Source: an optimization exercise on an open RTL-to-GDS flow (aim: a short achievable clock period and few clock cycles). Production flows keep margins and buffers that such runs may drop. Function was checked by simulation only, so behaviour that the tests miss may differ from the original. Some runs may be left out. An edit can pass the tests and still lose a function that they never use.

[flow/design.v]
`timescale 1ns / 1ps
module alu(input [31:0]a,input [31:0]b,input [2:0]alu_control, output reg [31:0] result);
	always@(*)
	begin
		case (alu_control)                                    
		3'b000: result = a + b;
		3'b001: result = a - b;
		3'b010: result = a & b;
		3'b011: result = a | b;                               
		3'b100: result = a ^ b;
		3'b101: result = a << b;
		3'b110: result = a >> b;
		default: result = 32'b0;
		endcase
	end
endmodule
`timescale 1ns / 1ps
module control_logic(instr,RegDst,RegWr,ExtOp,ALUSrc,ALUCtr,MemWr,MemtoReg,rs,rt,rd,imm16,branch,jump);
input [31:0] instr;
output reg RegDst,RegWr,ExtOp,ALUSrc,MemWr,MemtoReg,branch,jump;
output reg [15:0] imm16;
output reg [4:0] rs,rt,rd;
output reg [2:0] ALUCtr;
wire [5:0] op;
wire [5:0] func;
assign op = instr[31:26];
assign func = instr[5:0];
always @(*) begin
	branch = 1'b0; jump = 1'b0; RegDst = 1'b0; RegWr = 1'b0;
	ExtOp = 1'b0; ALUSrc = 1'b0; ALUCtr = 3'b000; MemtoReg = 1'b0;
	MemWr = 1'b0;
	rs = instr[25:21]; rt = instr[20:16]; rd = 5'b0; imm16 = instr[15:0];
	case (op)
	6'b000000:begin                                                   
				 RegDst = 1'b1; rd = instr[15:11];
				 case (func)
				 6'b100000: begin RegWr = 1'b1; ALUCtr = 3'b000; end
				 6'b100010: begin RegWr = 1'b1; ALUCtr = 3'b001; end
				 6'b100100: begin RegWr = 1'b1; ALUCtr = 3'b010; end
				 6'b100101: begin RegWr = 1'b1; ALUCtr = 3'b011; end
				 6'b100110: begin RegWr = 1'b1; ALUCtr = 3'b100; end
				 6'b000000: begin RegWr = 1'b1; ALUCtr = 3'b101; end
				 6'b000010: begin RegWr = 1'b1; ALUCtr = 3'b110; end
				 default:   begin RegWr = 1'b0; ALUCtr = 3'b000; end
				 endcase
				 end
	6'b001101:begin                                                   
				RegWr = 1'b1; ExtOp = 1'b0; ALUSrc = 1'b1; ALUCtr = 3'b011;
				end
	6'b100011:begin                                                  
				 RegWr = 1'b1; ExtOp = 1'b1; ALUSrc = 1'b1; ALUCtr = 3'b000; MemtoReg = 1'b1;
				 end
	6'b101011:begin                                                  
				 ExtOp = 1'b1; ALUSrc = 1'b1; ALUCtr = 3'b000; MemWr = 1'b1;
				 end
	6'b000100:begin                                                  
				 branch = 1'b1; ALUCtr = 3'b001;
				 end
	6'b000010:begin                                                  
				 jump = 1'b1; rs = 5'b0; rt = 5'b0;
				 end
	default: ;
	endcase
end
endmodule
`timescale 1ns / 1ps
module regfile(ReadRegister1,ReadRegister2,WriteRegister,WriteData,RegWrite,reset,clk,ReadData1,ReadData2);
input reset,clk,RegWrite;
input [4:0] ReadRegister1,ReadRegister2,WriteRegister;
input [31:0] WriteData;
output [31:0] ReadData1,ReadData2;
reg [31:0] RegArray [0:31];
integer i;
always @(posedge clk or posedge reset) begin
if (reset) begin
	for (i = 0; i < 32; i = i + 1) RegArray[i] <= 32'b0;
end
else begin
	if (RegWrite) RegArray[WriteRegister] <= WriteData;
end
end
assign ReadData1 = (ReadRegister1 == 0) ? 32'b0 : RegArray[ReadRegister1];
assign ReadData2 = (ReadRegister2 == 0) ? 32'b0 : RegArray[ReadRegister2];
endmodule
`timescale 1ns / 1ps
module Mux(a,b,sel,o);
input sel;
input [31:0] a,b;
output [31:0] o;
assign o = (sel == 0) ? a : b;
endmodule
module execute(instr,branch,zero,jump,reset,clk,Ans,StoreData,MemWr,DataOut);
input reset,clk;
input [31:0] instr;
input [31:0] DataOut;
output branch,zero,jump;
output [31:0] Ans,StoreData;
output MemWr;
wire RegDst,RegWr,ExtOp,ALUSrc,MemtoReg;
wire [2:0] ALUCtr;
wire [31:0] Extension;
wire [31:0] W,W1,A,B;
wire [31:0] rt32,rd32,rw32;
wire [15:0] imm16;
wire [4:0] rs,rt,rd,rw;
control_logic CONTROL(instr,RegDst,RegWr,ExtOp,ALUSrc,ALUCtr,MemWr,MemtoReg,
							 rs,rt,rd,imm16,branch,jump);
assign Extension = (ExtOp == 1'b0) ? {16'b0,imm16} : {{16{imm16[15]}},imm16};
assign rt32 = {27'b0,rt};
assign rd32 = {27'b0,rd};
Mux mux1(rt32,rd32,RegDst,rw32);
assign rw = rw32[4:0];
Mux mux2(B,Extension,ALUSrc,W1);
regfile REGISTER(rs,rt,rw,W,RegWr,reset,clk,A,B);
alu ALU(A,W1,ALUCtr,Ans);                             
Mux mux3(Ans,DataOut,MemtoReg,W);
assign StoreData = B;
assign zero = (ALUCtr == 3'b001 && Ans == 32'b0) ? 1'b1 : 1'b0;
endmodule
`timescale 1ns / 1ps
module Fetch(branch,zero,jump,pc,instr,pc_new);
input branch,zero,jump;
input [29:0] pc;
input [31:0] instr;              
output [29:0] pc_new;
wire [29:0] w2,w3,w4,w6,w7,w8;
wire w5;
assign w2 = pc + 30'b1;
assign w4 = {{14{instr[15]}},instr[15:0]};
assign w3 = pc + w4;
assign w5 = branch && zero;
assign w6 = (w5 == 1'b1) ? w3 : w2;
assign w7[29:26] = pc[29:26];
assign w7[25:0] = instr[25:0];
assign w8 = (jump == 1'b1) ? w7 : w6;
assign pc_new = w8;
endmodule
`timescale 1ns / 1ps
module processor(clk,rst,imem_addr,imem_data,dmem_addr,dmem_wdata,dmem_we,dmem_rdata);
input clk,rst;
output [29:0] imem_addr;         
input [31:0] imem_data;          
output [31:0] dmem_addr;         
output [31:0] dmem_wdata;
output dmem_we;
input [31:0] dmem_rdata;         
reg [29:0] pc;
reg [31:0] instruction_new;
wire [29:0] pc_next;
wire branch,zero,jump;
always @(posedge clk or posedge rst) begin
if (rst) begin
	pc <= 30'b0;
	instruction_new <= 32'b0;
end
else begin
	pc <= pc_next;
	instruction_new <= imem_data;
end
end
assign imem_addr = pc;
Fetch fetch (branch,zero,jump,pc,instruction_new,pc_next);
execute Execute (instruction_new,branch,zero,jump,rst,clk,dmem_addr,dmem_wdata,dmem_we,dmem_rdata);
endmodule
[flow/run.sh]
#!/bin/bash
# synth_recipe.tcl (not shown) runs the flow's synth.tcl, then flattens the netlist and writes it again
# the make line also repeats each setting of config.mk as NAME=value (left out here)
make -C /OpenROAD-flow-scripts/flow DESIGN_CONFIG=/design/flow/config.mk WORK_HOME=/design/flow/orfs CLKGATE_MAP_FILE= SYNTH_SCRIPT=/design/flow/synth_recipe.tcl finish
[flow/config.mk]
export PLATFORM = sky130hd
export DESIGN_NAME = processor
export DESIGN_NICKNAME = processor
export VERILOG_FILES = /design/flow/design.v
export SDC_FILE = /design/flow/constraint.sdc
export NUM_CORES = 4
export LEC_CHECK = 0
export CAP_MARGIN = 20
export CORE_MARGIN = 2
export CORE_UTILIZATION = 30
export PLACE_DENSITY = 0.5
export SLEW_MARGIN = 20
[flow/constraint.sdc]
create_clock -name core_clock -period 13.0 [get_ports {clk}]
set_input_delay 2.6000 -clock core_clock [delete_from_list [all_inputs] [get_ports {clk}]]
set_output_delay 2.6000 -clock core_clock [all_outputs]
set_load 0.01 [all_outputs]
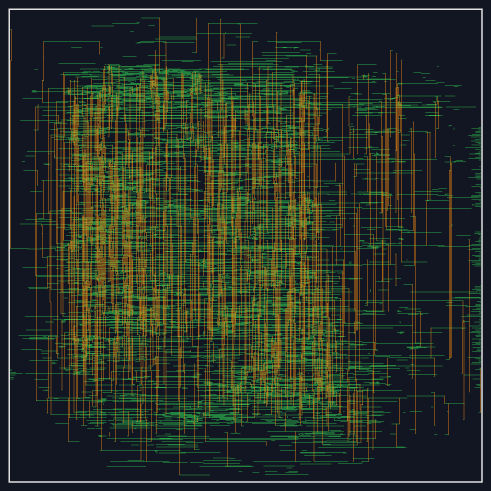
Figure 1: run 1, signal wires by layer.
(1 px per um) Only two layers are drawn.
Key: orange = M4 [wire length 48.2 mm]; green = M3 [wire length 64.3 mm]
Total GRT Usage: 0.4554
via count: 73.90k
final WL: 520.2 mm
WL/cell: 48.27 um

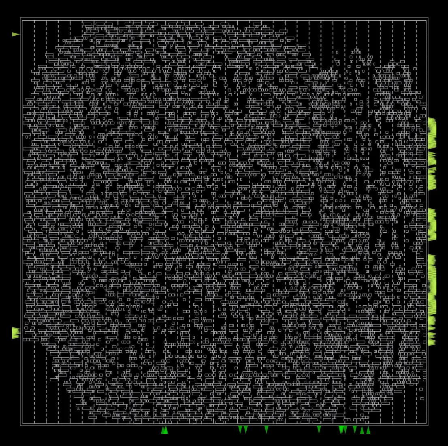
Figure 2: run 1, placement view.
filler cell count: 22.36k
Seq area share: 0.3384
num sequential: 1054

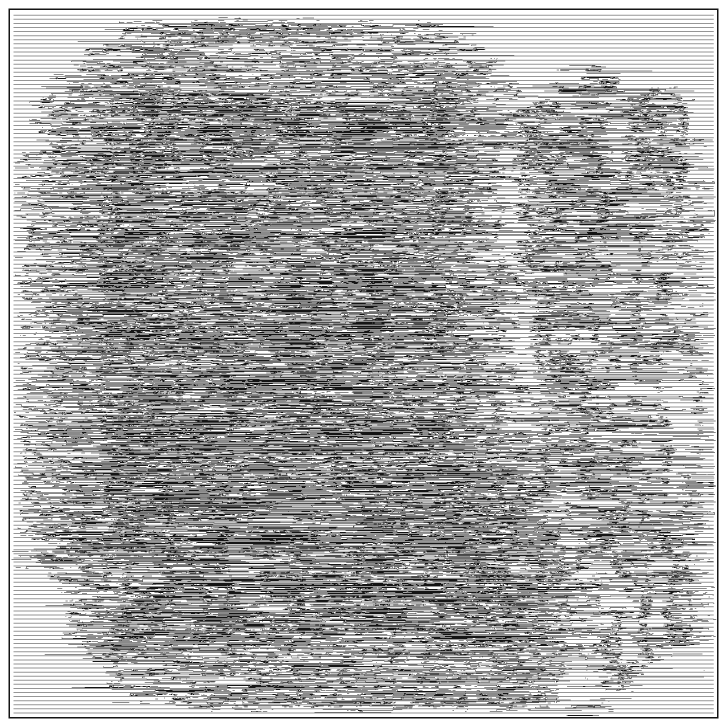
Figure 3: run 1, the metal 1 layer.
(1.5 px per um) Supply wires on this layer in grey.
The wires run mostly horizontal. The layer carries 198 mm of wire. The longest straight run is 152 um.
met1 GRT Util: 0.5608

==> run summary, run 1 <==
unrepaired setup endpoints after global routing no; WHS 492.2 ps; Yosys warnings 5; Hold Crit Depth 2; sequential fraction of the synthesis area 0.4025; clock sink count 1054; vias in the first global route 67.83k; I/O Buffers 160; run status complete, no violations; TritonCTS Buffers 135; commonest non-fill, non-tap cell in the layout nand2_1; Data arrival, critical path 10050 ps; I/O Pins 161; final std cells w/o fill 10.78k; Worst Setup Slack, final 347.6 ps; FF-to-FF End pc[29]$_DFFE_PP0N_; Crit Path Max Fanout 30; hold buffer count at cts 0; vias per cell 6.858; first-pass GRT wire length 678.3 mm; Initial Util 0.3017; Syn Std Cell Area 65520 um^2; Startpoint Class register; Nets 7954; Syn Nets 7807; final critical-path required period 12650 ps; number of remaining DRC errors 0; core area 217200 um^2; clk buf depth 3; fin util 0.3594; Worst Max-Slew Pin Slew 1296 ps; Worst setup EP type output pin; Max Clock Freq 79.04 MHz; Slew HR 0.1333; Setup crit end dmem_addr[31]; grt total ovfl 0; largest net degree at the start of global routing 154; Hold WC Path Type register to register; htree depth 4; initial antenna violation count 79; Area growth syn-to-layout 19.13%; Final Skew 53.25 ps; pre-CTS WS 481.4 ps; ratio of cells with drive above 1 in the final layout 0.1499; syn_area_per_cell 8.605 um^2; fin crit share 0.9733; R2R cell count 48; Mapped Cells 7614; Reg-to-Reg Start instruction_new[27]$_DFF_PP0_; worst skew pair latency 840 ps; clock-pin slew on the worst setup and hold paths 60 ps; Slew Limit Fails 0; Placer Congestion 1.104
Testbench counts for the RTL of run 1, summed over its fixed seeds: cycles 16,835.
## run 1: stage by stage
| step | setup TNS, ps | area, um^2 |
|---|---|---|
| 2_1_floorplan | -4356770 | 65530 |
| 3_3_place_gp | 0 | 73170 |
| 3_5_place_dp | 0 | 73240 |
| 4_1_cts | 0 | 77830 |
| 5_1_grt | 0 | 77930 |
| 6_report | 0 | 78060 |
## run 1: final cells by class
type / count / area (um^2) / area share
multi-input combinational: 5721 / 36650 / 0.4696
sequential: 1054 / 26410 / 0.3384
timing repair buffer: 726 / 6230 / 0.07981
clock buffer: 192 / 3989 / 0.05110
tap: 2854 / 3571 / 0.04575
clock inverter: 51 / 601.8 / 0.007710
inverter: 123 / 465.4 / 0.005963
antenna: 54 / 135.1 / 0.001731
## run 1: synth_stat cells (24+ instances only)
cell type  count  area share
xnor2_1       47      0.0063
a21oi_1      264       0.020
o31ai_1       34      0.0039
nand4_1       54      0.0052
buf_4         33      0.0038
buf_1         37      0.0021
o32ai_1       43      0.0057
o2111a_1      28      0.0048
and2_1        29      0.0028
nor3_1       174       0.013
a2111oi_0     38      0.0051
o22ai_1       65      0.0062
a222oi_1      25      0.0038
a22oi_1      204       0.023
a221oi_1      89       0.012
or2_2         24      0.0023
nor2_1       310       0.018
nand2b_1      43      0.0041
a32oi_1       53      0.0071
and3_1        82      0.0078
ha_1         125       0.024
nand3_1      140       0.011
mux2_2       102       0.018
nor4_1        43      0.0041
nor2b_1       30      0.0029
clkbuf_1     476       0.027
nand3b_1      62      0.0071
inv_1        115      0.0066
a31oi_1       69      0.0066
o21ai_0     1161       0.089
a22o_1        88       0.012
o211ai_1      44      0.0050
xor2_1        26      0.0035
buf_2        154       0.012
a21o_1        24      0.0027
a211oi_1     119       0.014
mux2i_1      317       0.048
nand2_1     1288       0.074
dfrtp_1     1054        0.40
## run 1: registers in the layout (all words and copies together), names as in the netlist
| signal | flops |
|---|---|
| instruction_new | 32 |
| pc | 30 |
| Execute.REGISTER.RegArray | 992 |
## run 1: per-layer routing
metal / GRT usage / up-vias / share of wire
met1: 0.5608 / 37010 / 0.38
met4: 0.3515 / 44 / 0.093
li1: - / 28460 / -
met2: 0.6352 / 6389 / 0.40
met3: 0.1753 / 1993 / 0.12
met5: 0.0008652 / - / 0.00052
## run 1: kinds of logic after synthesis
group                      synth area share
buffers and inverters               0.05458
AOI/OAI and AO/OA                    0.2593
muxes                               0.07404
xor gates and xnor gates           0.009758
adders and majority gates           0.02448
DFF                                  0.4025
and+or+nand+nor                      0.1753
## run 1: worst max-delay path: cells and delay by family (launching register included)
family / cells / cell delay (ps)
AOI/OAI and AO/OA: 13 / 3980
buffers and inverters: 6 / 1960
and+or+nand+nor: 7 / 1840
DFF: 1 / 640
adders and majority gates: 1 / 340
xor gates and xnor gates: 2 / 330
## run 1: repair_timing
| action | 4_1_cts | 5_1_grt |
|---|---|---|
| gates resized for setup | 0 | 2 |
| setup endpoints to repair | 0 | 4 |
| buffers inserted | 0 | 4 |
## run 1: how the worst min path moves through the flow
| stage | end | slack, ps |
|---|---|---|
| floorplan | Execute.REGISTER.RegArray[18][5]$_DFFE_PP0P_ | 450 |
| global placement | Execute.REGISTER.RegArray[18][5]$_DFFE_PP0P_ | 470 |
| detailed placement | Execute.REGISTER.RegArray[18][5]$_DFFE_PP0P_ | 470 |
| CTS | Execute.REGISTER.RegArray[18][5]$_DFFE_PP0P_ | 490 |
| global route | Execute.REGISTER.RegArray[8][4]$_DFFE_PP0P_ | 530 |
| finish | Execute.REGISTER.RegArray[18][5]$_DFFE_PP0P_ | 490 |
==> run 2: a larger rewrite; changed files in full <==
==> flow/design.v <==
`timescale 1ns / 1ps
module alu(a,b,op_add,op_sub,op_and,op_or,op_xor,op_sll,op_srl,result);
input [31:0] a,b;
input op_add,op_sub,op_and,op_or,op_xor,op_sll,op_srl;
output [31:0] result;
wire [31:0] s_add = a + b;
wire [31:0] s_sub = a - b;
wire big = |b[31:5];
wire [31:0] s_sll = big ? 32'b0 : (a << b[4:0]);
wire [31:0] s_srl = big ? 32'b0 : (a >> b[4:0]);
assign result = ({32{op_add}} & s_add) | ({32{op_sub}} & s_sub) |
                ({32{op_and}} & (a & b)) | ({32{op_or}} & (a | b)) |
                ({32{op_xor}} & (a ^ b)) | ({32{op_sll}} & s_sll) |
                ({32{op_srl}} & s_srl);
endmodule
`timescale 1ns / 1ps
module control_logic(instr,uses_rs,uses_rt,reg_we,dest,use_imm,imm32,
                     op_add,op_sub,op_and,op_or,op_xor,op_sll,op_srl,
                     is_lw,is_sw,beq_chk,taken);
input [31:0] instr;
output uses_rs,uses_rt,reg_we,use_imm;
output [4:0] dest;
output [31:0] imm32;
output op_add,op_sub,op_and,op_or,op_xor,op_sll,op_srl;
output is_lw,is_sw,beq_chk,taken;
wire [5:0] op = instr[31:26];
wire [5:0] fn = instr[5:0];
wire [4:0] rs = instr[25:21];
wire [4:0] rt = instr[20:16];
wire [4:0] rd = instr[15:11];
wire is_r   = (op == 6'b000000);
wire f_add  = is_r & (fn == 6'b100000);
wire f_sub  = is_r & (fn == 6'b100010);
wire f_and  = is_r & (fn == 6'b100100);
wire f_or   = is_r & (fn == 6'b100101);
wire f_xor  = is_r & (fn == 6'b100110);
wire f_sll  = is_r & (fn == 6'b000000);
wire f_srl  = is_r & (fn == 6'b000010);
wire r_ok   = f_add | f_sub | f_and | f_or | f_xor | f_sll | f_srl;
wire is_ori = (op == 6'b001101);
wire is_beq = (op == 6'b000100);
wire is_j   = (op == 6'b000010);
wire same   = (rs == rt);
assign is_lw   = (op == 6'b100011);
assign is_sw   = (op == 6'b101011);
assign beq_chk = is_beq & ~same;
assign taken   = is_j | (is_beq & same);
assign uses_rs = r_ok | is_ori | is_lw | is_sw | beq_chk;
assign uses_rt = r_ok | is_sw | beq_chk;
assign dest    = r_ok ? rd : rt;
assign reg_we  = (r_ok & (rd != 5'd0)) | ((is_ori | is_lw) & (rt != 5'd0));
assign use_imm = is_ori | is_lw | is_sw;
assign imm32   = {{16{instr[15] & ~is_ori}}, instr[15:0]};
assign op_add  = f_add | is_lw | is_sw;
assign op_sub  = f_sub;
assign op_and  = f_and;
assign op_or   = f_or | is_ori;
assign op_xor  = f_xor;
assign op_sll  = f_sll;
assign op_srl  = f_srl;
endmodule
`timescale 1ns / 1ps
module regfile(ReadRegister1,ReadRegister2,WriteRegister,WriteData,RegWrite,reset,clk,ReadData1,ReadData2);
input reset,clk,RegWrite;
input [4:0] ReadRegister1,ReadRegister2,WriteRegister;
input [31:0] WriteData;
output [31:0] ReadData1,ReadData2;
reg [31:0] RegArray [1:31];
integer i;
always @(posedge clk or posedge reset) begin
if (reset) begin
	for (i = 1; i < 32; i = i + 1) RegArray[i] <= 32'b0;
end
else begin
	if (RegWrite && WriteRegister != 5'd0) RegArray[WriteRegister] <= WriteData;
end
end
wire [31:0] r1 = (ReadRegister1 == 5'd0) ? 32'b0 : RegArray[ReadRegister1];
wire [31:0] r2 = (ReadRegister2 == 5'd0) ? 32'b0 : RegArray[ReadRegister2];
assign ReadData1 = (RegWrite && WriteRegister == ReadRegister1 && ReadRegister1 != 5'd0) ? WriteData : r1;
assign ReadData2 = (RegWrite && WriteRegister == ReadRegister2 && ReadRegister2 != 5'd0) ? WriteData : r2;
endmodule
`timescale 1ns / 1ps
module fwd_mux(sel_em,sel_mw,em,mw,d,o);
input sel_em,sel_mw;
input [31:0] em,mw,d;
output [31:0] o;
assign o = sel_em ? em : (sel_mw ? mw : d);
endmodule
`timescale 1ns / 1ps
module Fetch(pc,d_instr,d_taken,stall,e_redirect,e_target,d_target,pc_new);
input [29:0] pc;
input [31:0] d_instr;            
input d_taken,stall,e_redirect;
input [29:0] e_target;
output [29:0] d_target;          
output [29:0] pc_new;
wire [29:0] br_target = pc + {{14{d_instr[15]}},d_instr[15:0]};
wire [29:0] j_target  = {pc[29:26], d_instr[25:0]};
assign d_target = d_instr[27] ? j_target : br_target;    
assign pc_new = e_redirect ? e_target :
                stall      ? pc :
                d_taken    ? d_target : pc + 30'd1;
endmodule
`timescale 1ns / 1ps
module processor(clk,rst,imem_addr,imem_data,dmem_addr,dmem_wdata,dmem_we,dmem_rdata);
input clk,rst;
output [29:0] imem_addr;         
input [31:0] imem_data;          
output [31:0] dmem_addr;         
output [31:0] dmem_wdata;
output dmem_we;
input [31:0] dmem_rdata;         
reg [29:0] pc;
reg [31:0] d_ir;
reg        e_reg_we, e_lw, e_sw, e_chk;
reg  [4:0] e_dest;
reg        e_add, e_sub, e_and, e_or, e_xor, e_sll, e_srl;
reg        e_fa_em, e_fa_mw, e_fb_em, e_fb_mw, e_fs_em, e_fs_mw;
reg [31:0] e_a, e_b, e_s;
reg [29:0] e_target;
reg        m_reg_we, m_lw, m_sw;
reg  [4:0] m_dest;
reg [31:0] m_res, m_sd;
reg        w_reg_we;
reg  [4:0] w_dest;
reg [31:0] w_res;
wire [4:0] d_rs = d_ir[25:21];
wire [4:0] d_rt = d_ir[20:16];
wire d_uses_rs, d_uses_rt, d_reg_we, d_use_imm;
wire [4:0] d_dest;
wire [31:0] d_imm;
wire d_add, d_sub, d_and, d_or, d_xor, d_sll, d_srl;
wire d_lw, d_sw, d_chk, d_taken;
control_logic CONTROL(d_ir, d_uses_rs, d_uses_rt, d_reg_we, d_dest, d_use_imm, d_imm,
                      d_add, d_sub, d_and, d_or, d_xor, d_sll, d_srl,
                      d_lw, d_sw, d_chk, d_taken);
wire [31:0] rf_a, rf_b;
regfile REGISTER(d_rs, d_rt, w_dest, w_res, w_reg_we, rst, clk, rf_a, rf_b);
wire a_em = e_reg_we & (e_dest == d_rs);
wire a_mw = m_reg_we & (m_dest == d_rs);
wire b_em = e_reg_we & (e_dest == d_rt);
wire b_mw = m_reg_we & (m_dest == d_rt);
wire stall = e_lw & ((d_uses_rs & a_em) | (d_uses_rt & b_em));
wire [31:0] op_a, op_b, op_s, alu_res;
fwd_mux FA(e_fa_em, e_fa_mw, m_res, w_res, e_a, op_a);
fwd_mux FB(e_fb_em, e_fb_mw, m_res, w_res, e_b, op_b);
fwd_mux FS(e_fs_em, e_fs_mw, m_res, w_res, e_s, op_s);
alu ALU(op_a, op_b, e_add, e_sub, e_and, e_or, e_xor, e_sll, e_srl, alu_res);
wire e_redirect = e_chk & (op_a == op_b);
wire [29:0] pc_next, d_target;
Fetch fetch(pc, d_ir, d_taken, stall, e_redirect, e_target, d_target, pc_next);
always @(posedge clk or posedge rst) begin
if (rst) begin
	pc <= 30'b0;
	d_ir <= 32'b0;
	e_reg_we <= 1'b0; e_lw <= 1'b0; e_sw <= 1'b0; e_chk <= 1'b0;
	m_reg_we <= 1'b0; m_lw <= 1'b0; m_sw <= 1'b0;
	w_reg_we <= 1'b0;
end
else begin
	pc <= pc_next;
	if (e_redirect) d_ir <= 32'b0;             
	else if (!stall) d_ir <= imem_data;
	if (stall) begin
		e_reg_we <= 1'b0; e_lw <= 1'b0; e_sw <= 1'b0; e_chk <= 1'b0;
	end else begin
		e_reg_we <= d_reg_we; e_lw <= d_lw; e_sw <= d_sw; e_chk <= d_chk;
	end
	m_reg_we <= e_reg_we; m_lw <= e_lw; m_sw <= e_sw;
	w_reg_we <= m_reg_we;
end
end
always @(posedge clk) begin
	e_dest <= d_dest;
	e_add <= d_add; e_sub <= d_sub; e_and <= d_and; e_or <= d_or;
	e_xor <= d_xor; e_sll <= d_sll; e_srl <= d_srl;
	e_fa_em <= a_em;
	e_fa_mw <= a_mw;
	e_fb_em <= b_em & ~d_use_imm;
	e_fb_mw <= b_mw & ~d_use_imm;
	e_fs_em <= b_em;
	e_fs_mw <= b_mw;
	e_a <= rf_a;
	e_b <= d_use_imm ? d_imm : rf_b;
	e_s <= rf_b;
	e_target <= d_target;
	m_dest <= e_dest;
	m_res <= alu_res;
	m_sd <= op_s;
	w_dest <= m_dest;
	w_res <= m_lw ? dmem_rdata : m_res;
end
assign imem_addr  = pc;
assign dmem_addr  = m_res;
assign dmem_wdata = m_sd;
assign dmem_we    = m_sw;
endmodule
==> flow/config.mk <==
export PLATFORM = sky130hd
export DESIGN_NAME = processor
export DESIGN_NICKNAME = processor
export VERILOG_FILES = /design/flow/design.v
export SDC_FILE = /design/flow/constraint.sdc
export NUM_CORES = 4
export LEC_CHECK = 0
export ABC_CLOCK_PERIOD_IN_PS = 3000
export CAP_MARGIN = 20
export CORE_MARGIN = 2
export CORE_UTILIZATION = 30
export PLACE_DENSITY = 0.5
export SETUP_SLACK_MARGIN = 5
export SLEW_MARGIN = 20
==> run 2 against run 1 <==
Net effect: cell count fell by 7.4%; flip-flop and latch count rose by 258; fmax rose by 120%; non-clock buffer count fell by 347; routed wire length fell by 30%; clock skew rose by 4.7 ps; critical endpoint is now pc[16]$_DFFE_PP0P_; first-iteration DRC count fell by 24%; sequential share of layout area rose by 4.8 points; still clean on timing, DRC and antenna; critical path depth fell by 17; setup slack improved by 6900 ps.
==> run summary, run 2 <==
first-pass GRT wire length 504.6 mm (-26%); run status complete, no violations; final instance area 81900 um^2 (+4.9%); max FFs per register 992 (unchanged); syn_area_per_cell 10.47 um^2 (+22%); # Post-CTS Setup Buffers 0 (unchanged); Slew Limit Fails 0 (unchanged); Initial Util 0.3023 (+0.0005904); Mapped Cells 6812 (-11%); pre-CTS WS 6728 ps (+6247 ps); Placer Congestion 0.9562 (-13%); Most flops, register REGISTER.RegArray; sequential fraction of the synthesis area 0.4429 (+0.04038); Crit Path Max Fanout 59 (+97%); ratio of cells with drive above 1 in the final layout 0.2531 (+0.1032); post-CTS sizing 0 (unchanged); Worst Max-Slew Pin Slew 1252 ps (-43.65 ps); Max Clock Freq 172.9 MHz (+120%); clock-pin slew on the worst setup and hold paths 60 ps (about the same); Yosys warnings 3 (-2); Syn Nets 7016 (-10%); fin crit share 0.4449 (-0.5284); hold buffer count at cts 0 (unchanged)
Testbench counts for the RTL of run 2, summed over its fixed seeds: cycles 17,082.
==> run 2: critical path, stage by stage (launching register included) <==
cell and delay, ps:
dfxtp_2 310, buf_4 420, mux2_1 380, mux2i_1 640, ha_1 590, nor3_1 570, nand4_1 320, nor3_1 880
and2_2 520, buf_4 630, a211oi_1 90, o21ai_0 100, o21ai_0 90
==> run 2: final timing paths <==
path	startpoint	end	slack, ps	cells after the start
max in group asynchronous	rst	REGISTER.RegArray[22][26]$_DFFE_PP0P_	7720	5
hold reg to reg	e_sw$_DFF_PP0_	m_sw$_DFF_PP0_	370	0
min in group asynchronous	rst	REGISTER.RegArray[26][4]$_DFFE_PP0P_	2280	2
setup / recovery	e_fb_mw$_DFF_P_	pc[16]$_DFFE_PP0P_	7220	12
setup reg to reg	e_fb_mw$_DFF_P_	pc[16]$_DFFE_PP0P_	7220	12
hold / removal	e_sw$_DFF_PP0_	m_sw$_DFF_PP0_	370	0
==> run 2: metrics by stage <==
step,instances,hold slack (ps),utilization
CTS,9970,372.1,0.3469
detailed placement,9693,355.6,0.3248
floorplan,6812,331.2,-
finish,9975,368.6,0.3473
global placement,9691,340.0,0.3246
global route,9972,377.3,0.3472
==> run 2: cells by family after synthesis <==
logic type               after synthesis  share of synthesized area
AO/OA/AOI/OAI                       1887                     0.1899
AND/OR/NAND/NOR                     1330                    0.08727
flip-flops                          1312                     0.4429
multiplexers                        1307                     0.2033
buffers and inverters                763                    0.04287
adder cells (fa/ha/maj)              138                    0.02453
XOR/XNOR                              75                   0.009213
==> run 2: cell type report <==
| type | instances | area, um^2 |
|---|---|---|
| fillers | 23590 | 154000 |
| multi-input cells | 4737 | 37380 |
| flip-flops and latches | 1312 | 31610 |
| clock buffers | 224 | 4363 |
| well taps | 3150 | 3941 |
| repair buffers | 379 | 3312 |
| clock inverters | 53 | 855.8 |
| inverters | 115 | 435.4 |
| diodes | 5 | 12.51 |
==> run 2: layer usage <==
layer	vias to the layer above	track usage	part of all wire
met4	10	0.1615	0.068
met3	1370	0.09117	0.12
met5	-	0	0.00040
met2	4510	0.4332	0.42
li1	25500	-	-
met1	32420	0.3770	0.39
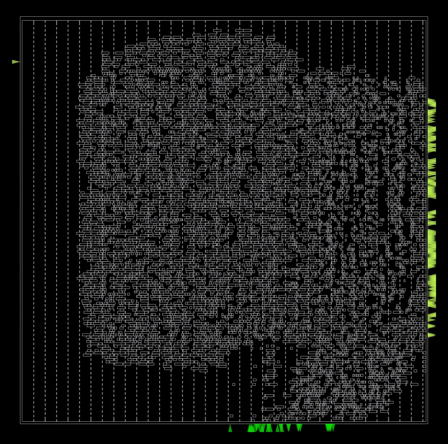
Figure 4: run 2, placement view.
fin util: 0.3473
core area: 235900 um^2
filler cell count: 23.59k
Seq area share: 0.3859
final std cells w/o fill: 9975

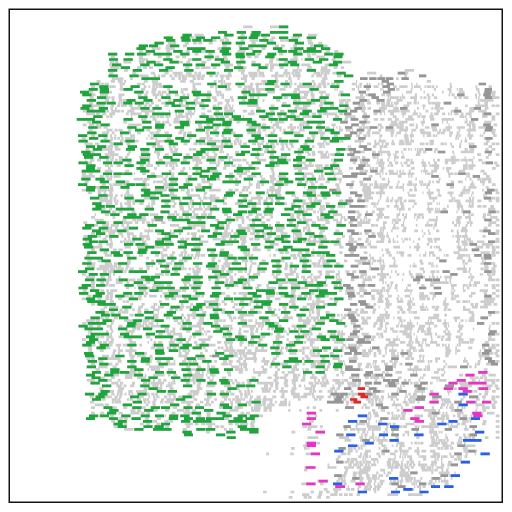
Figure 5: run 2, where the registers sit.
(1 px per um) Other sequential cells in the stronger grey, the rest of the logic in the fainter grey.
Key: red = `m_dest` [sequential cells 5]; magenta = `d_ir` [sequential cells 32, where bottom right]; blue = `pc` [sequential cells 30, where bottom right]; green = `REGISTER.RegArray` [sequential cells 992]
Another 253 sequential cells are not coloured.

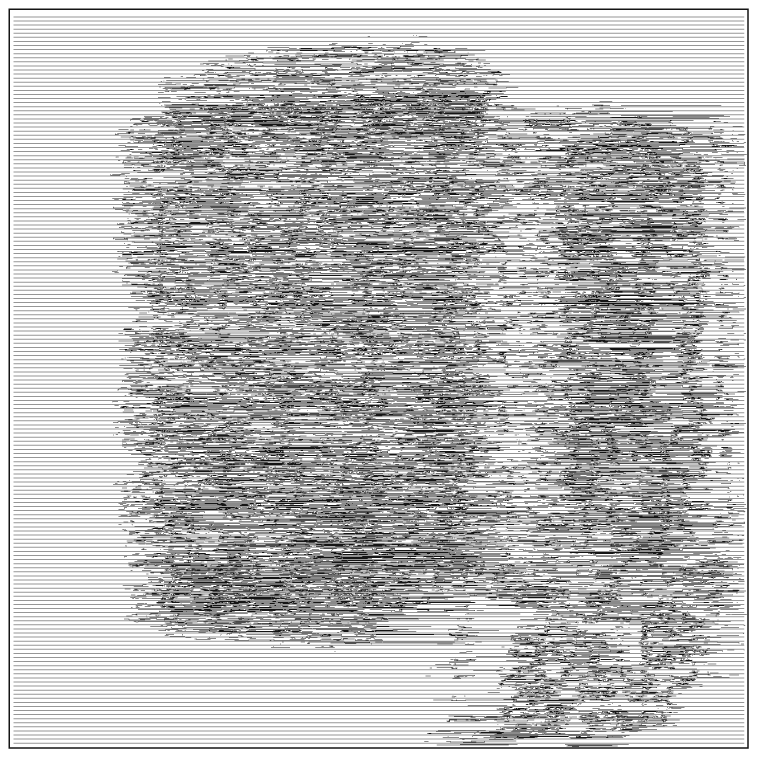
Figure 6: run 2, the metal 1 layer.
(1.5 px per um) Supply wires on this layer in grey.
The longest straight run is 128 um. The layer holds 39% of the routed length. The layer carries 144 mm of wire. 6473 nets have wire on it.

==> run 2 -> run 3 <==
==> flow/flow/run.sh (new file) <==
#!/bin/bash
# Standard synthesis and layout; the timing repair steps aim for a slack
# margin well above zero so the layout runs faster than the 13 ns target.
set -euo pipefail
MARGIN=${MARGIN:-9.5}
bash standard.sh synth > log_synth.txt 2>&1
bash standard.sh SETUP_SLACK_MARGIN=$MARGIN finish > log_layout.txt 2>&1
==> flow/standard.sh (new file) <==
#!/bin/bash
# synth_recipe.tcl (not shown) runs the flow's synth.tcl, then flattens the netlist and writes it again
# the make line also repeats each setting of config.mk as NAME=value (left out here)
make -C /OpenROAD-flow-scripts/flow DESIGN_CONFIG=/design/flow/config.mk WORK_HOME=/design/flow/orfs CLKGATE_MAP_FILE= SYNTH_SCRIPT=/design/flow/synth_recipe.tcl "${@:-finish}"
--- a/flow/config.mk
+++ b/flow/config.mk
@@ -10,5 +10,4 @@
 export CORE_MARGIN = 2
 export CORE_UTILIZATION = 30
 export PLACE_DENSITY = 0.5
-export SETUP_SLACK_MARGIN = 5
 export SLEW_MARGIN = 20
removed: flow/run.sh
==> run 3 against run 2 <==
Net effect: still clean on timing, DRC and antenna; die area unchanged; global-route usage increased by 1.2 points; critical path depth is 4 higher; flip-flop and latch count did not move; via count grew 5.6%; design area increased by 9.1%; synthesized area unchanged; largest cell class unchanged.
==> run summary, run 3 <==
run status complete, no violations; max FFs per register 992 (unchanged); ratio of cells with drive above 1 in the final layout 0.3616 (+0.1085); async set-reset flop share out of synthesis 0.8095; Yosys warnings 3 (unchanged); Mapped Cells 6812 (unchanged); Most flops, register REGISTER.RegArray; fin crit share 0.3140 (-0.1309); core area 235900 um^2 (unchanged); syn_area_per_cell 10.47 um^2 (unchanged); WHS 363.8 ps (-4.818 ps); Worst Max-Slew Pin Slew 1310 ps (+57.86 ps); I/O Buffers 160; first-pass GRT wire length 524.7 mm (+4.0%); Area growth syn-to-layout 25.28%; clock-pin slew on the worst setup and hold paths 70 ps (about the same); Hold Crit Depth 0 (unchanged); multi-input logic area 40000 um^2 (+7.0%); Syn Nets 7016 (unchanged); sequential fraction of the synthesis area 0.4429 (unchanged); FF-to-FF End m_res[30]$_DFF_P_; R2R cell count 16 (+4); r2r setup slk 8920 ps (+1700 ps); final instance area 89330 um^2 (+9.1%); Reg-to-Reg Start e_fa_mw$_DFF_P_; hold buffer count at cts 0 (unchanged); Crit Path Max Fanout 14 (-76%); crit path launch e_fa_mw$_DFF_P_; Slew Limit Fails 0 (unchanged); Placer Congestion 0.9807 (+2.6%); filler cell count 22.95k (-2.7%); register bit count reported by yosys 1312; Initial Util 0.3023 (unchanged); Setup crit end m_res[30]$_DFF_P_; Max Clock Freq 245.0 MHz (+42%)
[run 3: cell counts after synthesis]
Identical to the previous run, type by type.
[run 3: final cells by class]
| type | instances | area share |
|---|---|---|
| multi-input combinational | 4742 | 0.4478 |
| sequential | 1312 | 0.3564 |
| timing repair buffer | 764 | 0.08878 |
| clock buffer | 227 | 0.05034 |
| tap | 3150 | 0.04412 |
| clock inverter | 49 | 0.007018 |
| inverter | 115 | 0.005211 |
| timing repair inverter | 3 | 0.0002521 |
| antenna | 5 | 0.0001401 |
[run 3: cell families (layout without fill, tap and decap cells)]
group / after synthesis / count (layout) / synth area share
multiplexers: 1307 / 1307 / 0.2033
other: 0 / 5 / 0
buffers and inverters: 763 / 1158 / 0.04287
AND/OR/NAND/NOR: 1330 / 1330 / 0.08727
AO/OA/AOI/OAI: 1887 / 1892 / 0.1899
XOR/XNOR: 75 / 75 / 0.009213
adder cells (fa/ha/maj): 138 / 138 / 0.02453
flip-flops: 1312 / 1312 / 0.4429
[run 3: repair_timing]
action                     4_1_cts  5_1_grt
setup endpoints to repair     1199      739
gates resized for setup       1162      178
setup buffers                  268       92
pin swaps                      127       99
gates cloned                    34        4
[run 3: critical path: stages, from the launching register on]
cell	delay, ps
dfxtp_4	420
buf_12	180
mux2i_1	210
o21a_2	230
buf_4	160
ha_4	130
inv_2	40
fa_2	340
a221o_1	420
a211oi_4	370
o21ai_4	140
o31ai_4	270
o21a_2	220
o21ai_4	90
a211oi_2	270
mux2i_1	100
or3_1	360
[run 3: worst min-delay path by stage]
stage / from / end / slack [ps]
6_report: e_sw$_DFF_PP0_ / m_sw$_DFF_PP0_ / 360
5_1_grt: e_sw$_DFF_PP0_ / m_sw$_DFF_PP0_ / 360
4_1_cts: e_sw$_DFF_PP0_ / m_sw$_DFF_PP0_ / 360
3_5_place_dp: e_sw$_DFF_PP0_ / m_sw$_DFF_PP0_ / 330
3_3_place_gp: e_sw$_DFF_PP0_ / m_sw$_DFF_PP0_ / 330
2_1_floorplan: e_sw$_DFF_PP0_ / m_sw$_DFF_PP0_ / 330
[run 3: metal layers]
metal,vias up,global-route usage,part of all wire
li1,26360,-,-
met1,33980,0.3817,0.38
met2,5345,0.4419,0.41
met3,1690,0.1087,0.13
met4,22,0.1927,0.080
met5,-,0.002183,0.00068
[run 3: per-stage QoR]
stage / util / worst slack (ps) / setup TNS, ps / instances
finish: 0.3787 / 8919 / 0 / 10370
floorplan: - / -4245 / -4508680 / 6812
CTS: 0.3716 / 8923 / 0 / 10270
global placement: 0.3250 / 6978 / 0 / 9687
global route: 0.3787 / 8881 / 0 / 10360
detailed placement: 0.3251 / 6880 / 0 / 9687
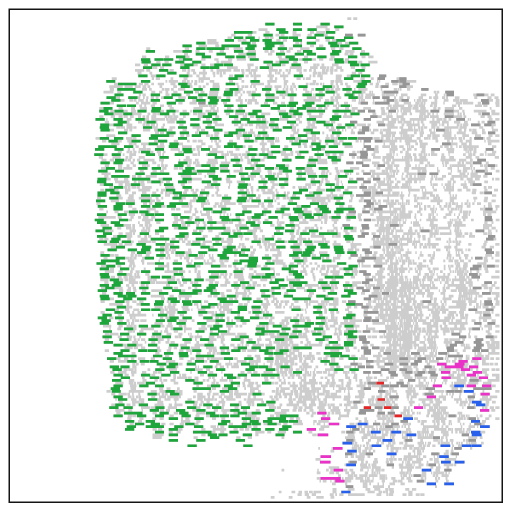
Figure 7: run 3, where the registers sit.
(1 px per um) Other sequential cells in the stronger grey, the rest of the logic in the fainter grey.
Key: magenta = `d_ir` [sequential cells 32, where bottom right]; red = `m_dest` [sequential cells 5, where bottom right]; blue = `pc` [sequential cells 30, where bottom right]; green = `REGISTER.RegArray` [sequential cells 992]
Another 253 sequential cells are not coloured.
Seq area share: 0.3564
register area: 31830 um^2
fin util: 0.3787

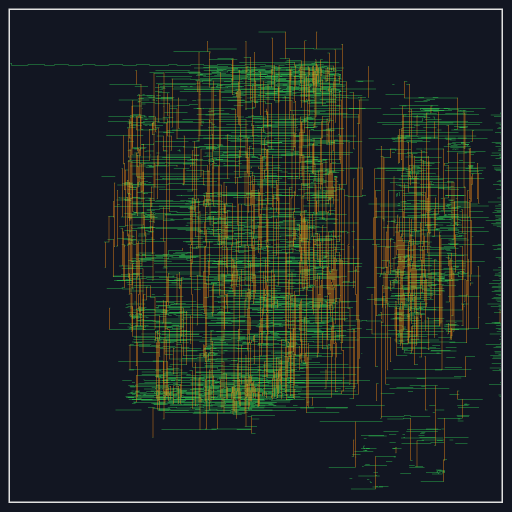
Figure 8: run 3, signal wires by layer.
(1 px per um) Only two layers are drawn.
Key: orange = M4 [wire length 30.7 mm]; green = M3 [wire length 48.0 mm]
final WL: 383.6 mm
via count: 67.39k
WL/cell: 37.00 um
Total GRT Usage: 0.3044

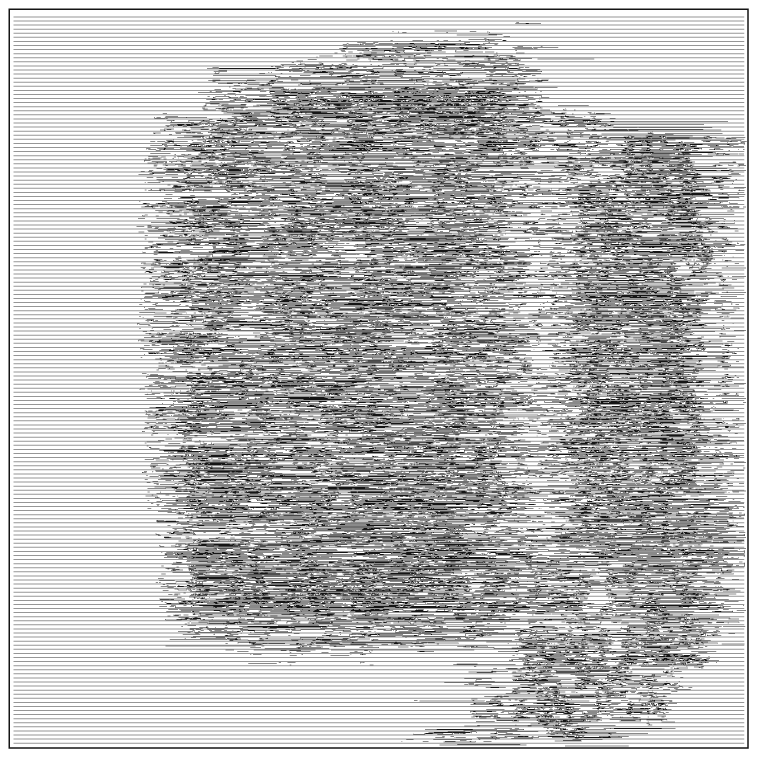
Figure 9: run 3, the metal 1 layer.
(1.5 px per um) Supply wires on this layer in grey.
The layer carries 146 mm of wire. 6825 nets have wire on it. The wires run mostly horizontal. The layer holds 38% of the routed length.
met1 GRT Util: 0.3817

==> run 4: a larger rewrite; changed files in full <==
==> flow/design.v <==
`timescale 1ns / 1ps
module alu(a,b,op_add,op_sub,op_and,op_or,op_xor,op_sll,op_srl,result);
input [31:0] a,b;
input op_add,op_sub,op_and,op_or,op_xor,op_sll,op_srl;
output [31:0] result;
wire [31:0] s_add = a + b;
wire [31:0] s_sub = a - b;
wire big = |b[31:5];
wire [31:0] s_sll = a << b[4:0];
wire [31:0] s_srl = a >> b[4:0];
assign result = ({32{op_add}} & s_add) | ({32{op_sub}} & s_sub) |
                ({32{op_and}} & (a & b)) | ({32{op_or}} & (a | b)) |
                ({32{op_xor}} & (a ^ b)) | ({32{op_sll & ~big}} & s_sll) |
                ({32{op_srl & ~big}} & s_srl);
endmodule
`timescale 1ns / 1ps
module control_logic(instr,uses_rs,uses_rt,reg_we,dest,use_imm,imm32,
                     op_add,op_sub,op_and,op_or,op_xor,op_sll,op_srl,
                     is_lw,is_sw,beq_chk,taken);
input [31:0] instr;
output uses_rs,uses_rt,reg_we,use_imm;
output [4:0] dest;
output [31:0] imm32;
output op_add,op_sub,op_and,op_or,op_xor,op_sll,op_srl;
output is_lw,is_sw,beq_chk,taken;
wire [5:0] op = instr[31:26];
wire [5:0] fn = instr[5:0];
wire [4:0] rs = instr[25:21];
wire [4:0] rt = instr[20:16];
wire [4:0] rd = instr[15:11];
wire is_r   = (op == 6'b000000);
wire f_add  = is_r & (fn == 6'b100000);
wire f_sub  = is_r & (fn == 6'b100010);
wire f_and  = is_r & (fn == 6'b100100);
wire f_or   = is_r & (fn == 6'b100101);
wire f_xor  = is_r & (fn == 6'b100110);
wire f_sll  = is_r & (fn == 6'b000000);
wire f_srl  = is_r & (fn == 6'b000010);
wire r_ok   = f_add | f_sub | f_and | f_or | f_xor | f_sll | f_srl;
wire is_ori = (op == 6'b001101);
wire is_beq = (op == 6'b000100);
wire is_j   = (op == 6'b000010);
wire same   = (rs == rt);
assign is_lw   = (op == 6'b100011);
assign is_sw   = (op == 6'b101011);
assign beq_chk = is_beq & ~same;
assign taken   = is_j | (is_beq & same);
assign uses_rs = r_ok | is_ori | is_lw | is_sw | beq_chk;
assign uses_rt = r_ok | is_sw | beq_chk;
assign dest    = r_ok ? rd : rt;
assign reg_we  = (r_ok & (rd != 5'd0)) | ((is_ori | is_lw) & (rt != 5'd0));
assign use_imm = is_ori | is_lw | is_sw;
assign imm32   = {{16{instr[15] & ~is_ori}}, instr[15:0]};
assign op_add  = f_add | is_lw | is_sw;
assign op_sub  = f_sub;
assign op_and  = f_and;
assign op_or   = f_or | is_ori;
assign op_xor  = f_xor;
assign op_sll  = f_sll;
assign op_srl  = f_srl;
endmodule
`timescale 1ns / 1ps
module regfile(sel1,sel2,WriteRegister,WriteData,RegWrite,reset,clk,ReadData1,ReadData2);
input reset,clk,RegWrite;
input [31:0] sel1,sel2;
input [4:0] WriteRegister;
input [31:0] WriteData;
output reg [31:0] ReadData1,ReadData2;
reg [31:0] RegArray [1:31];
integer i;
always @(posedge clk or posedge reset) begin
if (reset) begin
	for (i = 1; i < 32; i = i + 1) RegArray[i] <= 32'b0;
end
else begin
	if (RegWrite && WriteRegister != 5'd0) RegArray[WriteRegister] <= WriteData;
end
end
always @(*) begin
	ReadData1 = 32'b0;
	ReadData2 = 32'b0;
	for (i = 1; i < 32; i = i + 1) begin
		ReadData1 = ReadData1 | ({32{sel1[i]}} & RegArray[i]);
		ReadData2 = ReadData2 | ({32{sel2[i]}} & RegArray[i]);
	end
end
endmodule
`timescale 1ns / 1ps
module reg_decode(r,oh);
input [4:0] r;
output [31:0] oh;
assign oh = 32'b1 << r;
endmodule
`timescale 1ns / 1ps
module Fetch(pc,d_instr,d_taken,stall,e_redirect,e_target,d_target,pc_new);
input [29:0] pc;
input [31:0] d_instr;            
input d_taken,stall,e_redirect;
input [29:0] e_target;
output [29:0] d_target;          
output [29:0] pc_new;
wire [29:0] br_target = pc + {{14{d_instr[15]}},d_instr[15:0]};
wire [29:0] j_target  = {pc[29:26], d_instr[25:0]};
assign d_target = d_instr[27] ? j_target : br_target;    
assign pc_new = e_redirect ? e_target :
                stall      ? pc :
                d_taken    ? d_target : pc + 30'd1;
endmodule
`timescale 1ns / 1ps
module processor(clk,rst,imem_addr,imem_data,dmem_addr,dmem_wdata,dmem_we,dmem_rdata);
input clk,rst;
output [29:0] imem_addr;         
input [31:0] imem_data;          
output [31:0] dmem_addr;         
output [31:0] dmem_wdata;
output dmem_we;
input [31:0] dmem_rdata;         
reg [29:0] pc;                   
reg [29:0] pc_out;               
reg [31:0] d_ir;
reg [31:0] d_rs_oh, d_rt_oh;     
reg        d_kill;               
reg        e_reg_we, e_lw, e_sw, e_chk;
reg  [4:0] e_dest;
reg        e_add, e_sub, e_and, e_or, e_xor, e_sll, e_srl;
reg [31:0] e_a, e_b, e_s;
reg [29:0] e_target;
reg        m_reg_we, m_lw;
reg  [4:0] m_dest;
reg [31:0] m_res;                
reg [31:0] m_addr;               
reg [31:0] m_sd;
reg        m_sw;
wire [31:0] f_rs_oh, f_rt_oh;
reg_decode DRS(imem_data[25:21], f_rs_oh);
reg_decode DRT(imem_data[20:16], f_rt_oh);
wire [4:0] d_rs = d_ir[25:21];
wire [4:0] d_rt = d_ir[20:16];
wire c_uses_rs, c_uses_rt, c_reg_we, d_use_imm;
wire [4:0] d_dest;
wire [31:0] d_imm;
wire d_add, d_sub, d_and, d_or, d_xor, d_sll, d_srl;
wire c_lw, c_sw, c_chk, c_taken;
control_logic CONTROL(d_ir, c_uses_rs, c_uses_rt, c_reg_we, d_dest, d_use_imm, d_imm,
                      d_add, d_sub, d_and, d_or, d_xor, d_sll, d_srl,
                      c_lw, c_sw, c_chk, c_taken);
wire d_uses_rs = c_uses_rs & ~d_kill;
wire d_uses_rt = c_uses_rt & ~d_kill;
wire d_reg_we  = c_reg_we & ~d_kill;
wire d_lw      = c_lw & ~d_kill;
wire d_sw      = c_sw & ~d_kill;
wire d_chk     = c_chk & ~d_kill;
wire d_taken   = c_taken & ~d_kill;
wire [31:0] wb = m_lw ? dmem_rdata : m_res;
wire [31:0] rf_a, rf_b;
regfile REGISTER(d_rs_oh, d_rt_oh, m_dest, wb, m_reg_we, rst, clk, rf_a, rf_b);
wire a_em = e_reg_we & (e_dest == d_rs);
wire b_em = e_reg_we & (e_dest == d_rt);
wire a_m  = m_reg_we & (m_dest == d_rs);
wire b_m  = m_reg_we & (m_dest == d_rt);
wire stall = e_lw & ((d_uses_rs & a_em) | (d_uses_rt & b_em));
wire [31:0] d_a = a_m ? wb : rf_a;
wire [31:0] d_b = b_m ? wb : rf_b;
wire [31:0] alu_res;
alu ALU(e_a, e_b, e_add, e_sub, e_and, e_or, e_xor, e_sll, e_srl, alu_res);
wire e_redirect = e_chk & (e_a == e_b);
wire [29:0] pc_next, d_target;
Fetch fetch(pc, d_ir, d_taken, stall, e_redirect, e_target, d_target, pc_next);
always @(posedge clk or posedge rst) begin
if (rst) begin
	pc <= 30'b0;
	d_ir <= 32'b0;
	d_rs_oh <= 32'b1;
	d_rt_oh <= 32'b1;
	d_kill <= 1'b0;
	e_reg_we <= 1'b0; e_lw <= 1'b0; e_sw <= 1'b0; e_chk <= 1'b0;
	m_reg_we <= 1'b0; m_lw <= 1'b0;
	m_res <= 32'b0;
end
else begin
	pc <= pc_next;
	if (!stall) begin
		d_ir <= imem_data;
		d_rs_oh <= f_rs_oh;
		d_rt_oh <= f_rt_oh;
	end
	d_kill <= e_redirect;              
	if (stall) begin
		e_reg_we <= 1'b0; e_lw <= 1'b0; e_sw <= 1'b0; e_chk <= 1'b0;
	end else begin
		e_reg_we <= d_reg_we; e_lw <= d_lw; e_sw <= d_sw; e_chk <= d_chk;
	end
	m_reg_we <= e_reg_we; m_lw <= e_lw;
	m_res <= alu_res;
end
end
always @(posedge clk) begin
	pc_out <= rst ? 30'b0 : pc_next;
end
always @(posedge clk) begin
	e_dest <= d_dest;
	e_add <= d_add; e_sub <= d_sub; e_and <= d_and; e_or <= d_or;
	e_xor <= d_xor; e_sll <= d_sll; e_srl <= d_srl;
	e_a <= a_em ? alu_res : d_a;
	e_b <= d_use_imm ? d_imm : (b_em ? alu_res : d_b);
	e_s <= b_em ? alu_res : d_b;
	e_target <= d_target;
	m_dest <= e_dest;
	m_addr <= alu_res;
	m_sd <= e_s;
	m_sw <= e_sw;                      
end
assign imem_addr  = pc_out;
assign dmem_addr  = m_addr;
assign dmem_wdata = m_sd;
assign dmem_we    = m_sw;
endmodule
==> flow/config.mk <==
export PLATFORM = sky130hd
export DESIGN_NAME = processor
export DESIGN_NICKNAME = processor
export VERILOG_FILES = /design/flow/design.v
export SDC_FILE = /design/flow/constraint.sdc
export NUM_CORES = 4
export LEC_CHECK = 0
export ABC_CLOCK_PERIOD_IN_PS = 3000
export CAP_MARGIN = 20
export CORE_MARGIN = 2
export CORE_UTILIZATION = 80
export CTS_CLUSTER_DIAMETER = 100
export CTS_CLUSTER_SIZE = 40
export PLACE_DENSITY = 0.9
export SLEW_MARGIN = 20
==> run 4 against run 3 <==
Net effect: the run now fails in 5_1_grt; synthesized area fell by 2.5%; synthesized cell count rose by 10%.
==> run summary, run 4 <==
run status aborted with a tool error; Synth area leaders dfrtp_1 42%, dfxtp_1 6.9%, a21oi_1 5.2%; commonest register cell after synthesis dfrtp_1; grt total ovfl 8; clock sink count 1393; largest net degree at the start of global routing 104; Synth top area share 0.4156; I/O Pins 161; I/O Buffers 160 (unchanged); async set-reset flop share out of synthesis 0.8291 (+0.01969); Inst Count DP 8307 (-14%); library cells used by synthesis 93; Syn Nets 7692 (+9.6%); CTS Root Cell clkbuf_16; dominant cell by count in the synthesized netlist dfrtp_1; sequential fraction of the synthesis area 0.4841 (+0.04120); pre-CTS WS 6537 ps (-343.8 ps); Initial Util 0.8041 (+0.5018); Yosys warnings 3 (unchanged); number of flops mapped to enable cells by yosys 0; num rows 108; register bit count reported by yosys 1393 (+6.2%); die height 298.8 um; Mapped Cells 7497 (+10%); syn_area_per_cell 9.276 um^2 (-11%); Placer Congestion 1.147 (+17%); Total GRT Usage 0.8468; hpwl dp 178.4 mm; clk buf depth 3; Synth area leader dfrtp_1; Die X 298.8 um; most instantiated cells after synthesis 1155 x dfrtp_1, 772 x nor2_1, 762 x nand2_1; TritonCTS Buffers 43; htree depth 2; Failed at 5_1_grt; Syn Std Cell Area 69540 um^2; Tool Error [ERROR GRT-0232] Routing congestion too high. Check the congestion heatmap in the GUI.
Testbench counts for the RTL of run 4, summed over its fixed seeds: cycles 17,082.
run 4: layer usage:
layer,global-route usage,overflow
met2,0.9371,4
met5,0.5952,0
met1,0.8589,0
met3,0.7762,1
met4,0.7962,3
run 4: cells by family after synthesis:
logic type / share of synthesized area
compound gates: 0.2678
simple gates: 0.1313
xor+xnor: 0.007053
fa+ha+maj: 0.02353
flops: 0.4841
buf+inv: 0.04516
mux: 0.04104
run 4: what timing repair did:
| item | CTS |
|---|---|
| endpoints found under the setup margin | 1734 |
| gates cloned | 35 |
| setup buffers | 62 |
| pin swaps | 24 |
| hold buffers | 0 |
| resized for setup | 757 |
run 4: metrics by stage:
stage,util,cell area (um^2),hold WS [ps]
3_3_place_gp,0.8299,71770,311.7
3_5_place_dp,0.8300,71780,312.1
2_1_floorplan,-,69620,309.6
4_1_cts,0.8748,75660,336.3
run 4: worst min-delay path by stage:
stage | start | endpoint
CTS | e_s[29]$_DFF_P_ | m_sd[29]$_DFF_P_
global placement | e_s[22]$_DFF_P_ | m_sd[22]$_DFF_P_
detailed placement | e_s[22]$_DFF_P_ | m_sd[22]$_DFF_P_
floorplan | e_s[0]$_DFF_P_ | m_sd[0]$_DFF_P_
==> run 4 -> run 5 <==
--- a/flow/design.v
+++ b/flow/design.v
@@ -144,26 +144,28 @@
 control_logic CONTROL(d_ir, c_uses_rs, c_uses_rt, c_reg_we, d_dest, d_use_imm, d_imm,
                       d_add, d_sub, d_and, d_or, d_xor, d_sll, d_srl,
                       c_lw, c_sw, c_chk, c_taken);
+wire a_em = e_reg_we & (e_dest == d_rs);
+wire b_em = e_reg_we & (e_dest == d_rt);
+wire a_m  = m_reg_we & (m_dest == d_rs);
+wire b_m  = m_reg_we & (m_dest == d_rt);
+wire e_eq = (e_a == e_b);
+wire fuse = c_chk & (e_sub | e_xor) & ((a_em & (d_rt == 5'd0)) | (b_em & (d_rs == 5'd0)));
 wire d_uses_rs = c_uses_rs & ~d_kill;
 wire d_uses_rt = c_uses_rt & ~d_kill;
 wire d_reg_we  = c_reg_we & ~d_kill;
 wire d_lw      = c_lw & ~d_kill;
 wire d_sw      = c_sw & ~d_kill;
-wire d_chk     = c_chk & ~d_kill;
-wire d_taken   = c_taken & ~d_kill;
+wire d_chk     = c_chk & ~fuse & ~d_kill;
+wire d_taken   = (c_taken | (fuse & e_eq)) & ~d_kill;
 wire [31:0] wb = m_lw ? dmem_rdata : m_res;
 wire [31:0] rf_a, rf_b;
 regfile REGISTER(d_rs_oh, d_rt_oh, m_dest, wb, m_reg_we, rst, clk, rf_a, rf_b);
-wire a_em = e_reg_we & (e_dest == d_rs);
-wire b_em = e_reg_we & (e_dest == d_rt);
-wire a_m  = m_reg_we & (m_dest == d_rs);
-wire b_m  = m_reg_we & (m_dest == d_rt);
 wire stall = e_lw & ((d_uses_rs & a_em) | (d_uses_rt & b_em));
 wire [31:0] d_a = a_m ? wb : rf_a;
 wire [31:0] d_b = b_m ? wb : rf_b;
 wire [31:0] alu_res;
 alu ALU(e_a, e_b, e_add, e_sub, e_and, e_or, e_xor, e_sll, e_srl, alu_res);
-wire e_redirect = e_chk & (e_a == e_b);
+wire e_redirect = e_chk & e_eq;
 wire [29:0] pc_next, d_target;
 Fetch fetch(pc, d_ir, d_taken, stall, e_redirect, e_target, d_target, pc_next);
 always @(posedge clk or posedge rst) begin
--- a/flow/config.mk
+++ b/flow/config.mk
@@ -8,8 +8,6 @@
 export ABC_CLOCK_PERIOD_IN_PS = 3000
 export CAP_MARGIN = 20
 export CORE_MARGIN = 2
-export CORE_UTILIZATION = 80
-export CTS_CLUSTER_DIAMETER = 100
-export CTS_CLUSTER_SIZE = 40
-export PLACE_DENSITY = 0.9
+export CORE_UTILIZATION = 40
+export PLACE_DENSITY = 0.55
 export SLEW_MARGIN = 20
==> run 5 against run 4 <==
Net effect: the run now finishes clean; synthesized cell count increased by 2.0%; synthesized area increased by 1.1%.
==> run summary, run 5 <==
commonest non-fill, non-tap cell in the layout dfrtp_1; Die X 423.3 um (+42%); final critical-path required period 3925 ps; Min-Delay Endpoint m_sd[6]$_DFF_P_; Initial Util 0.4036 (-0.4005); Placer Congestion 0.9884 (-14%); run status complete, no violations; number of flops mapped to enable cells by yosys 0 (unchanged); dominant cell by count in the synthesized netlist dfrtp_1; die height 423.3 um (+42%); worst hold path startpoint e_s[6]$_DFF_P_; Max Clock Freq 254.8 MHz; sequential fraction of the synthesis area 0.4788 (-0.005273); CTS Root Cell clkbuf_16; htree depth 4 (+2); async set-reset flop share out of synthesis 0.8291 (unchanged); Slew HR 0.07703; final WL 387.2 mm; I/O Pins 161 (unchanged); number of remaining DRC errors 0; library cells used by synthesis 97 (+4.3%); Yosys warnings 3 (unchanged); Synth area leaders dfrtp_1 41%, dfxtp_1 6.8%, a21oi_1 5.3%; via count 71.33k; Hold WC Path Type register to register; syn_area_per_cell 9.195 um^2 (-0.87%); Worst Max-Slew Pin Slew 1374 ps; Bufs and invs on worst path 1; Area growth syn-to-layout 21.17%; Syn Std Cell Area 70310 um^2 (+1.1%); clk buf depth 3 (unchanged); total die area 179100 um^2; Initial DRC Count 12.69k; Synth top area share 0.4111 (-0.004526); grt total ovfl 0; num rows 153 (+42%); vias per cell 7.031; TritonCTS Buffers 157 (+270%); pre-CTS WS 7240 ps (+703.7 ps); hpwl dp 219.9 mm (+23%); clock sink count 1393 (unchanged); Mapped Cells 7646 (+2.0%); Syn Nets 7841 (+1.9%); register bit count reported by yosys 1393 (unchanged); most instantiated cells after synthesis 1155 x dfrtp_1, 846 x nand2_1, 745 x a21oi_1; Synth area leader dfrtp_1; Total GRT Usage 0.4153; Slew Limit Fails 0; FF-to-FF End e_a[21]$_DFF_P_; commonest register cell after synthesis dfrtp_1; I/O Buffers 160 (unchanged); largest net degree at the start of global routing 99; Worst setup EP type output pin
Testbench counts for the RTL of run 5, summed over its fixed seeds: cycles 16,976.
run 5: cell count changes after synthesis, moves of 27 or more:
cell | before | now
a22o_1 | 314 | 278
mux2i_1 | 95 | 124
nand2_1 | 762 | 846
a22oi_1 | 294 | 364
a221oi_1 | 321 | 294
nor2_1 | 772 | 729
run 5: kinds of logic (layout without fill, tap and decap cells):
group	after synthesis	in the layout	share of synthesized area
AO/OA/AOI/OAI	2818	2818	0.2672
AND/OR/NAND/NOR	2183	2187	0.1366
flip-flops	1393	1393	0.4788
buffers and inverters	859	1003	0.04778
multiplexers	218	226	0.04056
adder cells (fa/ha/maj)	129	129	0.02328
XOR/XNOR	46	46	0.005730
other	0	19	0
run 5: cell type report:
type | count | area [um^2]
Clock inverter | 58 | 690.7
Sequential cell | 1393 | 33960
Fill cell | 16160 | 89010
Inverter | 162 | 633.1
Timing Repair inverter | 1 | 7.507
Timing Repair Buffer | 548 | 6305
Multi-Input combinational cell | 5406 | 35910
Tap cell | 2325 | 2909
Antenna cell | 19 | 47.55
Clock buffer | 234 | 4735
run 5: routing by layer:
layer / vias up / global-route usage / wire, um
met3: 1790 / 0.1598 / 55500
met2: 6125 / 0.5714 / 153700
met1: 34980 / 0.5337 / 142900
met4: 31 / 0.2844 / 34740
met5: - / 0.006989 / 347
li1: 28410 / - / -
run 5: timing repair:
| item | 4_1_cts | 5_1_grt |
|---|---|---|
| hold buffers | 0 | 0 |
| setup endpoints to repair | 1385 | 1107 |
| resized for setup | 825 | 282 |
| pin swaps | 80 | 112 |
| setup buffers | 88 | 47 |
| cloned | 42 | 15 |
run 5: stage by stage:
| step | hold WS [ps] | cell area (um^2) | util | std cells |
|---|---|---|---|---|
| final | 320.8 | 85200 | 0.4891 | 10150 |
| after global routing | 332.1 | 85150 | 0.4888 | 10130 |
| after CTS | 321.4 | 83120 | 0.4772 | 10070 |
| after floorplan | 309.6 | 70360 | - | 7646 |
| after detailed placement | 312.1 | 74590 | 0.4282 | 9643 |
| after global placement | 310.8 | 74430 | 0.4273 | 9637 |
run 5: worst max-delay path by stage:
stage,from,end,cells past startpoint
floorplan,rst,REGISTER.RegArray[10][0]$_DFFE_PP0P_,2
global placement,rst,REGISTER.RegArray[29][22]$_DFFE_PP0P_,6
detailed placement,rst,REGISTER.RegArray[20][4]$_DFFE_PP0P_,6
CTS,m_addr[19]$_DFF_P_,dmem_addr[19],1
global route,m_addr[19]$_DFF_P_,dmem_addr[19],1
finish,m_addr[19]$_DFF_P_,dmem_addr[19],1
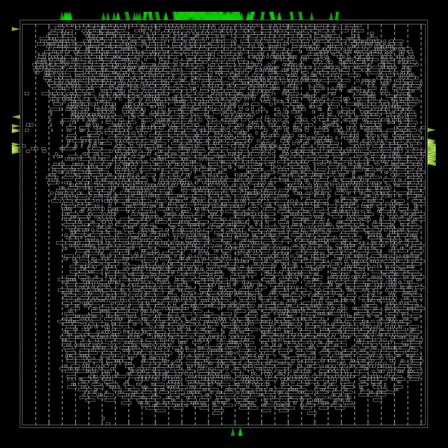
Figure 10: run 5, placement view.
fin util: 0.4891
Seq area share: 0.3986

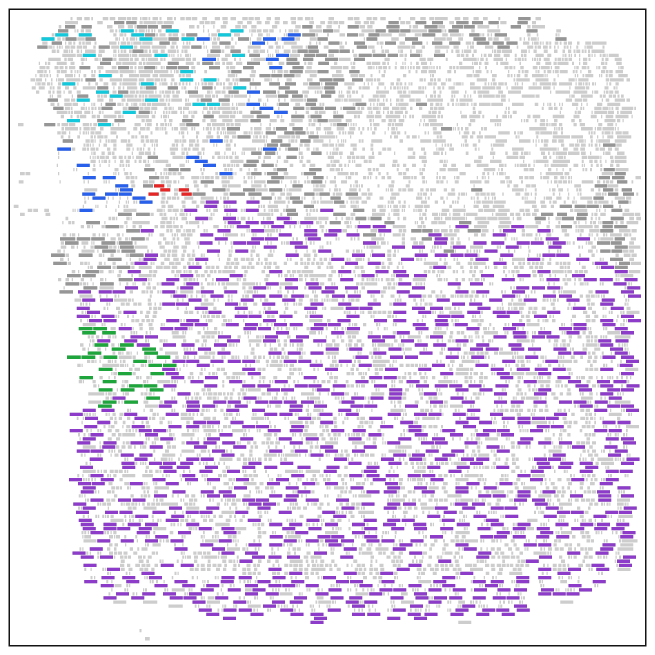
Figure 11: run 5, where the registers sit.
(1.5 px per um) Other sequential cells in the stronger grey, the rest of the logic in the fainter grey.
Key: blue = `d_ir` [sequential cells 32]; cyan = `pc` [sequential cells 30, where top left]; green = `d_rs_oh` [sequential cells 31, where left middle]; red = `m_dest` [sequential cells 5, where top left]; purple = `REGISTER.RegArray` [sequential cells 992]
register area: 33960 um^2

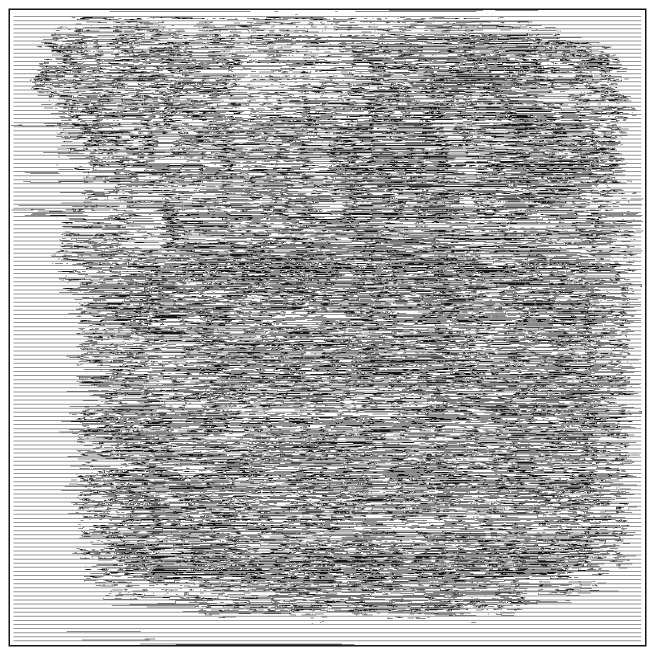
Figure 12: run 5, the metal 1 layer.
(1.5 px per um) Supply wires on this layer in grey.
The longest straight run is 134 um. The layer holds 37% of the routed length. The wires run mostly horizontal. 7435 nets have wire on it. The layer carries 143 mm of wire.

==> run 5 -> run 6 <==
--- a/flow/config.mk
+++ b/flow/config.mk
@@ -8,6 +8,6 @@
 export ABC_CLOCK_PERIOD_IN_PS = 3000
 export CAP_MARGIN = 20
 export CORE_MARGIN = 2
-export CORE_UTILIZATION = 40
-export PLACE_DENSITY = 0.55
+export CORE_UTILIZATION = 30
+export PLACE_DENSITY = 0.5
 export SLEW_MARGIN = 20
==> run 6 against run 5 <==
Net effect: synthesized area unchanged; clock skew decreased by 14 ps; critical path depth unchanged; via count decreased by 0.80%.
==> run summary, run 6 <==
total die area 238300 um^2 (+33%); grt total ovfl 0 (unchanged); Placer Congestion 0.9716 (-1.7%); final critical-path required period 3981 ps (+56.43 ps); die height 488.1 um (+15%); TritonCTS Buffers 157 (unchanged); Slew HR 0.1450 (+0.06794); async set-reset flop share out of synthesis 0.8291 (unchanged); number of flops mapped to enable cells by yosys 0 (unchanged); WHS 328.6 ps (+7.718 ps); Syn Nets 7841 (unchanged); vias per cell 6.450 (-8.3%); Total GRT Usage 0.3230 (-0.09235); run status complete, no violations; Initial DRC Count 10.90k (-14%); commonest register cell after synthesis dfrtp_1; Mapped Cells 7646 (unchanged); Worst Max-Slew Pin Slew 1283 ps (-91.33 ps); htree depth 4 (unchanged); pre-CTS WS 6923 ps (-317.7 ps); sequential fraction of the synthesis area 0.4788 (unchanged); I/O Buffers 160 (unchanged); Synth area leaders dfrtp_1 41%, dfxtp_1 6.8%, a21oi_1 5.3%; final instance area 86380 um^2 (+1.4%); Synth area leader dfrtp_1; Area growth syn-to-layout 22.86%; Bufs and invs on worst path 1 (unchanged); Hold WC Path Type register to register; Syn Std Cell Area 70310 um^2 (unchanged); CTS Root Cell clkbuf_16; Synth top area share 0.4111 (unchanged); hpwl dp 231.9 mm (+5.5%); Inst Count DP 10.47k (+8.5%)
[run 6: cell families (layout without fill, tap and decap cells)]
| family | after synthesis | after routing | synth area share |
|---|---|---|---|
| flops | 1393 | 1393 | 0.4788 |
| simple gates | 2183 | 2186 | 0.1366 |
| fa+ha+maj | 129 | 129 | 0.02328 |
| other cells | 0 | 24 | 0 |
| compound gates | 2818 | 2818 | 0.2672 |
| xor+xnor | 46 | 46 | 0.005730 |
| mux | 218 | 225 | 0.04056 |
| buf+inv | 859 | 1018 | 0.04778 |
[run 6: final cells by class]
class	instances	area, um^2
fillers	23290	146400
multi-input cells	5404	35920
flip-flops and latches	1393	33970
repair buffers	569	6449
clock buffers	224	4597
well taps	3132	3919
clock inverters	62	824.5
inverters	162	634.4
diodes	24	60.06
repair inverters	1	7.507
[run 6: routing by layer]
layer | vias up | track usage | part of all wire | wire (um)
met5 | - | 0.007961 | 0.00087 | 348
met4 | 18 | 0.1910 | 0.075 | 29860
met3 | 1457 | 0.1174 | 0.14 | 54590
met2 | 5661 | 0.4485 | 0.40 | 160600
met1 | 35190 | 0.4256 | 0.39 | 155200
li1 | 28430 | - | - | -
[run 6: path summary, 6_finish.rpt]
path	start	endpoint	slack (ps)
min reg2reg	e_s[1]$_DFF_P_	m_sd[1]$_DFF_P_	330
min	e_s[1]$_DFF_P_	m_sd[1]$_DFF_P_	330
min in group asynchronous	rst	d_ir[0]$_DFFE_PP0N_	2470
max in group asynchronous	rst	REGISTER.RegArray[16][25]$_DFFE_PP0P_	9540
max	m_addr[23]$_DFF_P_	dmem_addr[23]	9020
max reg2reg	e_b[1]$_DFF_P_	pc_out[7]$_SDFF_PP0_	9260
[run 6: what timing repair did]
| action | CTS | global route |
|---|---|---|
| cloned | 38 | 21 |
| setup buffers | 73 | 62 |
| resized for setup | 787 | 337 |
| pin swaps | 39 | 121 |
| endpoints found under the hold margin | 0 | 0 |
| setup endpoints to repair | 1570 | 967 |
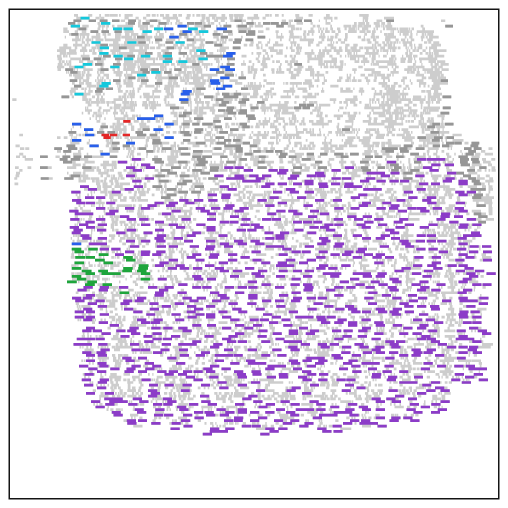
Figure 13: run 6, where the registers sit.
(1 px per um) Other sequential cells in the stronger grey, the rest of the logic in the fainter grey.
Key: purple = `REGISTER.RegArray` [sequential cells 992]; blue = `d_ir` [sequential cells 32]; cyan = `pc` [sequential cells 30, where top left]; red = `m_dest` [sequential cells 5, where top left]; green = `d_rs_oh` [sequential cells 31, where left middle]
Another 303 sequential cells are not coloured.

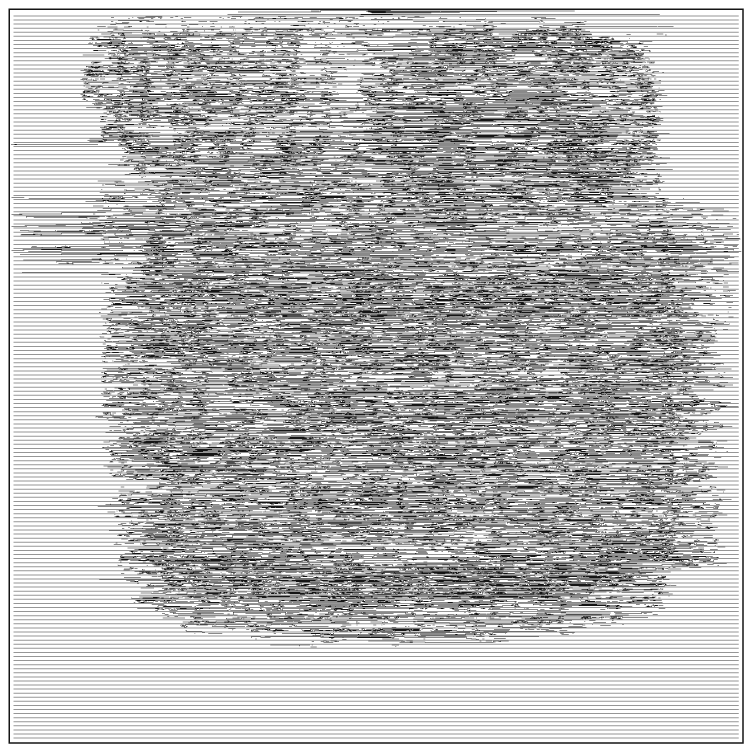
Figure 14: run 6, the metal 1 layer.
(1.5 px per um) Supply wires on this layer in grey.
The longest straight run is 199 um. The layer carries 155 mm of wire. 7454 nets have wire on it.
final WL: 400.6 mm
met1 GRT Util: 0.4256

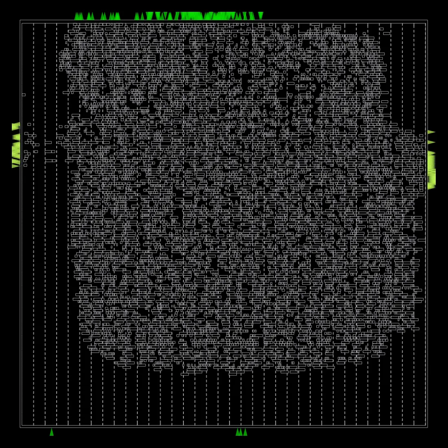
Figure 15: run 6, placement view.
filler cell count: 23.29k
num sequential: 1393

==> afterwards: timing with drivers on the ports <==
How much do the figures lean on ideal ports? The routed layouts below were timed once more, with nothing changed but the port constraints.
Step 1: set_driving_cell puts a clkbuf_16 on clk and a buf_2 on each other input, an assumption about the parent block.
Step 2 moves the port delays by t, midway between the first and last clock arrival at a register: inputs arrive t later, outputs are due t later. That takes back most of the time a late clock gives input paths.
Slacks: no drivers / after step 1 / after step 2; pairs: no drivers / after step 1.
run | t, ns | setup WS [ns] | worst setup path at the end | worst data-port slew with drivers (ns) | pins driven straight from the clock port
run 1 | 0.912 | 0.348 / 0.252 / 0.404 | register to register | 0.08 | 1
run 2 | 0.927 | 7.216 / 7.216 / 6.865 | input, reset recovery | 0.09 | 1
run 3 | 0.935 | 8.919 / 8.869 / 8.717 | input, reset recovery | 0.10 | 1
run 5 | 0.917 | 9.075 / 8.977 / 8.584 | input to register | 0.25 | 1
run 6 | 0.930 | 9.019 / 8.926 / 8.473 | input to register | 0.32 | 1
After both steps setup and hold are still met in every run listed. For run 6, which loses most, drivers alone change the setup slack by -0.093 ns; drivers and shift together by -0.546 ns. The worst setup slack also covers recovery checks on asynchronous resets.
